What follows belongs to an exercise in optimizing a design on an open flow for small area, a short achievable clock period and few clock cycles per item; a production flow would make more cautious choices. Where RTL was checked, it was by simulation tests only, not by an equivalence proof against the original. The series may have gaps, and a smaller design here may also do less where the tests do not look. Only the layout flow was run in runs 2, 3, 5 and 6; the RTL was not checked for function there.

[flow/constraint.sdc]
create_clock -name core_clock -period 80.0 [get_ports {clk}]
set_input_delay 16.0000 -clock core_clock [delete_from_list [all_inputs] [get_ports {clk}]]
set_output_delay 16.0000 -clock core_clock [all_outputs]
set_load 0.01 [all_outputs]
[flow/config.mk]
export PLATFORM = sky130hd
export DESIGN_NAME = circ
export DESIGN_NICKNAME = circ
export VERILOG_FILES = /design/flow/design.v
export SDC_FILE = /design/flow/constraint.sdc
export NUM_CORES = 4
export LEC_CHECK = 0
export CAP_MARGIN = 20
export CORE_MARGIN = 2
export CORE_UTILIZATION = 40
export SLEW_MARGIN = 20
[flow/run.sh]
#!/bin/bash
# synth_recipe.tcl (not shown) runs the flow's synth.tcl, then flattens the netlist and writes it again
# the make line also repeats each setting of config.mk as NAME=value (left out here)
make -C /OpenROAD-flow-scripts/flow DESIGN_CONFIG=/design/flow/config.mk WORK_HOME=/design/flow/orfs CLKGATE_MAP_FILE= SYNTH_SCRIPT=/design/flow/synth_recipe.tcl finish
[flow/design.v]
`timescale 1ns/10ps
module circ(clk, reset, pushin, Xin, Rin, pushout, Yout);
input clk,reset,pushin;
input [23:0] Xin,Rin;
output pushout;
output [23:0] Yout;
reg [23:0] Xl,Rl;
reg V1;
reg [47:0] X2,R2,diff,Diff;
reg V2;
reg V3;
reg [24:0] res;
reg [26:0] rv;
always @(posedge(clk) or posedge(reset)) begin
  if(reset) begin
    V1<=0;
    Xl<=0;
    Rl<=0;
  end else begin
    V1<= pushin;
    Xl<= Xin;
    Rl<= Rin;
  end
end
always @(posedge(clk) or posedge(reset)) begin
  if(reset) begin
    V2 <= 0;
    X2 <= 0;
    R2 <= 0;
  end else begin
    V2 <= V1;
    X2 <= Xl*Xl;
    R2 <= Rl*Rl;
  end
end
always @(posedge(clk) or posedge(reset)) begin
 if(reset) begin
  V3 <= 0;
  Diff <= 0;
 end else begin
  V3 <= V2;
  Diff <= R2-X2;
 end
end
integer ix;
always @(*) begin
 res=0;
 rv=0;
 diff=Diff;
 for(ix=0; ix < 24; ix=ix+1) begin 
   rv = { rv[24:0], diff[47:46] };
   diff={ diff[45:0],2'b0};
   if( { 1'b0,res[23:0],2'b1 } <= rv ) begin
     rv=rv - { 1'b0,res[23:0],2'b1 };
     res = { res[23:0],1'b1 };
   end else res= { res[23:0],1'b0 };
 end
end
assign pushout=V3;
assign Yout = res[23:0];
endmodule
==> flow_metrics.tcl, run 1 <==
set metrics [dict create \
    outcome "no timing/DRC/antenna violations" \
    worst_ep_required_time_ns 64.00 \
    setup_viol 0 \
    multi_input_comb_area_mm2 0.0588 \
    worst_slack_ns 4.42 \
    placed_cells 10700 \
    cp-startpoint "Diff[45]$_DFF_PP0_" \
    antenna_found_initial 9 \
    dr.pass1.iters 8 \
    synth_compound_area_frac 0.188 \
    ios 76 \
    preCtsSetupSlack_ns -2.08 \
    fin_cells 10800 \
    post-route-drc-count 0 \
    reg2reg_depth 54 \
    synthFlopType "dfrtp_1" \
    r2r-start "Rl[7]$_DFF_PP0_" \
    cpPeakStageDelay_ns 0.60 \
    ys_ff_latch 193 \
    wl_met3_um 11400 \
    placed_area_mm2 0.0737 \
    clk_path_buf_depth 2 \
    start_util 0.404 \
    maxCapViolations 0 \
    min_path_type "reg2reg" \
    fmax_mhz 13.2 \
    crit_path_start_kind "register" \
    die-area_mm2 0.177 \
    synth.yosys.seq_area_share 0.0695 \
    highest_layer "met5" \
    dp_hpwl_um 182000 \
    synthXorXnorAreaFrac 0.0595 \
    yosys.area_share.simple 0.164 \
    ys_types 131 \
    drive_gt1_frac 0.0701 \
    final_nets 10300 \
    hold_viol_final 0 \
    synth-edff-count 0 \
    ant_nets 0 \
    min_period_ns 75.58 \
    synth_top_family_by_area "adder cells" \
    worstSetupPathType "reg2out" \
    die_h_um 421 \
    synthCells 8428 \
    drv_slew 0 \
    root_buffer "clkbuf_16" \
    timing.final.crit_share 0.945 \
    nFillCells 17200 \
    cp_max_fo 34 \
    wire_per_inst_um 21.1 \
    finish.utilization 0.439 \
    grt_max_degree 78 \
    fin_area_mm2 0.0755 \
    hold_buffers 0 \
    synth_mux_area_frac 0.0148 \
    syn_avg_cell_area_um2 8.25 \
    core_area_mm2 0.172 \
    regArea_mm2 0.00483 \
    cp_slowest_cell "or4_4" \
    overflow 0 \
    yosys.area_share.adder 0.410 \
    htree_levels 4 \
    viasPerCell 5.56 \
    wl_met1_um 97000 \
    syn_to_final_growth_pct 8.67 \
    slew_headroom 0.265 \
    cts_sinks 193 \
    placementRows 152 \
    timing.critical_path.mode_cell "a21oi_1" \
    syn_area_mm2 0.0695 \
    grt_pass1_vias 61400 \
    path_clk_slew_ns 0.09 \
    cts_made_buffers 17 \
    clkLatencyLatePin_ns 0.54 \
    async_reset_ff_frac 1.00 \
    die_x_um 421 \
    io_buffers 75 \
]
Testbench counts for the RTL of run 1, summed over its fixed seeds: cycles 160,024, items 160,000.
-- run 1: logic make-up after synthesis --
group,count (synthesis)
AND/OR/NAND/NOR,2183
AO/OA/AOI/OAI,1994
adder cells (fa/ha/maj),1770
buffers and inverters,1719
XOR/XNOR,470
flip-flops,193
multiplexers,98
other,1
-- run 1: metrics by stage --
| step | hold WS (ns) | TNS [ns] |
|---|---|---|
| 2_1_floorplan | 0.331 | 0 |
| 3_3_place_gp | 0.334 | -0.710 |
| 3_5_place_dp | 0.337 | -2.08 |
| 4_1_cts | 0.357 | 0 |
| 5_1_grt | 0.360 | -0.277 |
| 6_report | 0.353 | 0 |
-- run 1: layer usage --
metal,up-vias,global-route usage
li1,28200,-
met1,29700,0.329
met2,1906,0.450
met3,432,0.0262
met4,2,0.0863
met5,-,0
-- run 1: worst paths after layout --
path,end,slack (ns)
worst max-delay path,Yout[0],4.42
worst min-delay path,V2$_DFF_PP0_,0.35
worst max register to register,R2[47]$_DFF_PP0_,68.20
worst min register to register,V2$_DFF_PP0_,0.35
max in group asynchronous,Xl[16]$_DFF_PP0_,62.64
min in group asynchronous,Rl[2]$_DFF_PP0_,15.93
-- run 1: cell usage after synthesis (161+ instances only) --
master    count  share of area
a21o_1      255          0.028
a21oi_1     610          0.044
and2_1      371          0.033
clkbuf_1    233          0.013
dfrtp_1     193          0.069
fa_1        845           0.24
ha_1        925           0.17
inv_1      1417          0.077
nand2_1     540          0.029
nor2_1      433          0.023
o21ai_0     361          0.026
xnor2_1     307          0.039
xor2_1      161          0.020
-- run 1: registers in the layout, indices dropped and copies added, names as in the netlist --
register	count
Xl	24
Rl	24
X2	47
V3	1
Diff	48
V1	1
V2	1
R2	47
-- run 1: timing repair --
item                       CTS  global route
setup endpoints to repair    1             3
cloned                       2             6
pin swaps                    2            31
buffers inserted             8            46
resized for setup           21           178
-- run 1: layout by cell type (no fill, tap or decap), types with 65 or more instances in the layout --
master / n
a21o_1: 255
a21oi_1: 591
and2_1: 371
buf_4: 260
clkdlybuf4s50_1: 74
dfrtp_1: 191
fa_1: 845
ha_1: 896
inv_1: 1411
mux2i_1: 65
nand2_1: 537
nand2b_1: 129
nand3_1: 109
nand4_1: 66
nor2_1: 424
nor2b_1: 109
nor3_1: 110
o21a_1: 73
o21ai_0: 331
o21ai_1: 74
o21bai_1: 125
xnor2_1: 303
xor2_1: 158
-- run 1: critical path, delay by kind of cell, from the launching register on --
family	cells	cell delay (ns)
AOI/OAI and AO/OA	134	21.36
and+or+nand+nor	125	20.64
xor gates and xnor gates	8	1.47
adders and majority gates	23	7.71
muxes	4	0.77
buffers and inverters	45	6.52
DFF	1	0.44
-- run 1: cell type report --
type | count | area share
Antenna cell | 2 | 0.0000663
Clock buffer | 19 | 0.00600
Clock inverter | 13 | 0.00204
Inverter | 1432 | 0.0719
Multi-Input combinational cell | 6521 | 0.779
Sequential cell | 193 | 0.0640
Tap cell | 2310 | 0.0383
Timing Repair Buffer | 348 | 0.0390
Timing Repair inverter | 1 | 0.0000994
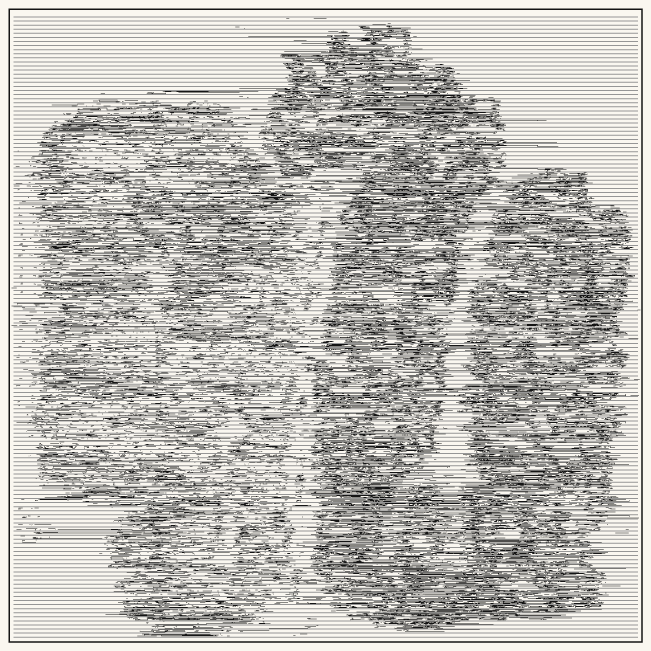
(run_1/met1.png)
Drawn at 1.5 px/um. Supply wires on this layer in gray.
wire length on this layer: 97.0 mm
nets with wire on the layer: 9,658
main direction: horizontal

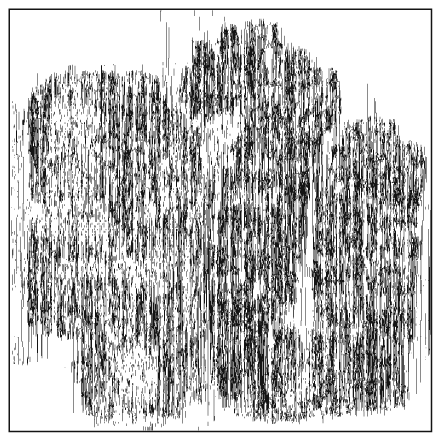
(run_1/met2.png)
Drawn at 1 px/um.
share of all routed wire: 49%
main direction: vertical
wire length on this layer: 112 mm
nets with wire on the layer: 8,618
longest straight run: 125 um
GRT met2 Usage: 0.450
final wirelength: 229,000 um
via count: 60.3k

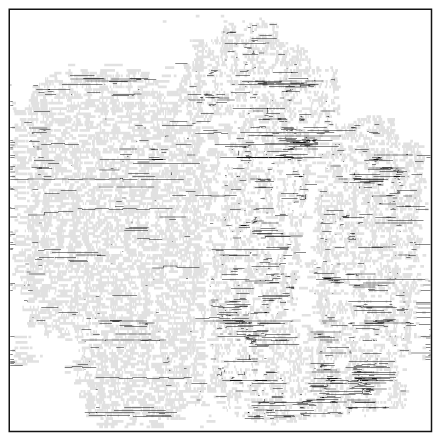
(run_1/met3.png)
Drawn at 1 px/um.
wire length on this layer: 11,400 um
main direction: horizontal
nets with wire on the layer: 665
share of all routed wire: 5.0%
longest straight run: 109 um
GR Layer Usage met3: 0.0262

==> run_1/met4.png <==
Drawn at 1.5 px/um. Supply wires on this layer in gray.
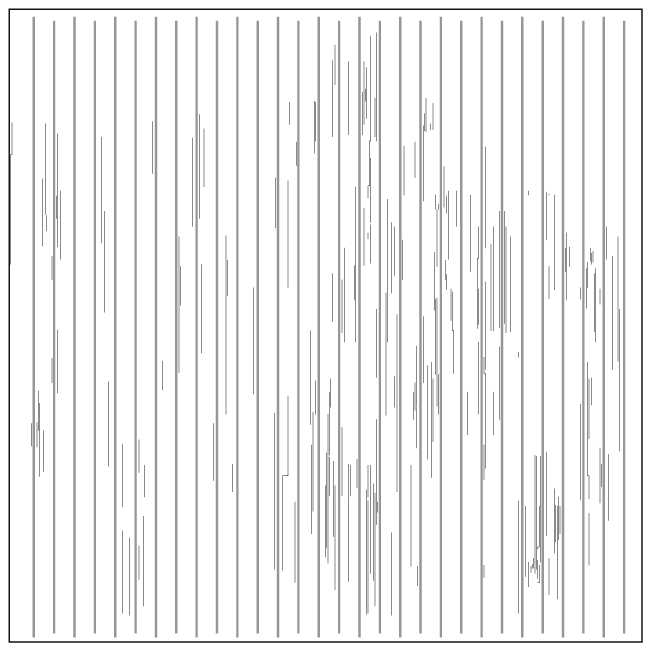

==> run 2: too many edits to list; what changed since run 1 <==
flow/design.v: 61 -> 1918 lines; modules unchanged: 0
  circ: edited, 60 -> 1890 lines
  fa: new, 6 lines
  cellp: new, 8 lines
  celln: new, 8 lines
  ha: new, 6 lines
==> module cellp as of run 2 <==
module cellp(t, q, ci, sel, con, r);
  input t, q, ci, sel;
  output con, r;
  wire p = ~(t ^ q);
  wire g = t & ~q;
  assign con = ~(g | (p & ci));
  assign r = sel ? (p ^ ci) : t;
endmodule
==> module ha as of run 2 <==
module ha(a, b, s, co);
  input a, b;
  output s, co;
  assign s = a ^ b;
  assign co = a & b;
endmodule
==> module celln as of run 2 <==
module celln(t, q, cin, sel, co, r);
  input t, q, cin, sel;
  output co, r;
  wire p = ~(t ^ q);
  wire g = t & ~q;
  assign co = g | (p & ~cin);
  assign r = sel ? ~(p ^ cin) : t;
endmodule
==> module fa as of run 2 <==
module fa(a, b, c, s, co);
  input a, b, c;
  output s, co;
  assign s = a ^ b ^ c;
  assign co = (a & b) | (a & c) | (b & c);
endmodule
--- a/flow/config.mk
+++ b/flow/config.mk
@@ -6,6 +6,8 @@
 export NUM_CORES = 4
 export LEC_CHECK = 0
-export CAP_MARGIN = 20
+export CAP_MARGIN = 60
 export CORE_MARGIN = 2
 export CORE_UTILIZATION = 40
-export SLEW_MARGIN = 20
+export SLEW_MARGIN = 70
+export SYNTH_HIERARCHICAL = 1
+export SYNTH_MINIMUM_KEEP_SIZE = 0
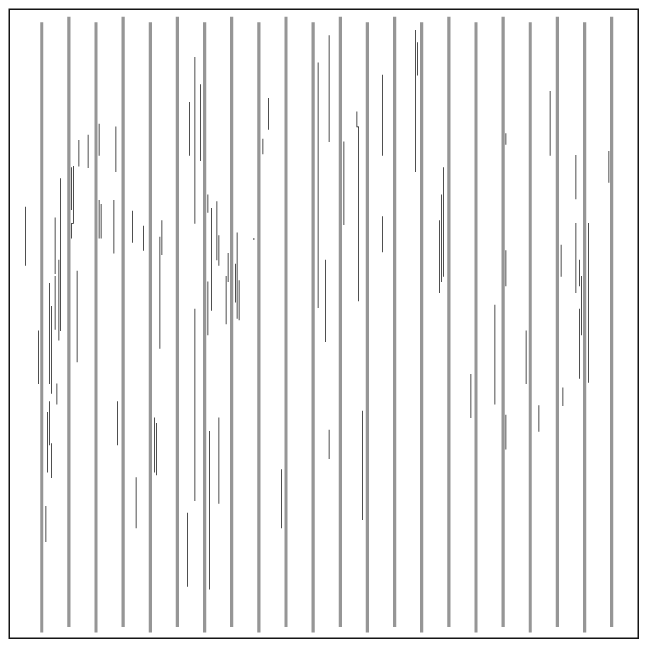
(run_2/met4.png)
Drawn at 2 px/um. Supply wires on this layer in gray.
nets with wire on the layer: 50
main direction: vertical
longest straight run: 122 um
wire length on this layer: 2,690 um
share of all routed wire: 2.5%

==> run 2 against run 1 <==
Compared with the run above:
- routed wire length shrank 53%
- still clean on timing, DRC and antenna
- flip-flop and latch count grew 81
- global-route usage shrank 3.9 points
- synthesized cell count shrank 49%
- die area shrank 44%
- core utilization grew 0.58 points
==> flow_metrics.tcl, run 2 <==
set metrics [dict create \
    outcome "no timing/DRC/antenna violations" \
    clkLatencyLatePin_ns 0.59 \
    cpPeakStageDelay_ns 0.53 \
    htree_levels 2 \
    dr.pass1.iters 5 \
    synth_top_area_share 0.265 \
    largest_register_ffs 42 \
    cp_max_fo 1 \
    place.gp.congestion 0.891 \
    reg.largest.list "DD2 (42), DD8 (30)" \
    synth_mux_area_frac 0.0207 \
    async_reset_ff_frac 0.0219 \
    drv_slew 0 \
    post-synth-top-count-cell "nand2_1" \
    ys_types 104 \
    die-area_mm2 0.0984 \
    finalWirelength_um 107000 \
    yosys.area_share.simple 0.177 \
    antenna_found_initial 5 \
    cts_made_buffers 35 \
    num_vias 30900 \
    die_x_um 314 \
    synth.yosys.seq_area_share 0.144 \
    min_path_type "reg2reg" \
    crit_path_start_kind "register" \
    cp_num_buf_inv 1 \
    setup_viol 0 \
    placementRows 113 \
    ant_nets 0 \
    synthCells 4290 \
    cp_slowest_cell "clkdlybuf4s50_1" \
    grt_max_degree 37 \
    grt_first_pass_wirelength_um 170000 \
    synth_top_family_by_area "adder cells" \
    syn_area_mm2 0.0384 \
    synth-edff-count 0 \
    final_nets 5271 \
    fmax_mhz 57.4 \
    synth_common_cells "525 x nand2_1, 508 x fa_1, 386 x ha_1" \
    viasPerCell 5.50 \
    final_common_cell "nand2_1" \
    antennaDiodeCount 0 \
    top_register "DD2" \
    max_slew.worst_pin.slew_ns 0.458 \
    die_h_um 314 \
    placed_area_mm2 0.0409 \
    hold_viol_final 0 \
    fin_area_mm2 0.0422 \
    synth_warnings 7 \
    ios 76 \
    final_cell_mix "521 x nand2_1, 508 x fa_1, 386 x ha_1, 308 x a21oi_1, 295 x and2_1" \
    worst_slack_ns 62.56 \
    hold_buffers 0 \
    wire_per_inst_um 19.0 \
    overflow 0 \
    synth_area_leaders "fa_1 27%, dfxtp_1 14%, ha_1 13%, nand2_1 5.1%, and2_1 4.8%" \
    cts_setup_buffers 0 \
    yosys.area_share.adder 0.391 \
    grt_pass1_vias 31100 \
    syn_to_final_growth_pct 10.1 \
    cts_sinks 274 \
    dp_hpwl_um 81100 \
    post-route-drc-count 0 \
    min_period_ns 17.44 \
    preCtsSetupSlack_ns 63.17 \
    timing.final.crit_share 0.218 \
    synthFlopType "dfxtp_1" \
    drt-initial-drc-count 1963 \
    cpLargestDelayFamily "buffers and inverters" \
    end_kind "output pin" \
    core_area_mm2 0.0950 \
    yosysTopAreaCell "fa_1" \
    cp_cell_sequence "clkdlybuf4s50_1" \
    root_buffer "clkbuf_16" \
    worst_ep_required_time_ns 64.00 \
    tns_ns 0 \
    slew_headroom 0.694 \
    drive_gt1_frac 0.0680 \
    synth_compound_area_frac 0.164 \
    path_clk_slew_ns 0.06 \
    synthXorXnorAreaFrac 0.0625 \
    ctsResizeCount 0 \
    maxCapViolations 0 \
    clk_path_buf_depth 3 \
    io_buffers 75 \
    start_util 0.404 \
    worstSetupPathType "reg2out" \
    ys_ff_latch 274 \
    syn_avg_cell_area_um2 8.94 \
    holdWs_ns 0.320 \
    grt_setup_unrepaired "no" \
    nFillCells 9392 \
]
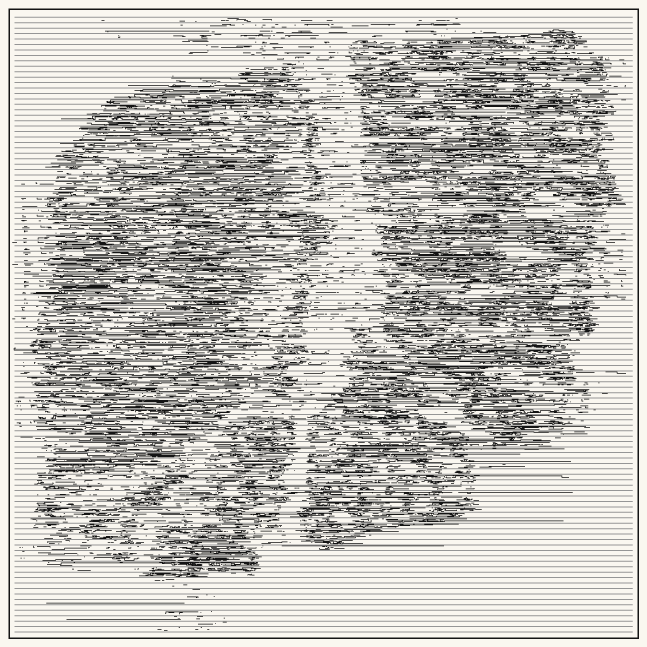
(run_2/met1.png)
Drawn at 2 px/um. Supply wires on this layer in gray.
main direction: horizontal
share of all routed wire: 46%
nets with wire on the layer: 4,892

-- run 2: changes by cell type after synthesis, moves of 187 or more --
cell | before | now
inv_1 | 1417 | 265
dfxtp_1 | 0 | 268
nor2_1 | 433 | 228
ha_1 | 925 | 386
fa_1 | 845 | 508
a21oi_1 | 610 | 310
dfrtp_1 | 193 | 6
-- run 2: routing by layer --
layer,vias to the layer above,part of all wire,track usage
met5,-,0.000084,0
met4,2,0.025,0.0630
met3,183,0.061,0.0352
met2,852,0.46,0.350
met1,15100,0.46,0.300
li1,14700,-,-
-- run 2: cell families (layout without fill, tap and decap cells) --
kind of cell	count (synthesis)	after routing
multiplexers	73	73
flip-flops	274	274
AO/OA/AOI/OAI	967	967
XOR/XNOR	274	274
AND/OR/NAND/NOR	1391	1391
buffers and inverters	417	478
adder cells (fa/ha/maj)	894	894
-- run 2: path summary, 6_finish.rpt --
kind                                  from          endpoint  slack, ns  depth (start not counted)
min in group asynchronous            reset    v[2]$_DFF_PP0_      15.61                          2
min reg2reg                DD8[12]$_DFF_P_  DD13[12]$_DFF_P_       0.32                          0
max in group asynchronous            reset    v[0]$_DFF_PP0_      64.21                          2
max reg2reg                QQ18[7]$_DFF_P_      Y[0]$_DFF_P_      66.25                         56
min                        DD8[12]$_DFF_P_  DD13[12]$_DFF_P_       0.32                          0
max                         v[5]$_DFF_PP0_           pushout      62.56                          1
-- run 2: layout make-up --
class                   instances  area (um^2)  area share
flip-flops and latches        274         5520       0.131
inverters                     273         1030      0.0244
clock buffers                  45          973      0.0230
well taps                    1265         1580      0.0375
clock inverters                17          179     0.00423
multi-input cells            3599        31600       0.748
repair buffers                143         1340      0.0317
-- run 2: stage by stage --
step / instances / util
floorplan: 4290 / -
detailed placement: 5552 / 0.431
finish: 5616 / 0.445
global route: 5616 / 0.445
global placement: 5542 / 0.427
CTS: 5614 / 0.443
-- run 2: worst reg2reg max path, delay by kind of cell, from the launching register on --
| family | cells | cell delay, ns |
|---|---|---|
| compound gates | 31 | 6.68 |
| fa+ha+maj | 5 | 1.82 |
| buf+inv | 8 | 2.28 |
| flops | 1 | 0.49 |
| mux | 2 | 0.60 |
| simple gates | 10 | 1.76 |
-- run 2: modules after synthesis, one instance, submodules excluded --
module | flip-flops and latches | cells | area [um^2] | times used
circ | 274 | 3758 | 27900 | 1
fa | 0 | 1 | 20.0 | 508
ha | 0 | 1 | 12.5 | 24
==> run_2/final_clocks.png <==
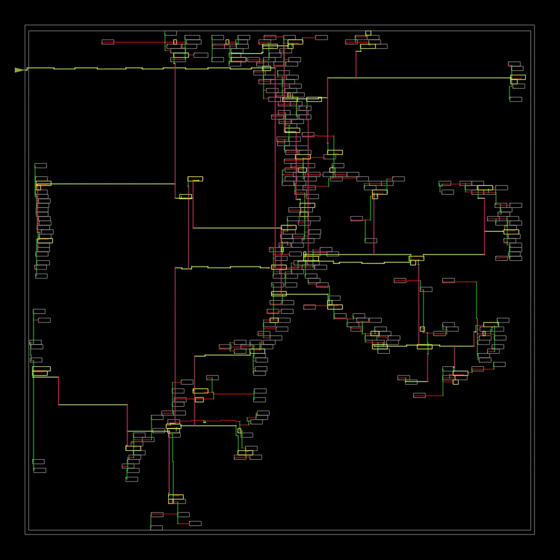

==> run 3, diff against run 2 <==
--- a/flow/config.mk
+++ b/flow/config.mk
@@ -6,8 +6,8 @@
 export NUM_CORES = 4
 export LEC_CHECK = 0
-export CAP_MARGIN = 60
+export CAP_MARGIN = 20
 export CORE_MARGIN = 2
 export CORE_UTILIZATION = 40
-export SLEW_MARGIN = 70
+export SLEW_MARGIN = 20
 export SYNTH_HIERARCHICAL = 1
 export SYNTH_MINIMUM_KEEP_SIZE = 0
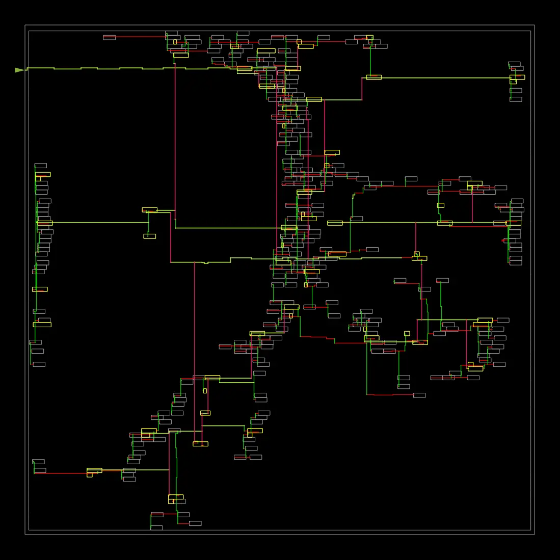
(run_3/final_clocks.png)
CTS Sinks: 274
Setup Skew: 0.0239 ns
CTS Buf Count: 36
layout clock buffer count: 41

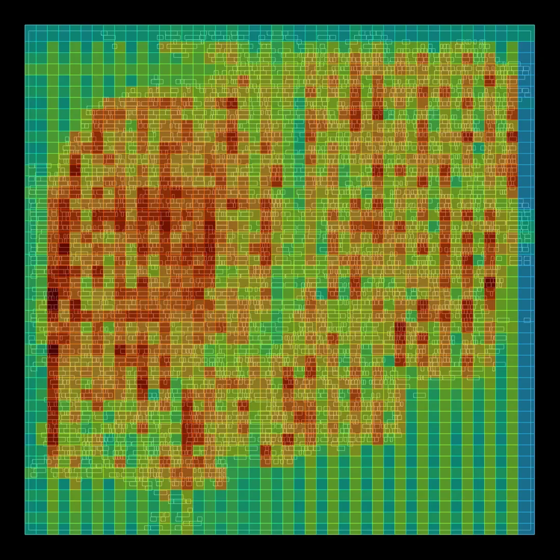
(run_3/final_congestion.png)
GRT met2 Usage: 0.351
Tot GR Track Use: 0.217
GR Layer Usage met3: 0.0347
met1 Track Usage GR: 0.303
final core occ: 0.440

==> run 3 against run 2 <==
Compared with the run above:
- flip-flop and latch count stayed put
- count of clock-buffer cells in the layout is 4 lower
- register-to-register slack worse by 1.3 ns
- synthesized cell count stayed put
- critical path type unchanged
- highest routed layer is now met4
==> flow_metrics.tcl, run 3 <==
set metrics [dict create \
    outcome "no timing/DRC/antenna violations" \
    drv_slew 0 \
    grt_setup_unrepaired "no" \
    ant_nets 0 \
    final_nets 5260 \
    clk_path_buf_depth 3 \
    syn_to_final_growth_pct 8.95 \
    preCtsSetupSlack_ns 63.17 \
    nFillCells 9451 \
    viasPerCell 5.47 \
    worst_ep_required_time_ns 64.00 \
    fmax_mhz 57.4 \
    synth_area_leaders "fa_1 27%, dfxtp_1 14%, ha_1 13%, nand2_1 5.1%, and2_1 4.8%" \
    drive_gt1_frac 0.0560 \
    final_common_cell "nand2_1" \
    post-synth-top-count-cell "nand2_1" \
    placed_cells 5542 \
    cp_slowest_cell "clkdlybuf4s50_1" \
    maxCapViolations 0 \
    grt_first_pass_wirelength_um 170000 \
    ctsResizeCount 0 \
    num_vias 30600 \
    dr_wl_met2_um 48800 \
    fin_cells 5608 \
    largest_register_ffs 42 \
    io_buffers 75 \
    arrival_ns 1.43 \
    cts_tree "yes" \
    overflow 0 \
    end_kind "output pin" \
    final_cell_mix "525 x nand2_1, 508 x fa_1, 386 x ha_1, 310 x a21oi_1, 295 x and2_1" \
    setup_viol 0 \
    place.gp.congestion 0.891 \
    max_slew.worst_pin.slew_ns 1.11 \
    path_clk_slew_ns 0.06 \
    multi_input_comb_area_mm2 0.0313 \
    cp_cell_sequence "clkdlybuf4s50_1" \
    worstSetupPathType "reg2out" \
    tns_ns 0 \
    reg.largest.list "DD2 (42), DD8 (30)" \
    dp_hpwl_um 80500 \
    ys_types 104 \
    synth_warnings 7 \
    dr.pass1.iters 5 \
    antennaDiodeCount 0 \
    core_area_mm2 0.0950 \
    async_reset_ff_frac 0.0219 \
    worst_slack_ns 62.57 \
    wl_met1_um 49000 \
    post-route-drc-count 0 \
    die_x_um 314 \
    drt-initial-drc-count 1841 \
    highest_layer "met4" \
    cp_num_buf_inv 1 \
    yosysTopAreaCell "fa_1" \
    cp_max_fo 1 \
    placementRows 113 \
    regArea_mm2 0.00552 \
    slew_headroom 0.238 \
    cts_setup_buffers 0 \
    grt_max_degree 37 \
    syn_avg_cell_area_um2 8.94 \
    antenna_found_initial 5 \
    die_h_um 314 \
    timing.final.crit_share 0.218 \
    start_util 0.404 \
    cpLargestDelayFamily "buffers and inverters" \
    clkLatencyLatePin_ns 0.60 \
    crit_path_start_kind "register" \
    ios 76 \
    ys_ff_latch 274 \
    synth-edff-count 0 \
    grt_pass1_vias 30700 \
    die-area_mm2 0.0984 \
    cpPeakStageDelay_ns 0.52 \
    min_period_ns 17.43 \
    hold_viol_final 0 \
    htree_levels 2 \
    wire_per_inst_um 19.0 \
    synth_top_area_share 0.265 \
    root_buffer "clkbuf_16" \
    synthCells 4290 \
    wl_met3_um 6320 \
    synth_common_cells "525 x nand2_1, 508 x fa_1, 386 x ha_1" \
    top_register "DD2" \
    syn_area_mm2 0.0384 \
    synth.yosys.seq_area_share 0.144 \
    synthFlopType "dfxtp_1" \
    min_path_type "reg2reg" \
    hold_buffers 0 \
    finalWirelength_um 107000 \
]
## run 3: final cells by class
class | instances | area share
multi-input combinational | 3599 | 0.748
inverter | 273 | 0.0245
timing repair buffer | 131 | 0.0280
sequential | 274 | 0.132
clock buffer | 41 | 0.0225
tap | 1265 | 0.0379
clock inverter | 25 | 0.00727
## run 3: cell families after synthesis
| family | after synthesis | share of synthesized area |
|---|---|---|
| simple gates | 1391 | 0.177 |
| mux | 73 | 0.0207 |
| flops | 274 | 0.144 |
| buf+inv | 417 | 0.0414 |
| xor+xnor | 274 | 0.0625 |
| fa+ha+maj | 894 | 0.391 |
| compound gates | 967 | 0.164 |
## run 3: routing by layer
| layer | vias to the layer above | GRT usage |
|---|---|---|
| met5 | - | 0 |
| met3 | 168 | 0.0347 |
| met2 | 819 | 0.351 |
| met1 | 15000 | 0.303 |
| li1 | 14700 | - |
| met4 | 0 | 0.0560 |
## run 3: metrics by stage
| step | hold slack (ns) | util | area [um^2] |
|---|---|---|---|
| after floorplan | 0.310 | - | 38400 |
| after global placement | 0.310 | 0.427 | 40600 |
| after detailed placement | 0.312 | 0.427 | 40600 |
| after CTS | 0.323 | 0.440 | 41800 |
| after global routing | 0.327 | 0.440 | 41800 |
| final | 0.322 | 0.440 | 41800 |
## run 3: worst paths after layout
path	start	to	cells after the start	slack, ns
max	v[5]$_DFF_PP0_	pushout	1	62.57
min	DD13[8]$_DFF_P_	DD18[8]$_DFF_P_	0	0.32
max reg2reg	QQ13[1]$_DFF_P_	RR18[15]$_DFF_P_	60	65.00
min reg2reg	DD13[8]$_DFF_P_	DD18[8]$_DFF_P_	0	0.32
max in group asynchronous	reset	v[5]$_DFF_PP0_	2	64.21
min in group asynchronous	reset	v[4]$_DFF_PP0_	2	15.61
## run 3: Yosys stat by module, one instance, submodules excluded
module / times used / cell area, um^2 / cells inside / flip-flops and latches
circ: 1 / 27900 / 3758 / 274
fa: 508 / 20.0 / 1 / 0
ha: 24 / 12.5 / 1 / 0
==> run_3/met4.png <==
Drawn at 2 px/um. Supply wires on this layer in gray.
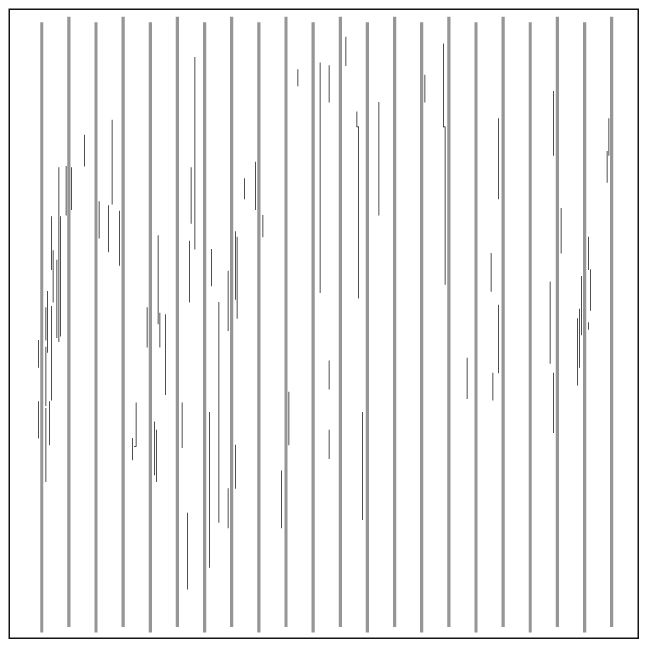

==> run 4, diff against run 3 <==
--- a/flow/design.v
+++ b/flow/design.v
@@ -1722,5 +1722,7 @@
   wire [47:0] tb = {c1708, c1706, c1704, c1702, c1700, c1698, c1696, c1694, c1692, c1690, c1688, c1686, c1684, c1682, c1680, c1678, c1676, c1674, c1672, c1670, c1668, c1666, c1664, c1662, c1660, c1658, c1656, c1654, c1652, c1650, c1648, c1646, c1644, c1642, c1640, c1638, c1636, c1634, c1632, c1630, c1628, c1626, c1624, c1622, c1620, 1'b1, c1618, 1'b1};
   wire [47:0] dsum = ta + tb;
-  wire [2:0] t0 = {1'b0, dsum[47:46]};
+  reg [47:0] D0;
+  always @(posedge clk) D0 <= dsum;
+  wire [2:0] t0 = {1'b0, D0[47:46]};
   wire [2:0] T0 = 3'd1;
   wire [3:0] df0 = {1'b0, t0} - {1'b0, T0};
@@ -1728,5 +1730,5 @@
   wire [1:0] r0 = s0 ? df0[1:0] : t0[1:0];
   wire q0 = s0;
-  wire [3:0] t1 = {r0, dsum[45:44]};
+  wire [3:0] t1 = {r0, D0[45:44]};
   wire [3:0] T1 = {1'b0, q0, 2'b01};
   wire [4:0] df1 = {1'b0, t1} - {1'b0, T1};
@@ -1734,5 +1736,5 @@
   wire [2:0] r1 = s1 ? df1[2:0] : t1[2:0];
   wire [1:0] q1 = {q0, s1};
-  wire [4:0] t2 = {r1, dsum[43:42]};
+  wire [4:0] t2 = {r1, D0[43:42]};
   wire [4:0] T2 = {1'b0, q1, 2'b01};
   wire [5:0] df2 = {1'b0, t2} - {1'b0, T2};
@@ -1740,16 +1742,11 @@
   wire [3:0] r2 = s2 ? df2[3:0] : t2[3:0];
   wire [2:0] q2 = {q1, s2};
-  reg [3:0] RR2;
-  reg [2:0] QQ2;
-  always @(posedge clk) begin RR2 <= r2; QQ2 <= q2; end
-  reg [41:0] DD2;
-  always @(posedge clk) DD2 <= dsum[41:0];
-  wire [5:0] t3 = {RR2, DD2[41:40]};
-  wire [5:0] T3 = {1'b0, QQ2, 2'b01};
+  wire [5:0] t3 = {r2, D0[41:40]};
+  wire [5:0] T3 = {1'b0, q2, 2'b01};
   wire [6:0] df3 = {1'b0, t3} - {1'b0, T3};
   wire s3 = ~df3[6];
   wire [4:0] r3 = s3 ? df3[4:0] : t3[4:0];
-  wire [3:0] q3 = {QQ2, s3};
-  wire [6:0] t4 = {r3, DD2[39:38]};
+  wire [3:0] q3 = {q2, s3};
+  wire [6:0] t4 = {r3, D0[39:38]};
   wire [6:0] T4 = {1'b0, q3, 2'b01};
   wire [7:0] df4 = {1'b0, t4} - {1'b0, T4};
@@ -1757,5 +1754,5 @@
   wire [5:0] r4 = s4 ? df4[5:0] : t4[5:0];
   wire [4:0] q4 = {q3, s4};
-  wire [7:0] t5 = {r4, DD2[37:36]};
+  wire [7:0] t5 = {r4, D0[37:36]};
   wire [7:0] T5 = {1'b0, q4, 2'b01};
   wire [8:0] df5 = {1'b0, t5} - {1'b0, T5};
@@ -1763,5 +1760,5 @@
   wire [6:0] r5 = s5 ? df5[6:0] : t5[6:0];
   wire [5:0] q5 = {q4, s5};
-  wire [8:0] t6 = {r5, DD2[35:34]};
+  wire [8:0] t6 = {r5, D0[35:34]};
   wire [8:0] T6 = {1'b0, q5, 2'b01};
   wire [9:0] df6 = {1'b0, t6} - {1'b0, T6};
@@ -1769,11 +1766,16 @@
   wire [7:0] r6 = s6 ? df6[7:0] : t6[7:0];
   wire [6:0] q6 = {q5, s6};
-  wire [9:0] t7 = {r6, DD2[33:32]};
-  wire [9:0] T7 = {1'b0, q6, 2'b01};
+  reg [7:0] RR6;
+  reg [6:0] QQ6;
+  always @(posedge clk) begin RR6 <= r6; QQ6 <= q6; end
+  reg [33:0] DD6;
+  always @(posedge clk) DD6 <= D0[33:0];
+  wire [9:0] t7 = {RR6, DD6[33:32]};
+  wire [9:0] T7 = {1'b0, QQ6, 2'b01};
   wire [10:0] df7 = {1'b0, t7} - {1'b0, T7};
   wire s7 = ~df7[10];
   wire [8:0] r7 = s7 ? df7[8:0] : t7[8:0];
-  wire [7:0] q7 = {q6, s7};
-  wire [10:0] t8 = {r7, DD2[31:30]};
+  wire [7:0] q7 = {QQ6, s7};
+  wire [10:0] t8 = {r7, DD6[31:30]};
   wire [10:0] T8 = {1'b0, q7, 2'b01};
   wire [11:0] df8 = {1'b0, t8} - {1'b0, T8};
@@ -1781,16 +1783,11 @@
   wire [9:0] r8 = s8 ? df8[9:0] : t8[9:0];
   wire [8:0] q8 = {q7, s8};
-  reg [9:0] RR8;
-  reg [8:0] QQ8;
-  always @(posedge clk) begin RR8 <= r8; QQ8 <= q8; end
-  reg [29:0] DD8;
-  always @(posedge clk) DD8 <= DD2[29:0];
-  wire [11:0] t9 = {RR8, DD8[29:28]};
-  wire [11:0] T9 = {1'b0, QQ8, 2'b01};
+  wire [11:0] t9 = {r8, DD6[29:28]};
+  wire [11:0] T9 = {1'b0, q8, 2'b01};
   wire [12:0] df9 = {1'b0, t9} - {1'b0, T9};
   wire s9 = ~df9[12];
   wire [10:0] r9 = s9 ? df9[10:0] : t9[10:0];
-  wire [9:0] q9 = {QQ8, s9};
-  wire [12:0] t10 = {r9, DD8[27:26]};
+  wire [9:0] q9 = {q8, s9};
+  wire [12:0] t10 = {r9, DD6[27:26]};
   wire [12:0] T10 = {1'b0, q9, 2'b01};
   wire [13:0] df10 = {1'b0, t10} - {1'b0, T10};
@@ -1798,5 +1795,5 @@
   wire [11:0] r10 = s10 ? df10[11:0] : t10[11:0];
   wire [10:0] q10 = {q9, s10};
-  wire [13:0] t11 = {r10, DD8[25:24]};
+  wire [13:0] t11 = {r10, DD6[25:24]};
   wire [13:0] T11 = {1'b0, q10, 2'b01};
   wire [14:0] df11 = {1'b0, t11} - {1'b0, T11};
@@ -1804,5 +1801,5 @@
   wire [12:0] r11 = s11 ? df11[12:0] : t11[12:0];
   wire [11:0] q11 = {q10, s11};
-  wire [14:0] t12 = {r11, DD8[23:22]};
+  wire [14:0] t12 = {r11, DD6[23:22]};
   wire [14:0] T12 = {1'b0, q11, 2'b01};
   wire [15:0] df12 = {1'b0, t12} - {1'b0, T12};
@@ -1810,22 +1807,22 @@
   wire [13:0] r12 = s12 ? df12[13:0] : t12[13:0];
   wire [12:0] q12 = {q11, s12};
-  wire [15:0] t13 = {r12, DD8[21:20]};
-  wire [15:0] T13 = {1'b0, q12, 2'b01};
+  reg [13:0] RR12;
+  reg [12:0] QQ12;
+  always @(posedge clk) begin RR12 <= r12; QQ12 <= q12; end
+  reg [21:0] DD12;
+  always @(posedge clk) DD12 <= DD6[21:0];
+  wire [15:0] t13 = {RR12, DD12[21:20]};
+  wire [15:0] T13 = {1'b0, QQ12, 2'b01};
   wire [16:0] df13 = {1'b0, t13} - {1'b0, T13};
   wire s13 = ~df13[16];
   wire [14:0] r13 = s13 ? df13[14:0] : t13[14:0];
-  wire [13:0] q13 = {q12, s13};
-  reg [14:0] RR13;
-  reg [13:0] QQ13;
-  always @(posedge clk) begin RR13 <= r13; QQ13 <= q13; end
-  reg [19:0] DD13;
-  always @(posedge clk) DD13 <= DD8[19:0];
-  wire [16:0] t14 = {RR13, DD13[19:18]};
-  wire [16:0] T14 = {1'b0, QQ13, 2'b01};
+  wire [13:0] q13 = {QQ12, s13};
+  wire [16:0] t14 = {r13, DD12[19:18]};
+  wire [16:0] T14 = {1'b0, q13, 2'b01};
   wire [17:0] df14 = {1'b0, t14} - {1'b0, T14};
   wire s14 = ~df14[17];
   wire [15:0] r14 = s14 ? df14[15:0] : t14[15:0];
-  wire [14:0] q14 = {QQ13, s14};
-  wire [17:0] t15 = {r14, DD13[17:16]};
+  wire [14:0] q14 = {q13, s14};
+  wire [17:0] t15 = {r14, DD12[17:16]};
   wire [17:0] T15 = {1'b0, q14, 2'b01};
   wire [18:0] df15 = {1'b0, t15} - {1'b0, T15};
@@ -1833,5 +1830,5 @@
   wire [16:0] r15 = s15 ? df15[16:0] : t15[16:0];
   wire [15:0] q15 = {q14, s15};
-  wire [18:0] t16 = {r15, DD13[15:14]};
+  wire [18:0] t16 = {r15, DD12[15:14]};
   wire [18:0] T16 = {1'b0, q15, 2'b01};
   wire [19:0] df16 = {1'b0, t16} - {1'b0, T16};
@@ -1839,5 +1836,5 @@
   wire [17:0] r16 = s16 ? df16[17:0] : t16[17:0];
   wire [16:0] q16 = {q15, s16};
-  wire [19:0] t17 = {r16, DD13[13:12]};
+  wire [19:0] t17 = {r16, DD12[13:12]};
   wire [19:0] T17 = {1'b0, q16, 2'b01};
   wire [20:0] df17 = {1'b0, t17} - {1'b0, T17};
@@ -1845,5 +1842,5 @@
   wire [18:0] r17 = s17 ? df17[18:0] : t17[18:0];
   wire [17:0] q17 = {q16, s17};
-  wire [20:0] t18 = {r17, DD13[11:10]};
+  wire [20:0] t18 = {r17, DD12[11:10]};
   wire [20:0] T18 = {1'b0, q17, 2'b01};
   wire [21:0] df18 = {1'b0, t18} - {1'b0, T18};
@@ -1855,5 +1852,5 @@
   always @(posedge clk) begin RR18 <= r18; QQ18 <= q18; end
   reg [9:0] DD18;
-  always @(posedge clk) DD18 <= DD13[9:0];
+  always @(posedge clk) DD18 <= DD12[9:0];
   wire [21:0] t19 = {RR18, DD18[9:8]};
   wire [21:0] T19 = {1'b0, QQ18, 2'b01};
@@ -1895,20 +1892,4 @@
   assign co = (a & b) | (a & c) | (b & c);
 endmodule
-module cellp(t, q, ci, sel, con, r);
-  input t, q, ci, sel;
-  output con, r;
-  wire p = ~(t ^ q);
-  wire g = t & ~q;
-  assign con = ~(g | (p & ci));
-  assign r = sel ? (p ^ ci) : t;
-endmodule
-module celln(t, q, cin, sel, co, r);
-  input t, q, cin, sel;
-  output co, r;
-  wire p = ~(t ^ q);
-  wire g = t & ~q;
-  assign co = g | (p & ~cin);
-  assign r = sel ? ~(p ^ cin) : t;
-endmodule
 module ha(a, b, s, co);
   input a, b;
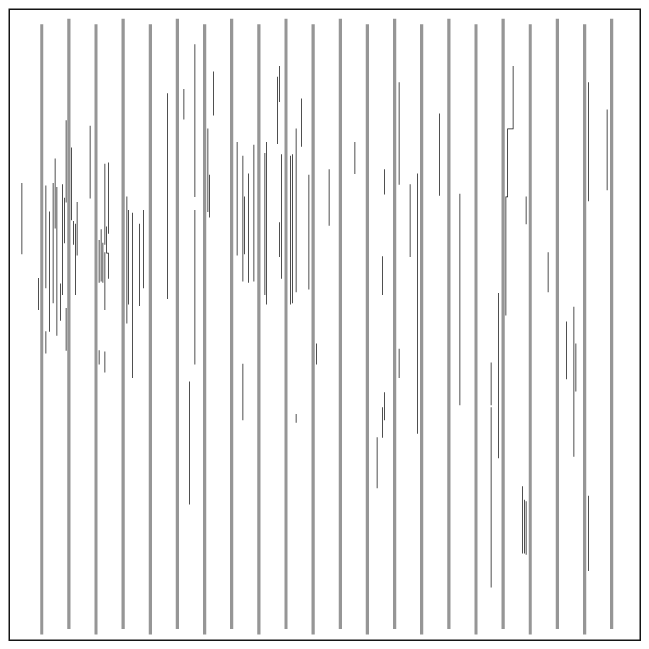
(run_4/met4.png)
Drawn at 2 px/um. Supply wires on this layer in gray.
main direction: vertical
share of all routed wire: 3.3%
longest straight run: 130 um
nets with wire on the layer: 59
via count: 31.7k
final wirelength: 111,000 um

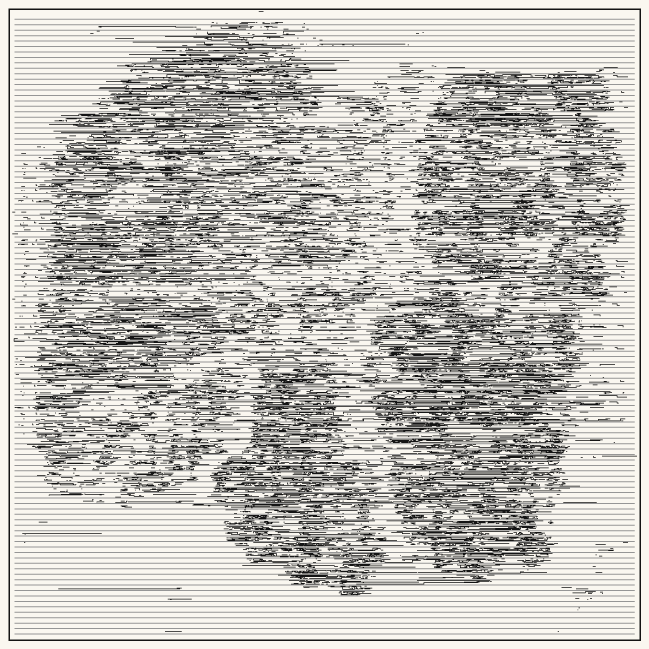
(run_4/met1.png)
Drawn at 2 px/um. Supply wires on this layer in gray.
wire length on this layer: 49.4 mm
main direction: horizontal
share of all routed wire: 44%
nets with wire on the layer: 4,971
met1 Track Usage GR: 0.299

==> run 4 against run 3 <==
Compared with the run above:
- sequential share of layout area down 0.13 points
- design area up 0.57%
- final cell count grew 1.6%
- critical path depth grew 68
- still clean
- first-iteration DRC count grew 22%
==> flow_metrics.tcl, run 4 <==
set metrics [dict create \
    synth.yosys.seq_area_share 0.142 \
    grt_first_pass_wirelength_um 176000 \
    overflow 0 \
    outcome "no timing/DRC/antenna violations" \
    hold_buffers 0 \
    cts_tree "yes" \
    synth_area_leaders "fa_1 26%, dfxtp_1 14%, ha_1 13%, nand2_1 5.2%, and2_1 4.9%" \
    cpPeakStageDelay_ns 0.96 \
    async_reset_ff_frac 0.0220 \
    synth-edff-count 0 \
    syn_area_mm2 0.0386 \
    final_cell_mix "536 x nand2_1, 508 x fa_1, 386 x ha_1, 301 x and2_1, 296 x a21oi_1" \
    cts_sinks 273 \
    worst_ep_required_time_ns 80.48 \
    grt_max_degree 45 \
    cts_setup_buffers 0 \
    final_nets 5353 \
    ios 76 \
    nFillCells 9447 \
    path_clk_slew_ns 0.06 \
    dp_hpwl_um 83600 \
    grt_use_total 0.224 \
    ys_ff_latch 273 \
    timing.final.crit_share 0.231 \
    setup_viol 0 \
    drive_gt1_frac 0.0469 \
    synthFlopType "dfxtp_1" \
    placed_cells 5635 \
    reg.largest.list "D0 (48), DD6 (34)" \
    clk_path_buf_depth 3 \
    ys_types 86 \
    yosysTopAreaCell "fa_1" \
    maxCapViolations 0 \
    drv_slew 0 \
    core_area_mm2 0.0953 \
    fmax_mhz 54.1 \
    cp_num_buf_inv 9 \
    timing.critical_path.mode_cell "a21oi_1" \
    cts_made_buffers 36 \
    die_x_um 315 \
    grt_setup_unrepaired "no" \
    tns_ns 0 \
    die_h_um 315 \
    end_kind "register" \
    viasPerCell 5.56 \
    placementRows 113 \
    synthCells 4393 \
    root_buffer "clkbuf_16" \
    clkLatencyLatePin_ns 0.59 \
    fin_cells 5699 \
    place.gp.congestion 0.917 \
    crit_path_start_kind "register" \
    worstSetupPathType "reg2reg" \
    synth_warnings 7 \
    cpLargestDelayFamily "compound AO/OA/AOI/OAI gates" \
    placed_area_mm2 0.0408 \
    start_util 0.405 \
    grt_pass1_vias 32000 \
    syn_avg_cell_area_um2 8.79 \
    cp_max_fo 36 \
    min_path_type "reg2reg" \
    syn_to_final_growth_pct 8.87 \
    cp_slowest_cell "inv_1" \
    post-synth-top-count-cell "nand2_1" \
    finish.utilization 0.441 \
    post-route-drc-count 0 \
    slew_headroom 0.323 \
    ctsResizeCount 0 \
    io_buffers 75 \
    synth_top_area_share 0.263 \
    finClkSkew_ns 0.0257 \
    dr.pass1.iters 6 \
    ant_nets 0 \
    hold_viol_final 0 \
    wire_per_inst_um 19.5 \
    max_slew.worst_pin.slew_ns 1.01 \
    min_period_ns 18.47 \
    drt-initial-drc-count 2254 \
    fin_area_mm2 0.0420 \
    final_common_cell "nand2_1" \
    antenna_found_initial 3 \
    arrival_ns 18.95 \
    htree_levels 2 \
    synth_common_cells "536 x nand2_1, 508 x fa_1, 386 x ha_1" \
    die-area_mm2 0.0991 \
    largest_register_ffs 48 \
    antennaDiodeCount 0 \
    top_register "D0" \
]
Testbench counts for the RTL of run 4, summed over its fixed seeds: cycles 160,048, items 160,000.
run 4: changes by cell type in the layout (fill, tap and decap cells not counted), moves of 11 or more:
cell / delta
and3_1: -14
inv_1: +21
a21o_1: -21
nand2_1: +11
o21ai_0: +33
nand3_1: +16
nor3_1: +14
a21oi_1: -14
nand2b_1: +13
run 4: metrics by stage:
| stage | hold WS (ns) | worst slack [ns] |
|---|---|---|
| final | 0.306 | 61.53 |
| after CTS | 0.304 | 61.91 |
| after floorplan | 0.310 | 63.62 |
| after global routing | 0.317 | 59.87 |
| after global placement | 0.310 | 62.23 |
| after detailed placement | 0.312 | 61.95 |
run 4: worst paths after layout:
path / from / endpoint / slack [ns] / cells past startpoint
worst min register to register: D0[13]$_DFF_P_ / DD6[13]$_DFF_P_ / 0.31 / 0
max in group asynchronous: reset / v[3]$_DFF_PP0_ / 64.17 / 2
worst min-delay path: D0[13]$_DFF_P_ / DD6[13]$_DFF_P_ / 0.31 / 0
worst max register to register: QQ12[11]$_DFF_P_ / RR18[13]$_DFF_P_ / 61.53 / 69
worst max-delay path: QQ12[11]$_DFF_P_ / RR18[13]$_DFF_P_ / 61.53 / 69
min in group asynchronous: reset / v[1]$_DFF_PP0_ / 15.64 / 2
run 4: routing by layer:
metal	track usage	wire length, um	vias to the layer above
met2	0.374	51600	980
met3	0.0303	6390	205
met5	0	13	-
li1	-	-	15000
met1	0.299	49400	15500
met4	0.0736	3660	2
run 4: cells by family (layout without fill, tap and decap cells):
kind of cell | count (synthesis) | count (layout) | share of synthesized area
flip-flops | 273 | 273 | 0.142
multiplexers | 68 | 68 | 0.0190
adder cells (fa/ha/maj) | 894 | 894 | 0.388
AND/OR/NAND/NOR | 1461 | 1461 | 0.185
buffers and inverters | 445 | 486 | 0.0438
AO/OA/AOI/OAI | 984 | 984 | 0.161
XOR/XNOR | 268 | 268 | 0.0608
run 4: area by class of cell:
| cell class | instances | area [um^2] | area share |
|---|---|---|---|
| flip-flops and latches | 273 | 5500 | 0.131 |
| repair buffers | 132 | 1180 | 0.0280 |
| clock buffers | 43 | 998 | 0.0237 |
| multi-input cells | 3675 | 31500 | 0.748 |
| clock inverters | 21 | 243 | 0.00577 |
| well taps | 1265 | 1580 | 0.0376 |
| inverters | 290 | 1090 | 0.0260 |
run 4: worst reg2reg max path: cells and delay by family, from the launching register on:
kind / cells / cell delay, ns
simple gates: 14 / 3.06
flops: 1 / 0.30
fa+ha+maj: 6 / 2.31
compound gates: 39 / 8.67
mux: 1 / 0.33
buf+inv: 9 / 3.68
run 4: Yosys stat by module, one instance, submodules excluded:
| module | flops+latches | cells inside | times used | cell area (um^2) |
|---|---|---|---|---|
| circ | 273 | 3861 | 1 | 28200 |
| ha | 0 | 1 | 24 | 12.5 |
| fa | 0 | 1 | 508 | 20.0 |
==> run_4/met3.png <==
Drawn at 1 px/um.
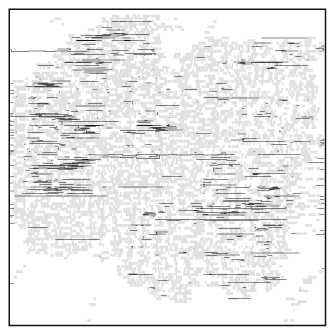

--- run 5: outline of the changes from run 4 ---
flow/design.v: 1899 -> 4289 lines; modules unchanged: 2
  circ: edited, 1887 -> 4261 lines
  cellp: new, 8 lines
  celln: new, 8 lines
==> module celln as of run 5 <==
module celln(t, q, cin, sel, co, r);
  input t, q, cin, sel;
  output co, r;
  wire p = ~(t ^ q);
  wire g = t & ~q;
  assign co = g | (p & ~cin);
  assign r = sel ? ~(p ^ cin) : t;
endmodule
==> module cellp as of run 5 <==
module cellp(t, q, ci, sel, con, r);
  input t, q, ci, sel;
  output con, r;
  wire p = ~(t ^ q);
  wire g = t & ~q;
  assign con = ~(g | (p & ci));
  assign r = sel ? (p ^ ci) : t;
endmodule
--- a/flow/config.mk
+++ b/flow/config.mk
@@ -6,4 +6,5 @@
 export NUM_CORES = 4
 export LEC_CHECK = 0
+export ABC_AREA = 1
 export CAP_MARGIN = 20
 export CORE_MARGIN = 2
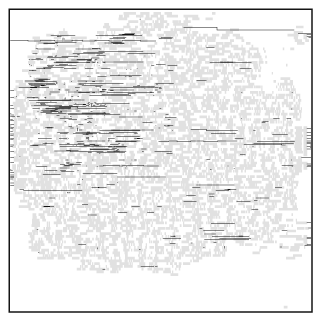
(run_5/met3.png)
Drawn at 1 px/um.
main direction: horizontal
nets with wire on the layer: 251
longest straight run: 77.0 um
via count: 28.3k
GR Layer Usage met3: 0.0264
final wirelength: 92,800 um

==> run 5 against run 4 <==
Compared with the run above:
- still clean
- final cell count fell by 3.4%
- worst hold slack improved by 0.0068 ns
- clock skew shrank 0.00088 ns
- non-clock buffer count shrank 8
- maximum frequency grew 5.8%
- design area shrank 8.7%
- via count decreased by 11%
- synthesized cell count fell by 2.0%
- count of clock-buffer cells in the layout fell by 9
- sequential share of layout area is 1.3 points lower
- core utilization decreased by 0.50 points
- highest routed layer is now met4
==> flow_metrics.tcl, run 5 <==
set metrics [dict create \
    timing.final.crit_share 0.218 \
    syn_area_mm2 0.0353 \
    cts_tree "yes" \
    cpPeakStageDelay_ns 0.53 \
    holdWs_ns 0.313 \
    yosysTopAreaCell "fa_1" \
    cts_made_buffers 28 \
    drive_gt1_frac 0.0696 \
    largest_register_ffs 34 \
    cp_cell_sequence "clkdlybuf4s50_1" \
    top_register "DD6" \
    async_reset_ff_frac 0.0223 \
    dp_hpwl_um 70200 \
    grt_use_total 0.207 \
    crit_path_start_kind "register" \
    cts_setup_buffers 0 \
    dr.pass1.iters 6 \
    viasPerCell 5.14 \
    grt_setup_unrepaired "no" \
    final_nets 5308 \
    grt_pass1_vias 28900 \
    die-area_mm2 0.0908 \
    slew_headroom 0.306 \
    setup_viol 0 \
    post-route-drc-count 0 \
    grt_first_pass_wirelength_um 151000 \
    cpLargestDelayFamily "buffers and inverters" \
    synth.yosys.seq_area_share 0.128 \
    synthFlopType "dfxtp_1" \
    place.gp.congestion 0.879 \
    worstSetupPathType "reg2out" \
    r2r-start "X[19]$_DFF_P_" \
    synth_common_cells "968 x nand2_1, 552 x fa_1, 529 x inv_1" \
    ios 76 \
    worstHoldPathCells 0 \
    finClkSkew_ns 0.0248 \
    min_path_type "reg2reg" \
    grt_max_degree 38 \
    synth-edff-count 0 \
    wire_per_inst_um 16.9 \
    max_slew.worst_pin.slew_ns 1.03 \
    outcome "no timing/DRC/antenna violations" \
    path_clk_slew_ns 0.07 \
    clk_path_buf_depth 3 \
    die_x_um 301 \
    ctsResizeCount 0 \
    syn_to_final_growth_pct 8.57 \
    timing.rr.end "RR6[2]$_DFF_P_" \
    core_area_mm2 0.0880 \
    syn_avg_cell_area_um2 8.21 \
    cp_max_fo 1 \
    maxCapViolations 0 \
    reg2reg_depth 63 \
    min_from "DD6[17]$_DFF_P_" \
    synth_top_area_share 0.313 \
    final_cell_mix "968 x nand2_1, 552 x fa_1, 528 x inv_1, 387 x ha_1, 371 x nor2_1" \
    synth_area_leaders "fa_1 31%, ha_1 14%, dfxtp_1 12%, nand2_1 10%, inv_1 5.6%" \
    overflow 0 \
    ys_ff_latch 224 \
    final_common_cell "nand2_1" \
    post-synth-top-count-cell "nand2_1" \
    fmax_mhz 57.3 \
    die_h_um 301 \
    finish.utilization 0.436 \
    drt-initial-drc-count 1357 \
    clkLatencyLatePin_ns 0.61 \
    synth_warnings 7 \
    start_util 0.402 \
    hold_viol_final 0 \
    tns_ns 0 \
    min_to "DD13[17]$_DFF_P_" \
    min_period_ns 17.45 \
    cp-startpoint "Y[15]$_DFF_P_" \
    io_buffers 75 \
    ant_nets 0 \
    worst_ep_required_time_ns 64.00 \
    end_kind "output pin" \
    synthCells 4305 \
    cp_num_buf_inv 1 \
    ys_types 70 \
    cp_slowest_cell "clkdlybuf4s50_1" \
]
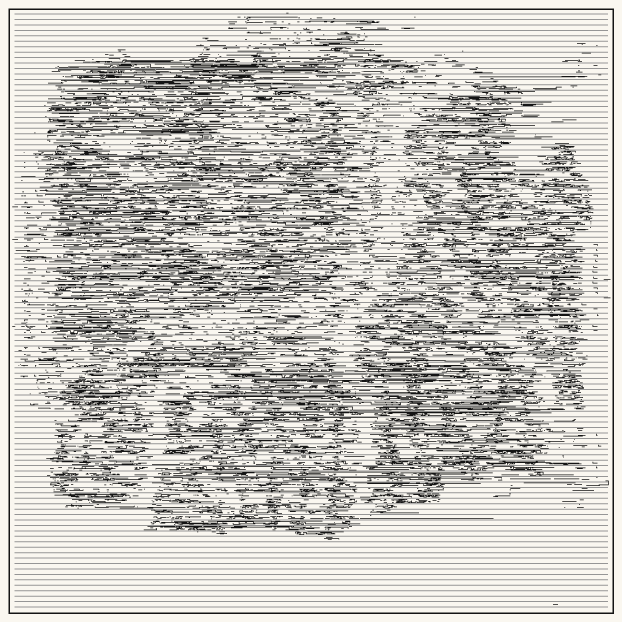
(run_5/met1.png)
Drawn at 2 px/um. Supply wires on this layer in gray.
main direction: horizontal
share of all routed wire: 42%
nets with wire on the layer: 4,933
wire length on this layer: 39.0 mm
longest straight run: 112 um
met1 Track Usage GR: 0.260

run 5: changes by cell type in the layout (fill, tap and decap cells not counted), moves of 64 or more:
cell / previous run / this run
nand2_1: 536 / 968
and2_1: 301 / 5
inv_1: 286 / 528
nor2_1: 238 / 371
a21o_1: 110 / 3
xnor2_1: 175 / 72
a21oi_1: 296 / 208
nand2_2: 0 / 66
nand3_1: 64 / 128
run 5: per-stage QoR:
stage          cell area (um^2)  setup WS [ns]  instances
2_1_floorplan             35300          63.62       4305
3_3_place_gp              37300          63.18       5453
3_5_place_dp              37300          63.18       5453
4_1_cts                   38400          62.49       5505
5_1_grt                   38400          62.47       5505
6_report                  38400          62.55       5506
run 5: kinds of logic (layout without fill, tap and decap cells):
| kind of cell | count (synthesis) | after routing | synth area share |
|---|---|---|---|
| simple gates | 1681 | 1681 | 0.205 |
| fa+ha+maj | 939 | 939 | 0.450 |
| buf+inv | 687 | 722 | 0.0748 |
| compound gates | 568 | 568 | 0.0911 |
| flops | 224 | 224 | 0.128 |
| xor+xnor | 200 | 200 | 0.0502 |
| mux | 6 | 6 | 0.00170 |
| other cells | 0 | 1 | 0 |
run 5: final cells by class:
cell class | count | area, um^2
well taps | 1165 | 1460
multi-input cells | 3394 | 28200
clock buffers | 34 | 763
flip-flops and latches | 224 | 4510
inverters | 546 | 2050
clock inverters | 18 | 279
diodes | 1 | 2.50
fillers | 8788 | 49600
repair buffers | 124 | 1120
run 5: Yosys stat by module (local to each module, per instance):
module | cell area, um^2 | cells inside | copies in the design | flip-flops and latches
circ | 24900 | 3773 | 1 | 224
fa | 20.0 | 1 | 508 | 0
ha | 12.5 | 1 | 24 | 0
run 5: worst max path at each step:
stage	slack [ns]	depth (start not counted)	to
2_1_floorplan	63.62	0	pushout
3_3_place_gp	63.18	1	pushout
3_5_place_dp	63.18	1	pushout
4_1_cts	62.49	1	Yout[15]
5_1_grt	62.47	1	Yout[21]
6_report	62.55	1	Yout[15]
run 5: layer usage:
metal / global-route usage / vias up / wire (um)
met5: 0 / - / 0
met4: 0.0676 / 0 / 3300
met3: 0.0264 / 207 / 4750
met2: 0.367 / 782 / 45700
met1: 0.260 / 13700 / 39000
li1: - / 13600 / -
==> run_5/met4.png <==
Drawn at 2 px/um. Supply wires on this layer in gray.
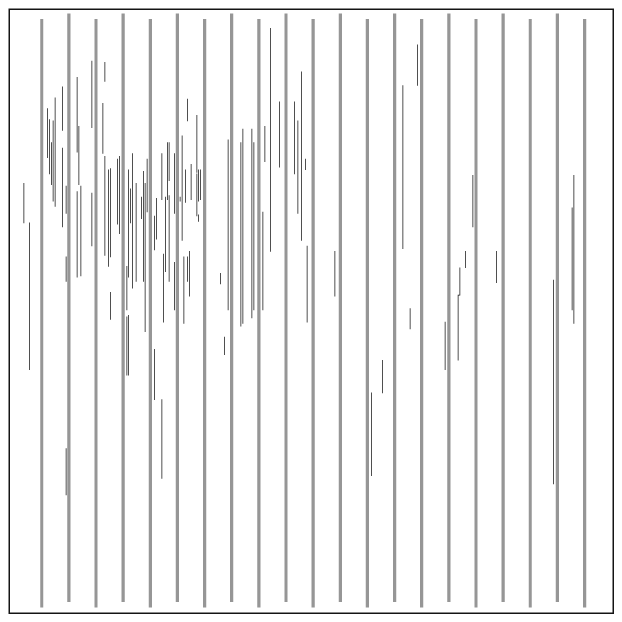

==> run 6, diff against run 5 <==
--- a/flow/design.v
+++ b/flow/design.v
@@ -1941,6 +1941,11 @@
   wire [6:0] r5 = s5 ? df5[6:0] : t5[6:0];
   wire [5:0] q5 = {q4, s5};
-  wire [8:0] t6 = {r5, dsum[35:34]};
-  wire [8:0] T6 = {1'b0, q5, 2'b01};
+  reg [6:0] RR5;
+  reg [5:0] QQ5;
+  always @(posedge clk) begin RR5 <= r5; QQ5 <= q5; end
+  reg [35:0] DD5;
+  always @(posedge clk) DD5 <= dsum[35:0];
+  wire [8:0] t6 = {RR5, DD5[35:34]};
+  wire [8:0] T6 = {1'b0, QQ5, 2'b01};
   wire g1892 = t6[0] & ~T6[0];
   wire h1893 = t6[0] ^ ~T6[0];
@@ -2000,12 +2005,7 @@
   wire s6 = g1935;
   wire [7:0] r6 = s6 ? df6[7:0] : t6[7:0];
-  wire [6:0] q6 = {q5, s6};
-  reg [7:0] RR6;
-  reg [6:0] QQ6;
-  always @(posedge clk) begin RR6 <= r6; QQ6 <= q6; end
-  reg [33:0] DD6;
-  always @(posedge clk) DD6 <= dsum[33:0];
-  wire [9:0] t7 = {RR6, DD6[33:32]};
-  wire [9:0] T7 = {1'b0, QQ6, 2'b01};
+  wire [6:0] q6 = {QQ5, s6};
+  wire [9:0] t7 = {r6, DD5[33:32]};
+  wire [9:0] T7 = {1'b0, q6, 2'b01};
   wire g1946 = t7[0] & ~T7[0];
   wire h1947 = t7[0] ^ ~T7[0];
@@ -2072,6 +2072,6 @@
   wire s7 = g1995;
   wire [8:0] r7 = s7 ? df7[8:0] : t7[8:0];
-  wire [7:0] q7 = {QQ6, s7};
-  wire [10:0] t8 = {r7, DD6[31:30]};
+  wire [7:0] q7 = {q6, s7};
+  wire [10:0] t8 = {r7, DD5[31:30]};
   wire [10:0] T8 = {1'b0, q7, 2'b01};
   wire g2007 = t8[0] & ~T8[0];
@@ -2147,5 +2147,5 @@
   wire [9:0] r8 = s8 ? df8[9:0] : t8[9:0];
   wire [8:0] q8 = {q7, s8};
-  wire [11:0] t9 = {r8, DD6[29:28]};
+  wire [11:0] t9 = {r8, DD5[29:28]};
   wire [11:0] T9 = {1'b0, q8, 2'b01};
   wire g2075 = t9[0] & ~T9[0];
@@ -2230,5 +2230,5 @@
   wire [10:0] r9 = s9 ? df9[10:0] : t9[10:0];
   wire [9:0] q9 = {q8, s9};
-  wire [12:0] t10 = {r9, DD6[27:26]};
+  wire [12:0] t10 = {r9, DD5[27:26]};
   wire [12:0] T10 = {1'b0, q9, 2'b01};
   wire g2152 = t10[0] & ~T10[0];
@@ -2320,5 +2320,5 @@
   wire [11:0] r10 = s10 ? df10[11:0] : t10[11:0];
   wire [10:0] q10 = {q9, s10};
-  wire [13:0] t11 = {r10, DD6[25:24]};
+  wire [13:0] t11 = {r10, DD5[25:24]};
   wire [13:0] T11 = {1'b0, q10, 2'b01};
   wire g2236 = t11[0] & ~T11[0];
@@ -2419,5 +2419,5 @@
   wire [12:0] r11 = s11 ? df11[12:0] : t11[12:0];
   wire [11:0] q11 = {q10, s11};
-  wire [14:0] t12 = {r11, DD6[23:22]};
+  wire [14:0] t12 = {r11, DD5[23:22]};
   wire [14:0] T12 = {1'b0, q11, 2'b01};
   wire g2329 = t12[0] & ~T12[0];
@@ -2527,6 +2527,11 @@
   wire [13:0] r12 = s12 ? df12[13:0] : t12[13:0];
   wire [12:0] q12 = {q11, s12};
-  wire [15:0] t13 = {r12, DD6[21:20]};
-  wire [15:0] T13 = {1'b0, q12, 2'b01};
+  reg [13:0] RR12;
+  reg [12:0] QQ12;
+  always @(posedge clk) begin RR12 <= r12; QQ12 <= q12; end
+  reg [21:0] DD12;
+  always @(posedge clk) DD12 <= DD5[21:0];
+  wire [15:0] t13 = {RR12, DD12[21:20]};
+  wire [15:0] T13 = {1'b0, QQ12, 2'b01};
   wire g2431 = t13[0] & ~T13[0];
   wire h2432 = t13[0] ^ ~T13[0];
@@ -2645,12 +2650,7 @@
   wire s13 = g2526;
   wire [14:0] r13 = s13 ? df13[14:0] : t13[14:0];
-  wire [13:0] q13 = {q12, s13};
-  reg [14:0] RR13;
-  reg [13:0] QQ13;
-  always @(posedge clk) begin RR13 <= r13; QQ13 <= q13; end
-  reg [19:0] DD13;
-  always @(posedge clk) DD13 <= DD6[19:0];
-  wire [16:0] t14 = {RR13, DD13[19:18]};
-  wire [16:0] T14 = {1'b0, QQ13, 2'b01};
+  wire [13:0] q13 = {QQ12, s13};
+  wire [16:0] t14 = {r13, DD12[19:18]};
+  wire [16:0] T14 = {1'b0, q13, 2'b01};
   wire g2544 = t14[0] & ~T14[0];
   wire h2545 = t14[0] ^ ~T14[0];
@@ -2774,6 +2774,6 @@
   wire s14 = g2643;
   wire [15:0] r14 = s14 ? df14[15:0] : t14[15:0];
-  wire [14:0] q14 = {QQ13, s14};
-  wire [17:0] t15 = {r14, DD13[17:16]};
+  wire [14:0] q14 = {q13, s14};
+  wire [17:0] t15 = {r14, DD12[17:16]};
   wire [17:0] T15 = {1'b0, q14, 2'b01};
   wire g2662 = t15[0] & ~T15[0];
@@ -2906,5 +2906,5 @@
   wire [16:0] r15 = s15 ? df15[16:0] : t15[16:0];
   wire [15:0] q15 = {q14, s15};
-  wire [18:0] t16 = {r15, DD13[15:14]};
+  wire [18:0] t16 = {r15, DD12[15:14]};
   wire [18:0] T16 = {1'b0, q15, 2'b01};
   wire g2787 = t16[0] & ~T16[0];
@@ -3044,5 +3044,5 @@
   wire [17:0] r16 = s16 ? df16[17:0] : t16[17:0];
   wire [16:0] q16 = {q15, s16};
-  wire [19:0] t17 = {r16, DD13[13:12]};
+  wire [19:0] t17 = {r16, DD12[13:12]};
   wire [19:0] T17 = {1'b0, q16, 2'b01};
   wire g2919 = t17[0] & ~T17[0];
@@ -3191,5 +3191,5 @@
   wire [18:0] r17 = s17 ? df17[18:0] : t17[18:0];
   wire [17:0] q17 = {q16, s17};
-  wire [20:0] t18 = {r17, DD13[11:10]};
+  wire [20:0] t18 = {r17, DD12[11:10]};
   wire [20:0] T18 = {1'b0, q17, 2'b01};
   wire g3060 = t18[0] & ~T18[0];
@@ -3349,5 +3349,5 @@
   always @(posedge clk) begin RR18 <= r18; QQ18 <= q18; end
   reg [9:0] DD18;
-  always @(posedge clk) DD18 <= DD13[9:0];
+  always @(posedge clk) DD18 <= DD12[9:0];
   wire [21:0] t19 = {RR18, DD18[9:8]};
   wire [21:0] T19 = {1'b0, QQ18, 2'b01};
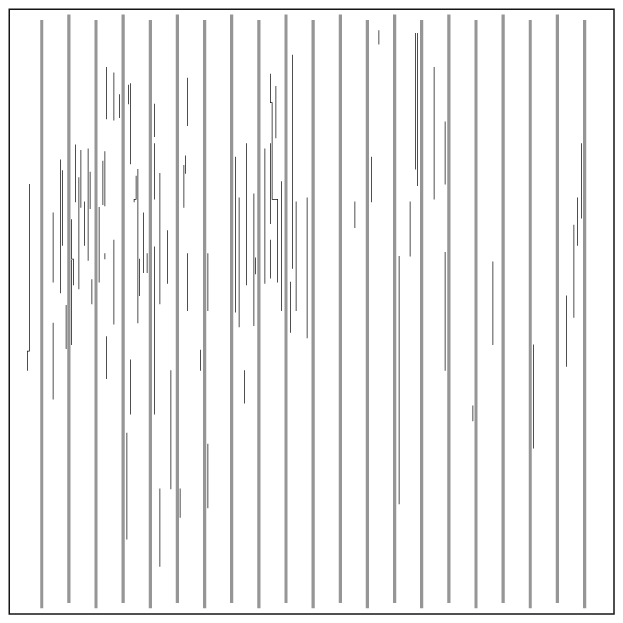
(run_6/met4.png)
Drawn at 2 px/um. Supply wires on this layer in gray.
wire length on this layer: 3,190 um
share of all routed wire: 3.4%

==> run 6 against run 5 <==
Compared with the run above:
- sequential share of layout area is essentially flat
- synthesized cell count fell by 0.70%
- maximum frequency is 0.20% lower
- core utilization up 0.050 points
- register-to-register slack got worse by 0.30 ns
- setup slack got worse by 0.036 ns
- non-clock buffer count up 2
- final cell count fell by 0.45%
==> flow_metrics.tcl, run 6 <==
set metrics [dict create \
    fmax_mhz 57.2 \
    core_area_mm2 0.0881 \
    finClkSkew_ns 0.0356 \
    synth_area_leaders "fa_1 31%, ha_1 14%, dfxtp_1 12%, nand2_1 9.7%, inv_1 5.5%" \
    synthFlopType "dfxtp_1" \
    drv_slew 0 \
    final_cell_mix "920 x nand2_1, 552 x fa_1, 524 x inv_1, 387 x ha_1, 379 x nor2_1" \
    clk_path_buf_depth 3 \
    path_clk_slew_ns 0.05 \
    syn_to_final_growth_pct 8.57 \
    placementRows 109 \
    placed_area_mm2 0.0374 \
    io_buffers 75 \
    placed_cells 5427 \
    cp-startpoint "v[4]$_DFF_PP0_" \
    synth_compound_area_frac 0.0925 \
    end_kind "output pin" \
    place.gp.congestion 0.852 \
    outcome "no timing/DRC/antenna violations" \
    synthXorXnorAreaFrac 0.0511 \
    cts_tree "yes" \
    grt_use_total 0.213 \
    grt_max_degree 39 \
    slew_headroom 0.350 \
    dp_hpwl_um 71600 \
    ys_ff_latch 224 \
    synth_top_area_share 0.312 \
    crit_path_start_kind "register" \
    final_common_cell "nand2_1" \
    yosys.area_share.simple 0.203 \
    worst_ep_required_time_ns 64.00 \
    wl_met1_um 41000 \
    overflow 0 \
    cpLargestDelayFamily "buffers and inverters" \
    synth_common_cells "920 x nand2_1, 552 x fa_1, 524 x inv_1" \
    preCtsSetupSlack_ns 63.17 \
    root_buffer "clkbuf_16" \
    async_reset_ff_frac 0.0223 \
    wire_per_inst_um 17.3 \
    antenna_found_initial 1 \
    arrival_ns 1.49 \
    synth_warnings 7 \
    wl_met3_um 5640 \
    synth_mux_area_frac 0.000565 \
    min_to "DD12[17]$_DFF_P_" \
    cpPeakStageDelay_ns 0.53 \
]
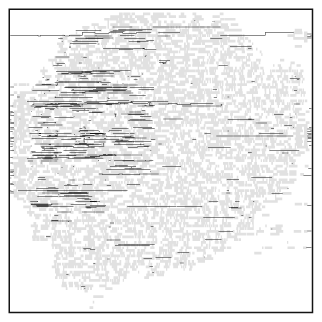
(run_6/met3.png)
Drawn at 1 px/um.
longest straight run: 109 um
main direction: horizontal
nets with wire on the layer: 219
wire length on this layer: 5,640 um
share of all routed wire: 5.9%
GR Layer Usage met3: 0.0324
final wirelength: 95,000 um

## run 6: cell types whose count changed after synthesis, moves of 6 or more
cell,before,now
nand2_1,968,920
nand2_4,14,33
buf_2,14,7
o21a_1,10,2
nand3b_1,9,3
o21ai_1,19,38
nor2_1,371,379
clkbuf_1,121,115
a21oi_1,208,181
a21oi_2,7,15
nand3_1,128,111
## run 6: worst max path at each step
stage               to  slack, ns  depth (start not counted)
2_1_floorplan  pushout      63.62                          0
3_3_place_gp   pushout      63.17                          1
3_5_place_dp   pushout      63.17                          1
4_1_cts        pushout      62.45                          1
5_1_grt        pushout      62.44                          1
6_report       pushout      62.51                          1
## run 6: cell type report
type / instances / area (um^2)
clock buffers: 35 / 810
clock inverters: 19 / 300
fillers: 8747 / 49600
inverters: 546 / 2060
multi-input cells: 3366 / 28200
flip-flops and latches: 224 / 4510
well taps: 1165 / 1460
repair buffers: 126 / 1130
## run 6: logic make-up (layout without fill, tap and decap cells)
| group | count (synthesis) | count (layout) |
|---|---|---|
| flip-flops | 224 | 224 |
| buffers and inverters | 685 | 726 |
| adder cells (fa/ha/maj) | 939 | 939 |
| AND/OR/NAND/NOR | 1639 | 1639 |
| multiplexers | 2 | 2 |
| AO/OA/AOI/OAI | 580 | 580 |
| XOR/XNOR | 206 | 206 |
## run 6: modules after synthesis (local to each module, per instance)
module	flip-flops and latches	cells	times used	area (um^2)
circ	224	3743	1	25000
fa	0	1	508	20.0
ha	0	1	24	12.5
## run 6: stage by stage
| stage | hold WS [ns] |
|---|---|
| 2_1_floorplan | 0.310 |
| 3_3_place_gp | 0.310 |
| 3_5_place_dp | 0.312 |
| 4_1_cts | 0.326 |
| 5_1_grt | 0.329 |
| 6_report | 0.324 |
## run 6: routing by layer
layer / up-vias / track usage
met2: 779 / 0.366
li1: 13500 / -
met3: 189 / 0.0324
met1: 13600 / 0.274
met5: - / 0
met4: 0 / 0.0658
==> run_6/final_congestion.png <==
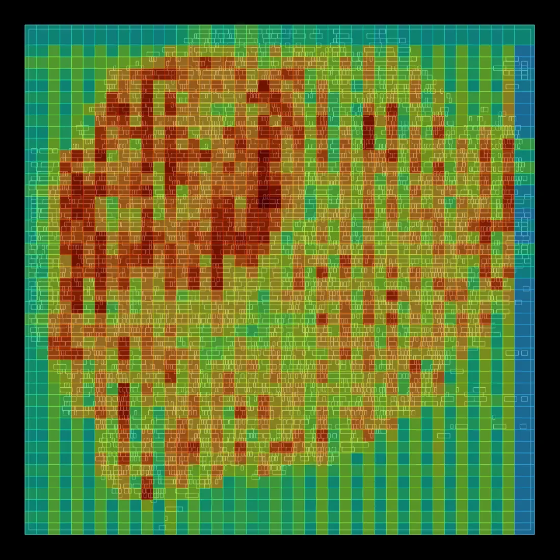

--- run 7: outline of the changes from run 6 ---
flow/design.v: 4289 -> 4610 lines; modules unchanged: 4
  circ: edited, 4261 -> 4582 lines
--- a/flow/config.mk
+++ b/flow/config.mk
@@ -10,4 +10,5 @@
 export CORE_MARGIN = 2
 export CORE_UTILIZATION = 40
+export CTS_BUF_LIST = sky130_fd_sc_hd__clkbuf_4 sky130_fd_sc_hd__clkbuf_8
 export SLEW_MARGIN = 20
 export SYNTH_HIERARCHICAL = 1
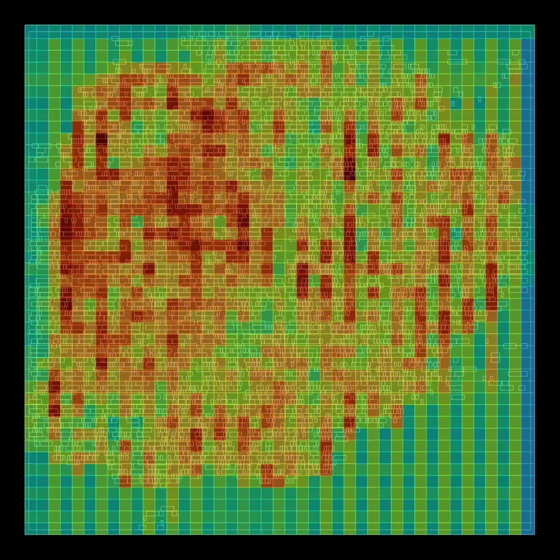
(run_7/final_congestion.png)
routed length per placed instance: 17.3 um
Tot GR Track Use: 0.210
busiest metal layer after global routing: met2
GRT met2 Usage: 0.356
final core occ: 0.440

==> run 7 against run 6 <==
Compared with the run above:
- still clean on timing, DRC and antenna
- flip-flop and latch count stayed put
- maximum frequency about the same
- routed wire length fell by 2.8%
- sequential share of layout area grew 0.29 points
- core utilization increased by 0.36 points
- worst hold slack worse by 0.010 ns
- global-route usage down 0.28 points
- die area fell by 2.6%
- register-to-register slack got worse by 1.1 ns
==> flow_metrics.tcl, run 7 <==
set metrics [dict create \
    outcome "no timing/DRC/antenna violations" \
    syn_area_mm2 0.0345 \
    die_x_um 298 \
    synthCells 4111 \
    synth-edff-count 0 \
    placed_area_mm2 0.0365 \
    placementRows 107 \
    min_period_ns 17.48 \
    clkLatencyLatePin_ns 0.66 \
    cpPeakStageDelay_ns 0.53 \
    cts_setup_buffers 0 \
    synth_common_cells "890 x nand2_1, 574 x fa_1, 504 x inv_1" \
    dp_hpwl_um 68400 \
    fin_area_mm2 0.0375 \
    start_util 0.404 \
    grt_max_degree 41 \
    async_reset_ff_frac 0.0223 \
    min_to "DD12[6]$_DFF_P_" \
    ys_types 63 \
    synth_warnings 7 \
    slew_headroom 0.313 \
    ctsResizeCount 0 \
    hold_buffers 0 \
    cpLargestDelayFamily "buffers and inverters" \
    antenna_found_initial 3 \
    placed_cells 5243 \
    dr.pass1.iters 7 \
    drt-initial-drc-count 1637 \
    setup_viol 0 \
    holdWs_ns 0.314 \
    preCtsSetupSlack_ns 63.17 \
    synth_top_area_share 0.333 \
    io_buffers 75 \
    ant_nets 0 \
    cp_cell_sequence "clkdlybuf4s50_1" \
    cts_made_buffers 47 \
    die_h_um 298 \
    r2r-start "QQ4[2]$_DFF_P_" \
    worst_ep_required_time_ns 64.00 \
    timing.rr.end "RR12[1]$_DFF_P_" \
]
Testbench counts for the RTL of run 7, summed over its fixed seeds: cycles 160,040, items 160,000.
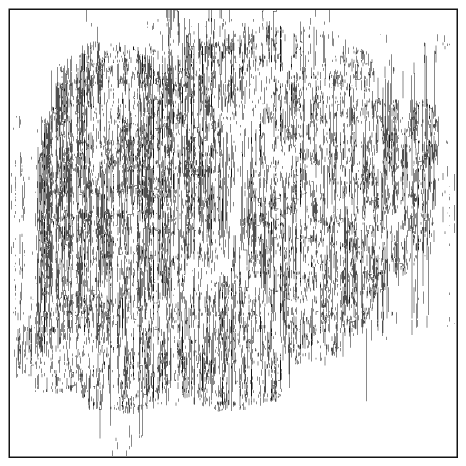
(run_7/met2.png)
Drawn at 1.5 px/um.
longest straight run: 111 um
wire length on this layer: 43.8 mm
final wirelength: 92,300 um
via count: 27.4k

-- run 7: cell families after synthesis --
| family | share of synthesized area |
|---|---|
| xor+xnor | 0.0464 |
| simple gates | 0.192 |
| buf+inv | 0.0731 |
| flops | 0.131 |
| fa+ha+maj | 0.474 |
| compound gates | 0.0829 |
| mux | 0.00145 |
-- run 7: cell type report --
cell class,count,area [um^2]
fill,8473,47700
multi-input combinational,3236,27500
sequential,224,4510
inverter,510,1920
tap,1144,1430
timing repair buffer,129,1160
clock buffer,63,805
clock inverter,22,268
-- run 7: worst max-delay path by stage --
stage,to
after floorplan,pushout
after global placement,pushout
after detailed placement,Yout[6]
after CTS,Yout[0]
after global routing,Yout[0]
final,Yout[0]
-- run 7: layer usage --
| metal | up-vias | part of all wire | global-route usage |
|---|---|---|---|
| met5 | - | 0.00015 | 0 |
| met1 | 13300 | 0.43 | 0.277 |
| met3 | 180 | 0.065 | 0.0349 |
| met2 | 816 | 0.47 | 0.356 |
| li1 | 13100 | - | - |
| met4 | 2 | 0.027 | 0.0575 |
-- run 7: Yosys stat by module, one instance, submodules excluded --
module | times used | flip-flops and latches | area [um^2] | cells
fa | 508 | 0 | 20.0 | 1
ha | 24 | 0 | 12.5 | 1
circ | 1 | 224 | 24000 | 3579
-- run 7: worst reg2reg max path, delay by kind of cell, from the launching register on --
family	cells	cell delay (ns)
compound gates	25	4.87
fa+ha+maj	8	2.80
buf+inv	13	3.31
flops	1	0.44
simple gates	31	3.85
-- run 7: through the flow --
stage / util
2_1_floorplan: -
3_3_place_gp: 0.428
3_5_place_dp: 0.428
4_1_cts: 0.440
5_1_grt: 0.440
6_report: 0.440
==> run_7/met3.png <==
Drawn at 1 px/um.
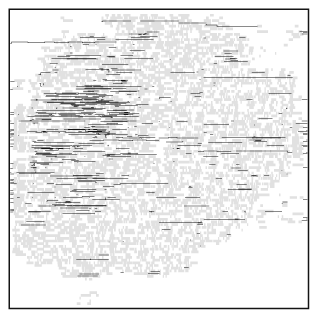

==> run 8, diff against run 7 <==
==> flow/config.mk (replaced) <==
export PLATFORM = sky130hd
export DESIGN_NAME = circ
export DESIGN_NICKNAME = circ
export VERILOG_FILES = /design/flow/design.v
export SDC_FILE = /design/flow/constraint.sdc
export NUM_CORES = 4
export LEC_CHECK = 0
export ABC_AREA = 1
export CAP_MARGIN = 0
export CORE_MARGIN = 2
export CORE_UTILIZATION = 65
export SLEW_MARGIN = 0
export SYNTH_HIERARCHICAL = 1
export SYNTH_MINIMUM_KEEP_SIZE = 0
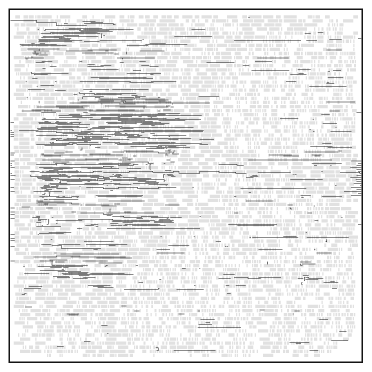
(run_8/met3.png)
Drawn at 1.5 px/um.
nets with wire on the layer: 299
longest straight run: 95.2 um
GR Layer Usage met3: 0.0730
via count: 27.5k
final wirelength: 88,500 um

==> run 8 against run 7 <==
Compared with the run above:
- critical path depth is the same
- flip-flop and latch count is the same
- die area shrank 38%
- core utilization grew 26 points
- via count grew 0.60%
- sequential share of layout area grew 0.23 points
- worst hold slack gained 0.010 ns
- critical path type unchanged
==> flow_metrics.tcl, run 8 <==
set metrics [dict create \
    htree_levels 1 \
    placementRows 84 \
    synth-edff-count 0 \
    fmax_mhz 57.4 \
    root_buffer "clkbuf_16" \
    synthCells 4111 \
    die_h_um 234 \
    cp_slowest_cell "clkdlybuf4s50_1" \
    end_kind "output pin" \
    cts_setup_buffers 0 \
    synth.yosys.seq_area_share 0.131 \
    outcome "no timing/DRC/antenna violations" \
    place.gp.congestion 0.932 \
    syn_avg_cell_area_um2 8.39 \
    die_x_um 234 \
    clk_path_buf_depth 3 \
    grt_first_pass_wirelength_um 145000 \
    dr.pass1.iters 6 \
    async_reset_ff_frac 0.0223 \
    final_nets 5137 \
    cts_made_buffers 26 \
    overflow 0 \
    ant_nets 0 \
    antenna_found_initial 5 \
    yosysTopAreaCell "fa_1" \
    drive_gt1_frac 0.0536 \
    setup_viol 0 \
    synth_common_cells "890 x nand2_1, 574 x fa_1, 504 x inv_1" \
    top_register "DD4" \
    start_util 0.656 \
    nFillCells 4326 \
    synth_top_area_share 0.333 \
    crit_path_start_kind "register" \
    grt_setup_unrepaired "no" \
    post-route-drc-count 0 \
    largest_register_ffs 38 \
    hold_buffers 0 \
    viasPerCell 5.70 \
    die-area_mm2 0.0549 \
    synthFlopType "dfxtp_1" \
    dp_hpwl_um 67000 \
    syn_area_mm2 0.0345 \
    arrival_ns 1.41 \
    slew_headroom 0.345 \
    drt-initial-drc-count 1719 \
    finClkSkew_ns 0.0347 \
    min_path_type "reg2reg" \
    path_clk_slew_ns 0.06 \
    worstSetupPathType "reg2out" \
    grt_pass1_vias 28400 \
    final_cell_mix "890 x nand2_1, 574 x fa_1, 504 x inv_1, 387 x ha_1, 368 x nor2_1" \
    synth_warnings 7 \
    io_buffers 75 \
    drv_slew 0 \
    cpLargestDelayFamily "buffers and inverters" \
    tns_ns 0 \
    clkLatencyLatePin_ns 0.59 \
    worst_ep_required_time_ns 64.00 \
    min_period_ns 17.41 \
    cts_sinks 224 \
    syn_to_final_growth_pct 6.81 \
    maxCapViolations 0 \
    ios 76 \
    hold_viol_final 0 \
    ys_ff_latch 224 \
]
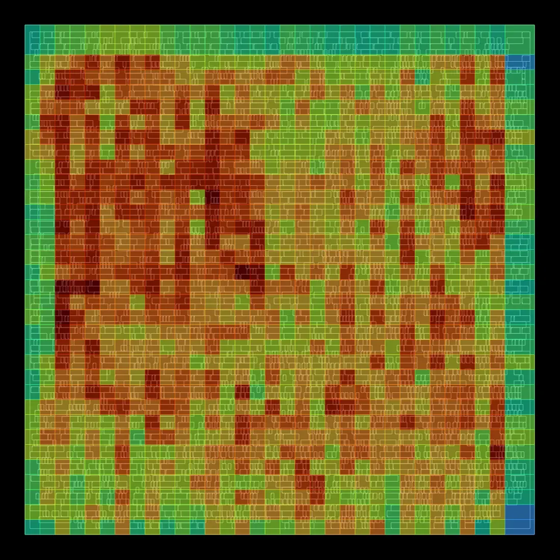
(run_8/final_congestion.png)
met1 Track Usage GR: 0.423
Tot GR Track Use: 0.337
GRT met2 Usage: 0.579
final core occ: 0.701
routed length per placed instance: 18.3 um

run 8: cell families after synthesis:
kind of cell / share of synthesized area
flops: 0.131
xor+xnor: 0.0464
simple gates: 0.192
buf+inv: 0.0731
mux: 0.00145
fa+ha+maj: 0.474
compound gates: 0.0829
run 8: modules after synthesis (local to each module, per instance):
module	times used	cell area, um^2	cells inside	flip-flops and latches
fa	508	20.0	1	0
ha	24	12.5	1	0
circ	1	24000	3579	224
run 8: metrics by stage:
step / area [um^2] / setup WS, ns / hold WS (ns) / instances
global route: 36800 / 62.51 / 0.330 / 4833
CTS: 36800 / 62.55 / 0.327 / 4832
finish: 36800 / 62.59 / 0.324 / 4834
floorplan: 34500 / 63.62 / 0.310 / 4111
detailed placement: 35900 / 63.16 / 0.312 / 4785
global placement: 35900 / 63.18 / 0.310 / 4785
run 8: worst paths after layout:
path                                       from                to  slack, ns  depth (start not counted)
worst max-delay path               Y[6]$_DFF_P_           Yout[6]      62.59                          1
worst min-delay path            DD12[7]$_DFF_P_   DD18[7]$_DFF_P_       0.32                          0
worst max register to register   QQ4[2]$_DFF_P_  RR12[13]$_DFF_P_      64.57                         77
worst min register to register  DD12[7]$_DFF_P_   DD18[7]$_DFF_P_       0.32                          0
max in group asynchronous                 reset    v[2]$_DFF_PP0_      64.22                          2
min in group asynchronous                 reset    v[0]$_DFF_PP0_      15.62                          2
run 8: area by class of cell:
class | instances | area, um^2 | share of cell area
Inverter | 510 | 1920 | 0.0520
Tap cell | 688 | 861 | 0.0234
Clock buffer | 28 | 678 | 0.0184
Multi-Input combinational cell | 3236 | 27500 | 0.745
Antenna cell | 2 | 5.00 | 0.000136
Clock inverter | 19 | 265 | 0.00720
Sequential cell | 224 | 4510 | 0.122
Timing Repair Buffer | 127 | 1140 | 0.0310
run 8: layer usage:
layer,share of wire,track usage,wire (um)
met3,0.082,0.0730,7290
met5,0.00036,0,32
met1,0.40,0.423,35600
met4,0.036,0.110,3200
met2,0.48,0.579,42400
==> run_8/met1.png <==
Drawn at 2 px/um. Supply wires on this layer in gray.
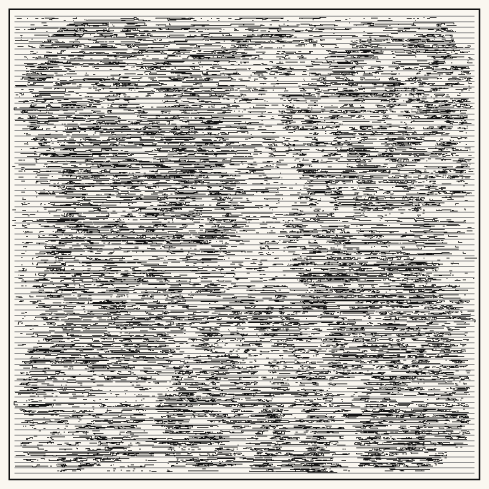

==> run 9, diff against run 8 <==
--- a/flow/config.mk
+++ b/flow/config.mk
@@ -7,8 +7,10 @@
 export LEC_CHECK = 0
 export ABC_AREA = 1
-export CAP_MARGIN = 0
+export CAP_MARGIN = 20
 export CORE_MARGIN = 2
 export CORE_UTILIZATION = 65
-export SLEW_MARGIN = 0
+export CTS_CLUSTER_DIAMETER = 100
+export CTS_CLUSTER_SIZE = 30
+export SLEW_MARGIN = 20
 export SYNTH_HIERARCHICAL = 1
 export SYNTH_MINIMUM_KEEP_SIZE = 0
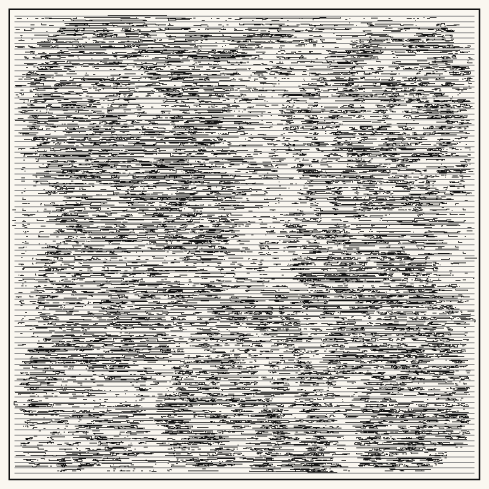
(run_9/met1.png)
Drawn at 2 px/um. Supply wires on this layer in gray.
nets with wire on the layer: 4,771
longest straight run: 81.0 um
main direction: horizontal
share of all routed wire: 41%
via count: 27.3k
met1 Track Usage GR: 0.424

==> run 9 against run 8 <==
Compared with the run above:
- still clean
- synthesized cell count is the same
- core utilization shrank 0.78 points
- register-to-register slack lost 0.03 ns
- first-iteration DRC count shrank 4.4%
- setup slack is the same
- non-clock buffer count is the same
==> flow_metrics.tcl, run 9 <==
set metrics [dict create \
    outcome "no timing/DRC/antenna violations" \
    syn_area_mm2 0.0345 \
    viasPerCell 5.68 \
    min_period_ns 17.41 \
    top_register "DD4" \
    place.gp.congestion 0.932 \
    cp_cell_sequence "clkdlybuf4s50_1" \
    hold_viol_final 0 \
    final_nets 5126 \
    min_path_type "reg2reg" \
    overflow 0 \
    synth_area_leaders "fa_1 33%, ha_1 14%, dfxtp_1 13%, nand2_1 9.7%, inv_1 5.5%" \
    io_buffers 75 \
    post-route-drc-count 0 \
    tns_ns 0 \
    finalWirelength_um 87900 \
    root_buffer "clkbuf_16" \
    regArea_mm2 0.00451 \
    cpPeakStageDelay_ns 0.53 \
    multi_input_comb_area_mm2 0.0275 \
    grt_max_degree 35 \
    fmax_mhz 57.4 \
    worst_ep_required_time_ns 64.00 \
    cts_made_buffers 15 \
    synth_common_cells "890 x nand2_1, 574 x fa_1, 504 x inv_1" \
    path_clk_slew_ns 0.11 \
    placed_cells 4785 \
    cts_setup_buffers 0 \
    arrival_ns 1.41 \
    final_common_cell "nand2_1" \
    cts_sinks 224 \
    ys_types 63 \
    dp_hpwl_um 67000 \
    htree_levels 1 \
    setup_viol 0 \
    async_reset_ff_frac 0.0223 \
    grt_pass1_vias 28100 \
    synth_top_area_share 0.333 \
    cp_max_fo 1 \
    maxCapViolations 0 \
    largest_register_ffs 38 \
    timing.final.crit_share 0.218 \
    worstSetupPathType "reg2out" \
    fin_cells 4814 \
    start_util 0.656 \
    die-area_mm2 0.0549 \
    yosysTopAreaCell "fa_1" \
    clk_path_buf_depth 3 \
    max_slew.worst_pin.slew_ns 0.992 \
    drt-initial-drc-count 1643 \
    synth-edff-count 0 \
    finClkSkew_ns 0.0245 \
    core_area_mm2 0.0526 \
    grt_setup_unrepaired "no" \
    synth.yosys.seq_area_share 0.131 \
    ant_nets 0 \
    die_x_um 234 \
    placementRows 84 \
    cp_slowest_cell "clkdlybuf4s50_1" \
    ys_ff_latch 224 \
    crit_path_start_kind "register" \
    syn_to_final_growth_pct 5.62 \
    ios 76 \
]
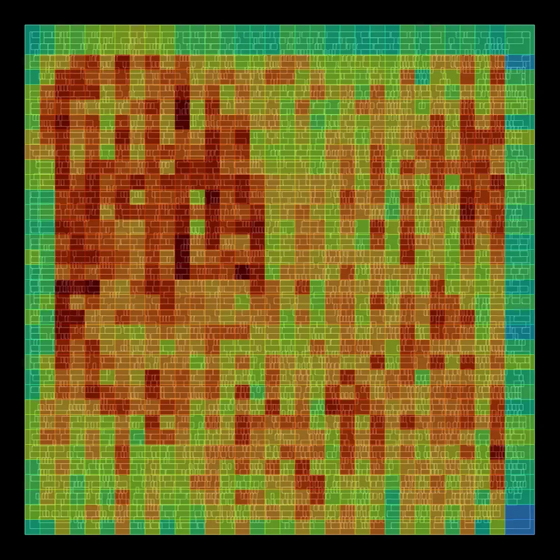
(run_9/final_congestion.png)
Tot GR Track Use: 0.334
routed length per placed instance: 18.3 um
GRT met2 Usage: 0.575
final core occ: 0.693

[run 9: worst reg2reg max path, delay by kind of cell, from the launching register on]
kind	cells	cell delay, ns
AOI/OAI and AO/OA	25	4.88
buffers and inverters	13	3.38
DFF	1	0.51
adders and majority gates	8	2.80
and+or+nand+nor	31	3.79
[run 9: layer usage]
metal / vias up / GRT usage / wire length (um)
met3: 232 / 0.0675 / 7040
met4: 4 / 0.107 / 3050
met2: 1027 / 0.575 / 42200
met1: 13100 / 0.424 / 35600
li1: 13000 / - / -
met5: - / 0 / 22
[run 9: path summary, 6_finish.rpt]
check | to | start | depth (start not counted) | slack (ns)
max | Yout[6] | Y[6]$_DFF_P_ | 1 | 62.59
min | DD12[8]$_DFF_P_ | DD4[8]$_DFF_P_ | 0 | 0.34
max reg2reg | RR12[13]$_DFF_P_ | QQ4[2]$_DFF_P_ | 77 | 64.54
min reg2reg | DD12[8]$_DFF_P_ | DD4[8]$_DFF_P_ | 0 | 0.34
max in group asynchronous | v[3]$_DFF_PP0_ | reset | 2 | 64.22
min in group asynchronous | v[0]$_DFF_PP0_ | reset | 2 | 15.62
[run 9: cells by family after synthesis]
| group | count (synthesis) | share of synthesized area |
|---|---|---|
| buffers and inverters | 651 | 0.0731 |
| multiplexers | 5 | 0.00145 |
| AND/OR/NAND/NOR | 1574 | 0.192 |
| adder cells (fa/ha/maj) | 961 | 0.474 |
| flip-flops | 224 | 0.131 |
| XOR/XNOR | 182 | 0.0464 |
| AO/OA/AOI/OAI | 514 | 0.0829 |
[run 9: layout make-up]
type,count,area share
Tap cell,688,0.0236
Timing Repair Buffer,127,0.0313
Clock inverter,9,0.00381
Antenna cell,3,0.000206
Clock buffer,17,0.0108
Sequential cell,224,0.124
Multi-Input combinational cell,3236,0.754
Inverter,510,0.0526
[run 9: modules after synthesis (local to each module, per instance)]
module	copies in the design	area (um^2)	cells	flops+latches
fa	508	20.0	1	0
ha	24	12.5	1	0
circ	1	24000	3579	224
[run 9: through the flow]
stage / area (um^2) / worst slack [ns]
finish: 36400 / 62.59
floorplan: 34500 / 63.62
detailed placement: 35900 / 63.16
global route: 36400 / 62.52
CTS: 36400 / 62.55
global placement: 35900 / 63.18
==> run_9/final_clocks.png <==
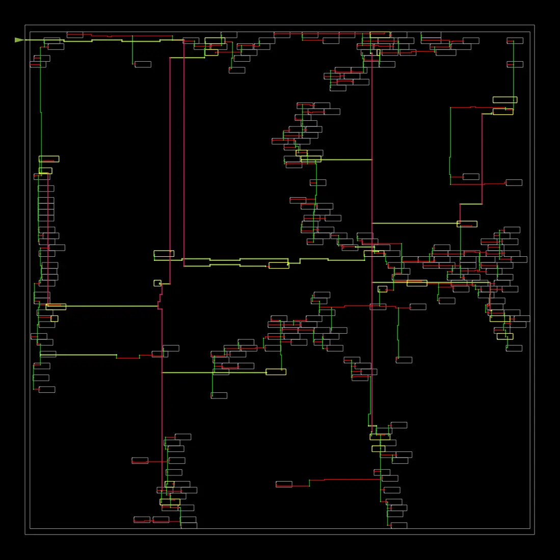

==> run 10, diff against run 9 <==
--- a/flow/config.mk
+++ b/flow/config.mk
@@ -9,5 +9,5 @@
 export CAP_MARGIN = 20
 export CORE_MARGIN = 2
-export CORE_UTILIZATION = 65
+export CORE_UTILIZATION = 80
 export CTS_CLUSTER_DIAMETER = 100
 export CTS_CLUSTER_SIZE = 30
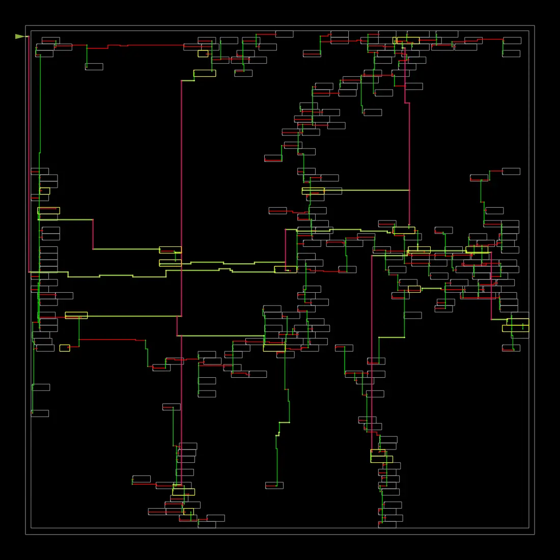
(run_10/final_clocks.png)
Setup Skew: 0.0422 ns
Skew-Pair Late Insertion Delay: 0.54 ns

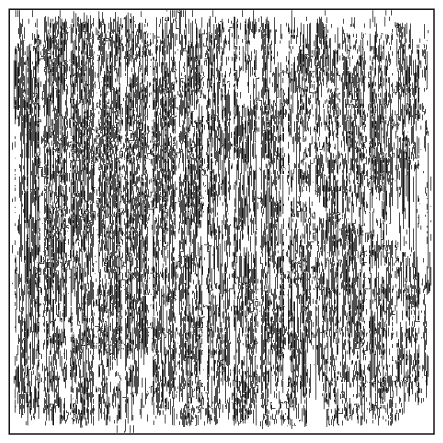
(run_10/met2.png)
Drawn at 2 px/um.
share of all routed wire: 47%
main direction: vertical
longest straight run: 72.8 um
GRT met2 Usage: 0.716
via count: 29.1k

==> run 10 against run 9 <==
Compared with the run above:
- sequential share of layout area increased by 0.084 points
- clock skew increased by 0.018 ns
- design area decreased by 0.67%
- critical path type unchanged
- largest cell class unchanged
==> flow_metrics.tcl, run 10 <==
set metrics [dict create \
    cts_sinks 224 \
    clk_path_buf_depth 3 \
    path_depth 1 \
    synth_area_leaders "fa_1 33%, ha_1 14%, dfxtp_1 13%, nand2_1 9.7%, inv_1 5.5%" \
    dp_hpwl_um 67900 \
    met1_usage 0.501 \
    dr.pass1.iters 10 \
    reg2reg_depth 78 \
    ctsResizeCount 0 \
    die_x_um 212 \
    yosysTopAreaCell "fa_1" \
    ys_ff_latch 224 \
    wire_per_inst_um 19.8 \
    final_nets 5123 \
    cpPeakStageDelay_ns 0.54 \
    top_register "DD4" \
    cp_num_buf_inv 1 \
    holdWs_ns 0.327 \
    use_met3 0.106 \
    finalWirelength_um 92300 \
    syn_avg_cell_area_um2 8.39 \
    fmax_mhz 57.4 \
    cts_made_buffers 14 \
    max_slew.worst_pin.slew_ns 1.22 \
    cts_tree "yes" \
    synthCells 4111 \
    cts_setup_buffers 0 \
    cp_slowest_cell "clkdlybuf4s50_1" \
    setup_viol 0 \
    worstHoldPathCells 0 \
    die_h_um 212 \
    root_buffer "clkbuf_16" \
    syn_area_mm2 0.0345 \
    overflow 0 \
    end_kind "output pin" \
    synth_common_cells "890 x nand2_1, 574 x fa_1, 504 x inv_1" \
    synthFlopType "dfxtp_1" \
    io_buffers 75 \
    busiest_layer "met2" \
    core_area_mm2 0.0428 \
    arrival_ns 1.42 \
    grt_first_pass_wirelength_um 149000 \
    path_clk_slew_ns 0.12 \
    min_path_type "reg2reg" \
    synth_top_area_share 0.333 \
    grt_pass1_vias 30400 \
    post-synth-top-count-cell "nand2_1" \
    ant_nets 0 \
    final_common_cell "nand2_1" \
    synth.yosys.seq_area_share 0.131 \
    tns_ns 0 \
    min_period_ns 17.42 \
    drt-initial-drc-count 2753 \
    drv_slew 0 \
    cp_cell_sequence "clkdlybuf4s50_1" \
    async_reset_ff_frac 0.0223 \
    grt_use_total 0.425 \
    final_cell_mix "890 x nand2_1, 574 x fa_1, 503 x inv_1, 387 x ha_1, 368 x nor2_1" \
    nFillCells 2637 \
    maxCapViolations 0 \
    synth_warnings 7 \
    htree_levels 1 \
    grt_setup_unrepaired "no" \
    worst_ep_required_time_ns 64.00 \
    post-route-drc-count 0 \
    drive_gt1_frac 0.0474 \
    placementRows 76 \
    start_util 0.806 \
    cpLargestDelayFamily "buffers and inverters" \
    hold_viol_final 0 \
    outcome "no timing/DRC/antenna violations" \
    ios 76 \
    timing.final.crit_share 0.218 \
    place.gp.congestion 0.959 \
    ys_types 63 \
    die-area_mm2 0.0448 \
    grt_max_degree 41 \
    cp_max_fo 1 \
    antenna_found_initial 1 \
    syn_to_final_growth_pct 4.91 \
    synth-edff-count 0 \
    hold_buffers 0 \
    slew_headroom 0.188 \
    worstSetupPathType "reg2out" \
    crit_path_start_kind "register" \
    largest_register_ffs 38 \
    viasPerCell 6.25 \
]
[run 10: worst paths after layout]
check,slack (ns),endpoint,from
hold reg to reg,0.33,DD12[12]$_DFF_P_,DD4[12]$_DFF_P_
setup / recovery,62.58,Yout[6],Y[6]$_DFF_P_
max in group asynchronous,64.19,v[1]$_DFF_PP0_,reset
setup reg to reg,64.58,RR12[7]$_DFF_P_,QQ4[2]$_DFF_P_
min in group asynchronous,15.65,v[0]$_DFF_PP0_,reset
hold / removal,0.33,DD12[12]$_DFF_P_,DD4[12]$_DFF_P_
[run 10: cell families (layout without fill, tap and decap cells)]
logic type,count (synthesis),count (layout),share of synthesized area
adders and majority gates,961,961,0.474
other,0,1,0
DFF,224,224,0.131
and+or+nand+nor,1574,1574,0.192
muxes,5,5,0.00145
AOI/OAI and AO/OA,514,514,0.0829
buffers and inverters,651,658,0.0731
xor gates and xnor gates,182,182,0.0464
[run 10: cell type report]
cell class / instances / area [um^2] / share of cell area
Antenna cell: 1 / 2.50 / 0.0000692
Clock buffer: 17 / 393 / 0.0109
Clock inverter: 6 / 91.3 / 0.00252
Inverter: 510 / 1920 / 0.0530
Multi-Input combinational cell: 3236 / 27500 / 0.759
Sequential cell: 224 / 4510 / 0.125
Tap cell: 546 / 683 / 0.0189
Timing Repair Buffer: 125 / 1130 / 0.0311
[run 10: routing by layer]
metal,vias to the layer above,wire length [um]
met5,-,0
met4,0,5990
li1,13000,-
met2,1858,43600
met1,13800,32600
met3,564,10100
[run 10: modules after synthesis, one instance, submodules excluded]
| module | cell area [um^2] | flip-flops and latches | copies in the design | cells inside |
|---|---|---|---|---|
| circ | 24000 | 224 | 1 | 3579 |
| fa | 20.0 | 0 | 508 | 1 |
| ha | 12.5 | 0 | 24 | 1 |
[run 10: through the flow]
stage	instances	area [um^2]	worst slack, ns	utilization
2_1_floorplan	4111	34500	63.62	-
3_3_place_gp	4641	35700	63.18	0.834
3_5_place_dp	4641	35700	63.15	0.834
4_1_cts	4664	36200	62.56	0.846
5_1_grt	4664	36200	62.54	0.846
6_report	4665	36200	62.58	0.846
==> run_10/met1.png <==
Drawn at 3 px/um. Supply wires on this layer in gray.
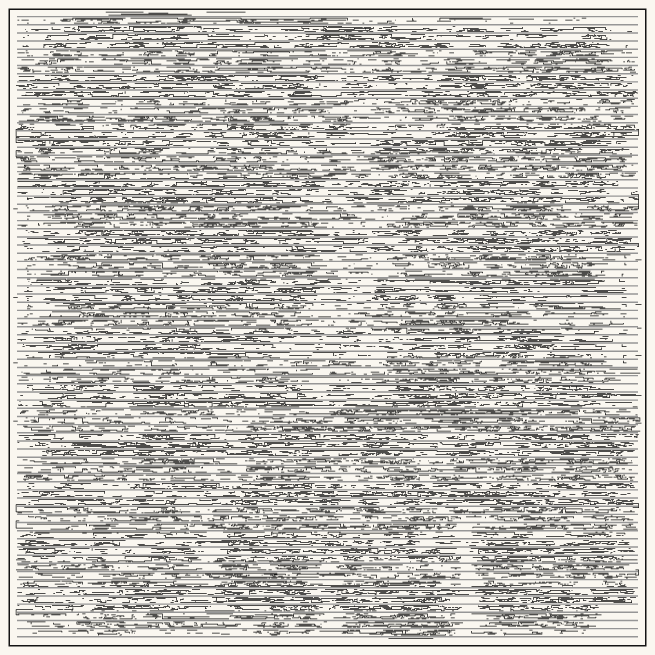

==> run 11, diff against run 10 <==
--- a/flow/config.mk
+++ b/flow/config.mk
@@ -9,7 +9,9 @@
 export CAP_MARGIN = 20
 export CORE_MARGIN = 2
-export CORE_UTILIZATION = 80
+export CORE_UTILIZATION = 65
 export CTS_CLUSTER_DIAMETER = 100
 export CTS_CLUSTER_SIZE = 30
+export GPL_ROUTABILITY_DRIVEN = 0
+export GPL_TIMING_DRIVEN = 0
 export SLEW_MARGIN = 20
 export SYNTH_HIERARCHICAL = 1
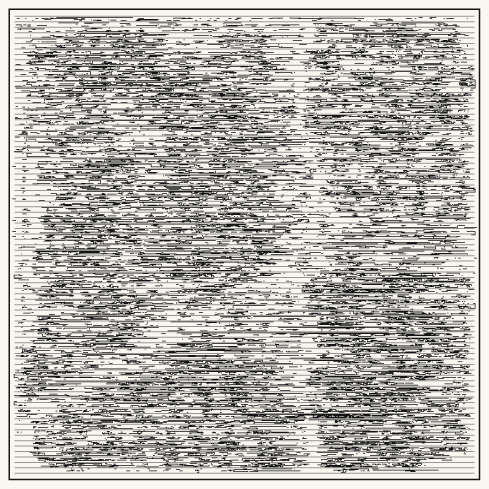
(run_11/met1.png)
Drawn at 2 px/um. Supply wires on this layer in gray.
nets with wire on the layer: 4,884
wire length on this layer: 36.5 mm
longest straight run: 73.6 um
main direction: horizontal

==> run 11 against run 10 <==
Compared with the run above:
- still clean on timing, DRC and antenna
- non-clock buffer count grew 91
- die area up 23%
- global-route usage fell by 8.3 points
- flip-flop and latch count unchanged
- design area up 1.2%
- critical path depth did not move
- synthesized cell count stayed put
- setup slack lost 0.030 ns
==> flow_metrics.tcl, run 11 <==
set metrics [dict create \
    slew_headroom 0.366 \
    worst_slack_ns 62.55 \
    io_buffers 75 \
    root_buffer "clkbuf_16" \
    rrSetupSlack_ns 63.31 \
    path_depth 1 \
    ys_ff_latch 224 \
    synth_mux_area_frac 0.00145 \
    end_kind "output pin" \
    placed_area_mm2 0.0361 \
    reg2reg_depth 83 \
    viasPerCell 5.67 \
    htree_levels 1 \
    synth_warnings 7 \
    synth.yosys.seq_area_share 0.131 \
    cp_cell_sequence "clkdlybuf4s50_1" \
    min_path_type "reg2reg" \
    start_util 0.656 \
    fin_cells 4898 \
    setup_viol 0 \
    ctsResizeCount 0 \
    cpLargestDelayFamily "buffers and inverters" \
    async_reset_ff_frac 0.0223 \
    yosys.area_share.simple 0.192 \
    final_nets 5215 \
    outcome "no timing/DRC/antenna violations" \
    top_register "DD4" \
    final_common_cell "nand2_1" \
    holdWs_ns 0.318 \
    grt_pass1_vias 28400 \
    maxCapViolations 0 \
    hold_viol_final 0 \
    dp_hpwl_um 75800 \
    cp_max_fo 1 \
    syn_area_mm2 0.0345 \
    grt_max_degree 32 \
    max_slew.worst_pin.slew_ns 0.951 \
    synth_top_area_share 0.333 \
    cp_slowest_cell "clkdlybuf4s50_1" \
    fin_area_mm2 0.0366 \
    die_h_um 234 \
    nFillCells 4458 \
    largest_register_ffs 38 \
    clk_path_buf_depth 3 \
    post-synth-top-count-cell "nand2_1" \
    synth_common_cells "890 x nand2_1, 574 x fa_1, 504 x inv_1" \
    ios 76 \
    drt-initial-drc-count 1651 \
    synthXorXnorAreaFrac 0.0464 \
    dr.pass1.iters 6 \
    min_period_ns 17.45 \
    yosysTopAreaCell "fa_1" \
    ys_types 63 \
    antenna_found_initial 0 \
    r2r-start "QQ4[1]$_DFF_P_" \
    synthFlopType "dfxtp_1" \
    placed_cells 4874 \
    grt_first_pass_wirelength_um 146000 \
]
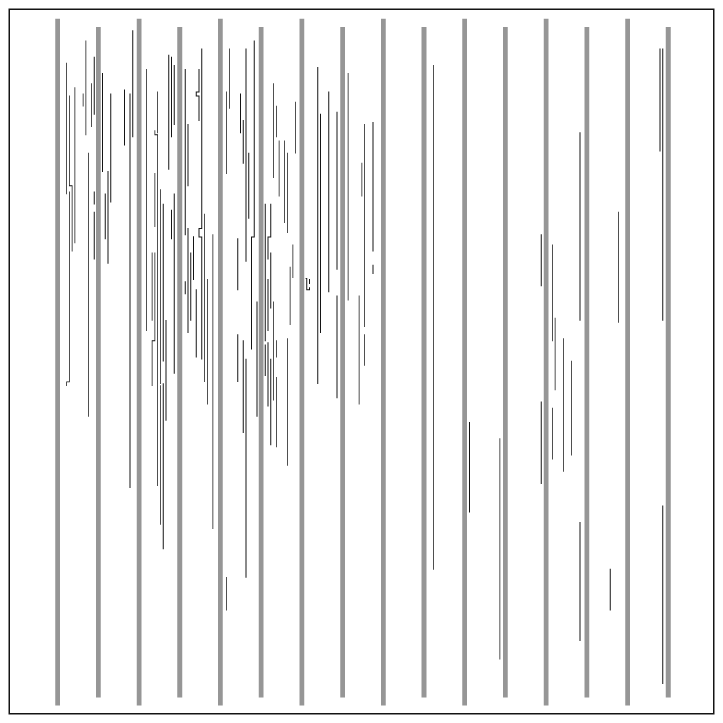
(run_11/met4.png)
Drawn at 3 px/um. Supply wires on this layer in gray.
nets with wire on the layer: 86
share of all routed wire: 4.6%
main direction: vertical
longest straight run: 168 um
wire length on this layer: 4,150 um
final wirelength: 90,500 um
via count: 27.8k

[run 11: worst register-to-register path, delay by kind of cell (launching register included)]
| family | cells | cell delay (ns) |
|---|---|---|
| compound gates | 27 | 4.97 |
| fa+ha+maj | 9 | 3.35 |
| buf+inv | 21 | 4.92 |
| simple gates | 26 | 2.85 |
| flops | 1 | 0.55 |
[run 11: routing by layer]
metal	up-vias	share of wire	routed length (um)	track usage
li1	13200	-	-	-
met1	13300	0.40	36500	0.427
met2	1025	0.49	43900	0.597
met3	246	0.065	5880	0.0530
met4	0	0.046	4150	0.137
met5	-	0	0	0
[run 11: logic make-up (layout without fill, tap and decap cells)]
group,Yosys count,in the layout
buffers and inverters,651,750
AND/OR/NAND/NOR,1574,1574
adder cells (fa/ha/maj),961,961
AO/OA/AOI/OAI,514,514
XOR/XNOR,182,182
multiplexers,5,5
flip-flops,224,224
[run 11: Yosys stat by module, one instance, submodules excluded]
module / cell area, um^2 / copies in the design / cells inside
fa: 20.0 / 508 / 1
circ: 24000 / 1 / 3579
ha: 12.5 / 24 / 1
[run 11: worst min-delay path by stage]
stage	depth (start not counted)	endpoint
after CTS	0	DD12[9]$_DFF_P_
final	0	DD12[9]$_DFF_P_
after global placement	0	DD12[4]$_DFF_P_
after detailed placement	0	DD12[21]$_DFF_P_
after floorplan	0	DD12[0]$_DFF_P_
after global routing	0	DD12[9]$_DFF_P_
[run 11: cell type report]
class                   instances  area [um^2]  area share
inverters                     510         1920      0.0523
multi-input cells            3236        27500       0.750
well taps                     688          861      0.0235
plain buffers                 141          603      0.0165
repair buffers                 75          751      0.0205
clock inverters                 8          151     0.00413
clock buffers                  16          379      0.0103
flip-flops and latches        224         4510       0.123

==> screenshots <==
Metal 2.
Plate I
Drawn at 1.5 px/um.
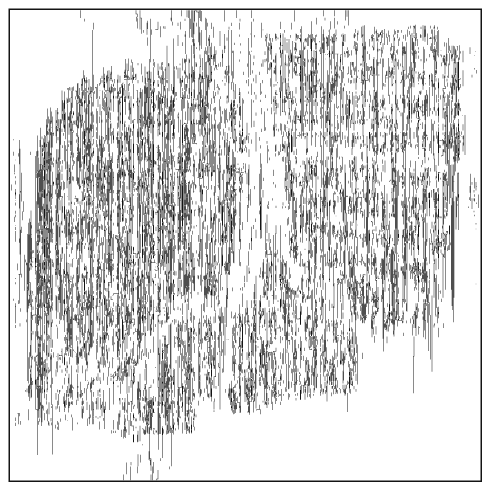
Plate II
Drawn at 2 px/um.
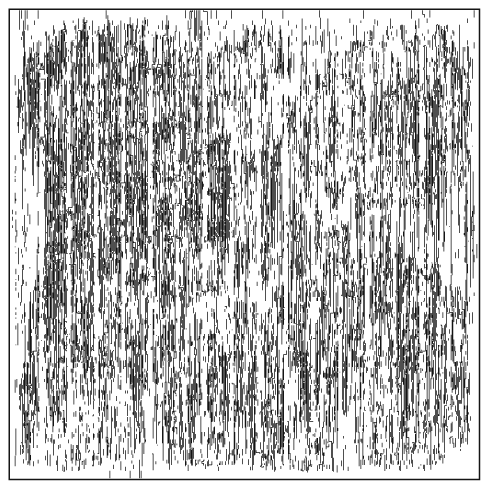
Plate III
Drawn at 1.5 px/um.
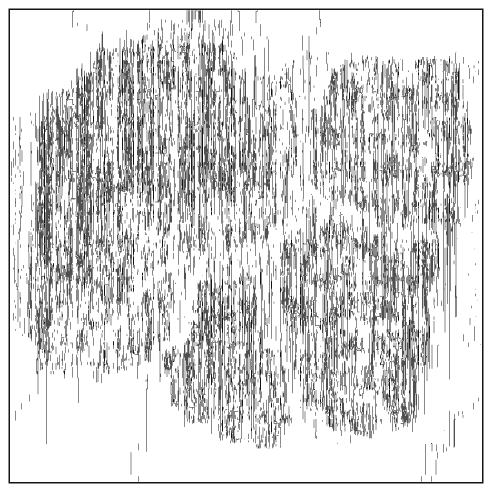
- smallest die: Plate II
| picture | from |
|---|---|
| Plate I | run 3 |
| Plate III | run 4 |
| Plate II | run 9 |


==> layout pictures side by side <==
Metal 3.
picture 1
Drawn at 1.5 px/um.
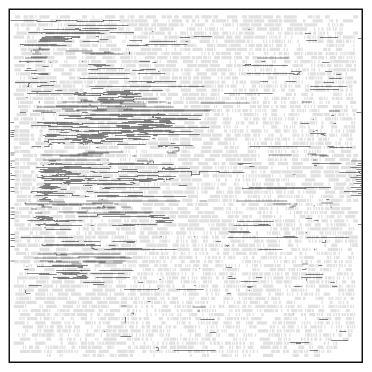
picture 2
Drawn at 1 px/um.
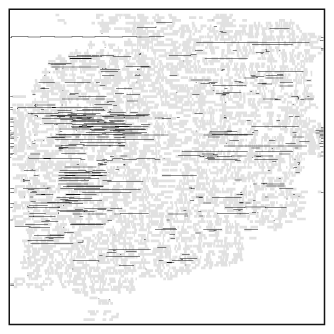
picture 3
Drawn at 1.5 px/um.
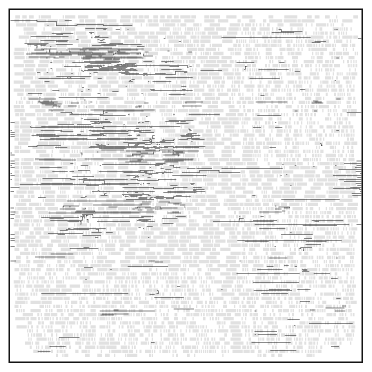
| picture | from |
|---|---|
| picture 1 | run 9 |
| picture 3 | run 11 |
| picture 2 | run 2 |
- largest die: picture 2

Key to picture 1:
wire length on this layer: 7,040 um
nets with wire on the layer: 284

re-timing with driven ports:
No port has a modelled driver above. Below, the same layouts with a new extraction and two added sets of constraints.
Step 1 assumes that a clkbuf_16 drives the clock port and a buf_2 every other input.
Step 2 adds t to the input delays and takes it off the output delays; t is the mean of the earliest and latest rising clock arrival at the registers after step 1. Input paths then give back, and output paths get back, about the clock's delay inside the block.
Slacks: ideal / step 1 / step 2; pairs: ideal / step 1.
run | shift t [ns] | slack for setup (ns) | cell pins on the clock port's net
run 1 | 0.601 | 4.420 / 4.351 / 4.952 | 1
run 2 | 0.647 | 62.565 / 62.501 / 63.147 | 1
run 3 | 0.646 | 62.566 / 62.503 / 63.149 | 1
run 4 | 0.641 | 61.529 / 61.529 / 61.529 | 1
run 5 | 0.667 | 62.550 / 62.484 / 63.152 | 1
run 6 | 0.692 | 62.514 / 62.444 / 63.136 | 1
run 7 | 0.706 | 62.519 / 62.456 / 63.162 | 1
run 8 | 0.638 | 62.587 / 62.523 / 63.161 | 1
run 9 | 0.598 | 62.587 / 62.525 / 63.123 | 1
run 10 | 0.581 | 62.583 / 62.522 / 63.103 | 1
run 11 | 0.589 | 62.553 / 62.492 / 63.081 | 1
After both steps setup and hold are still met in every run listed.
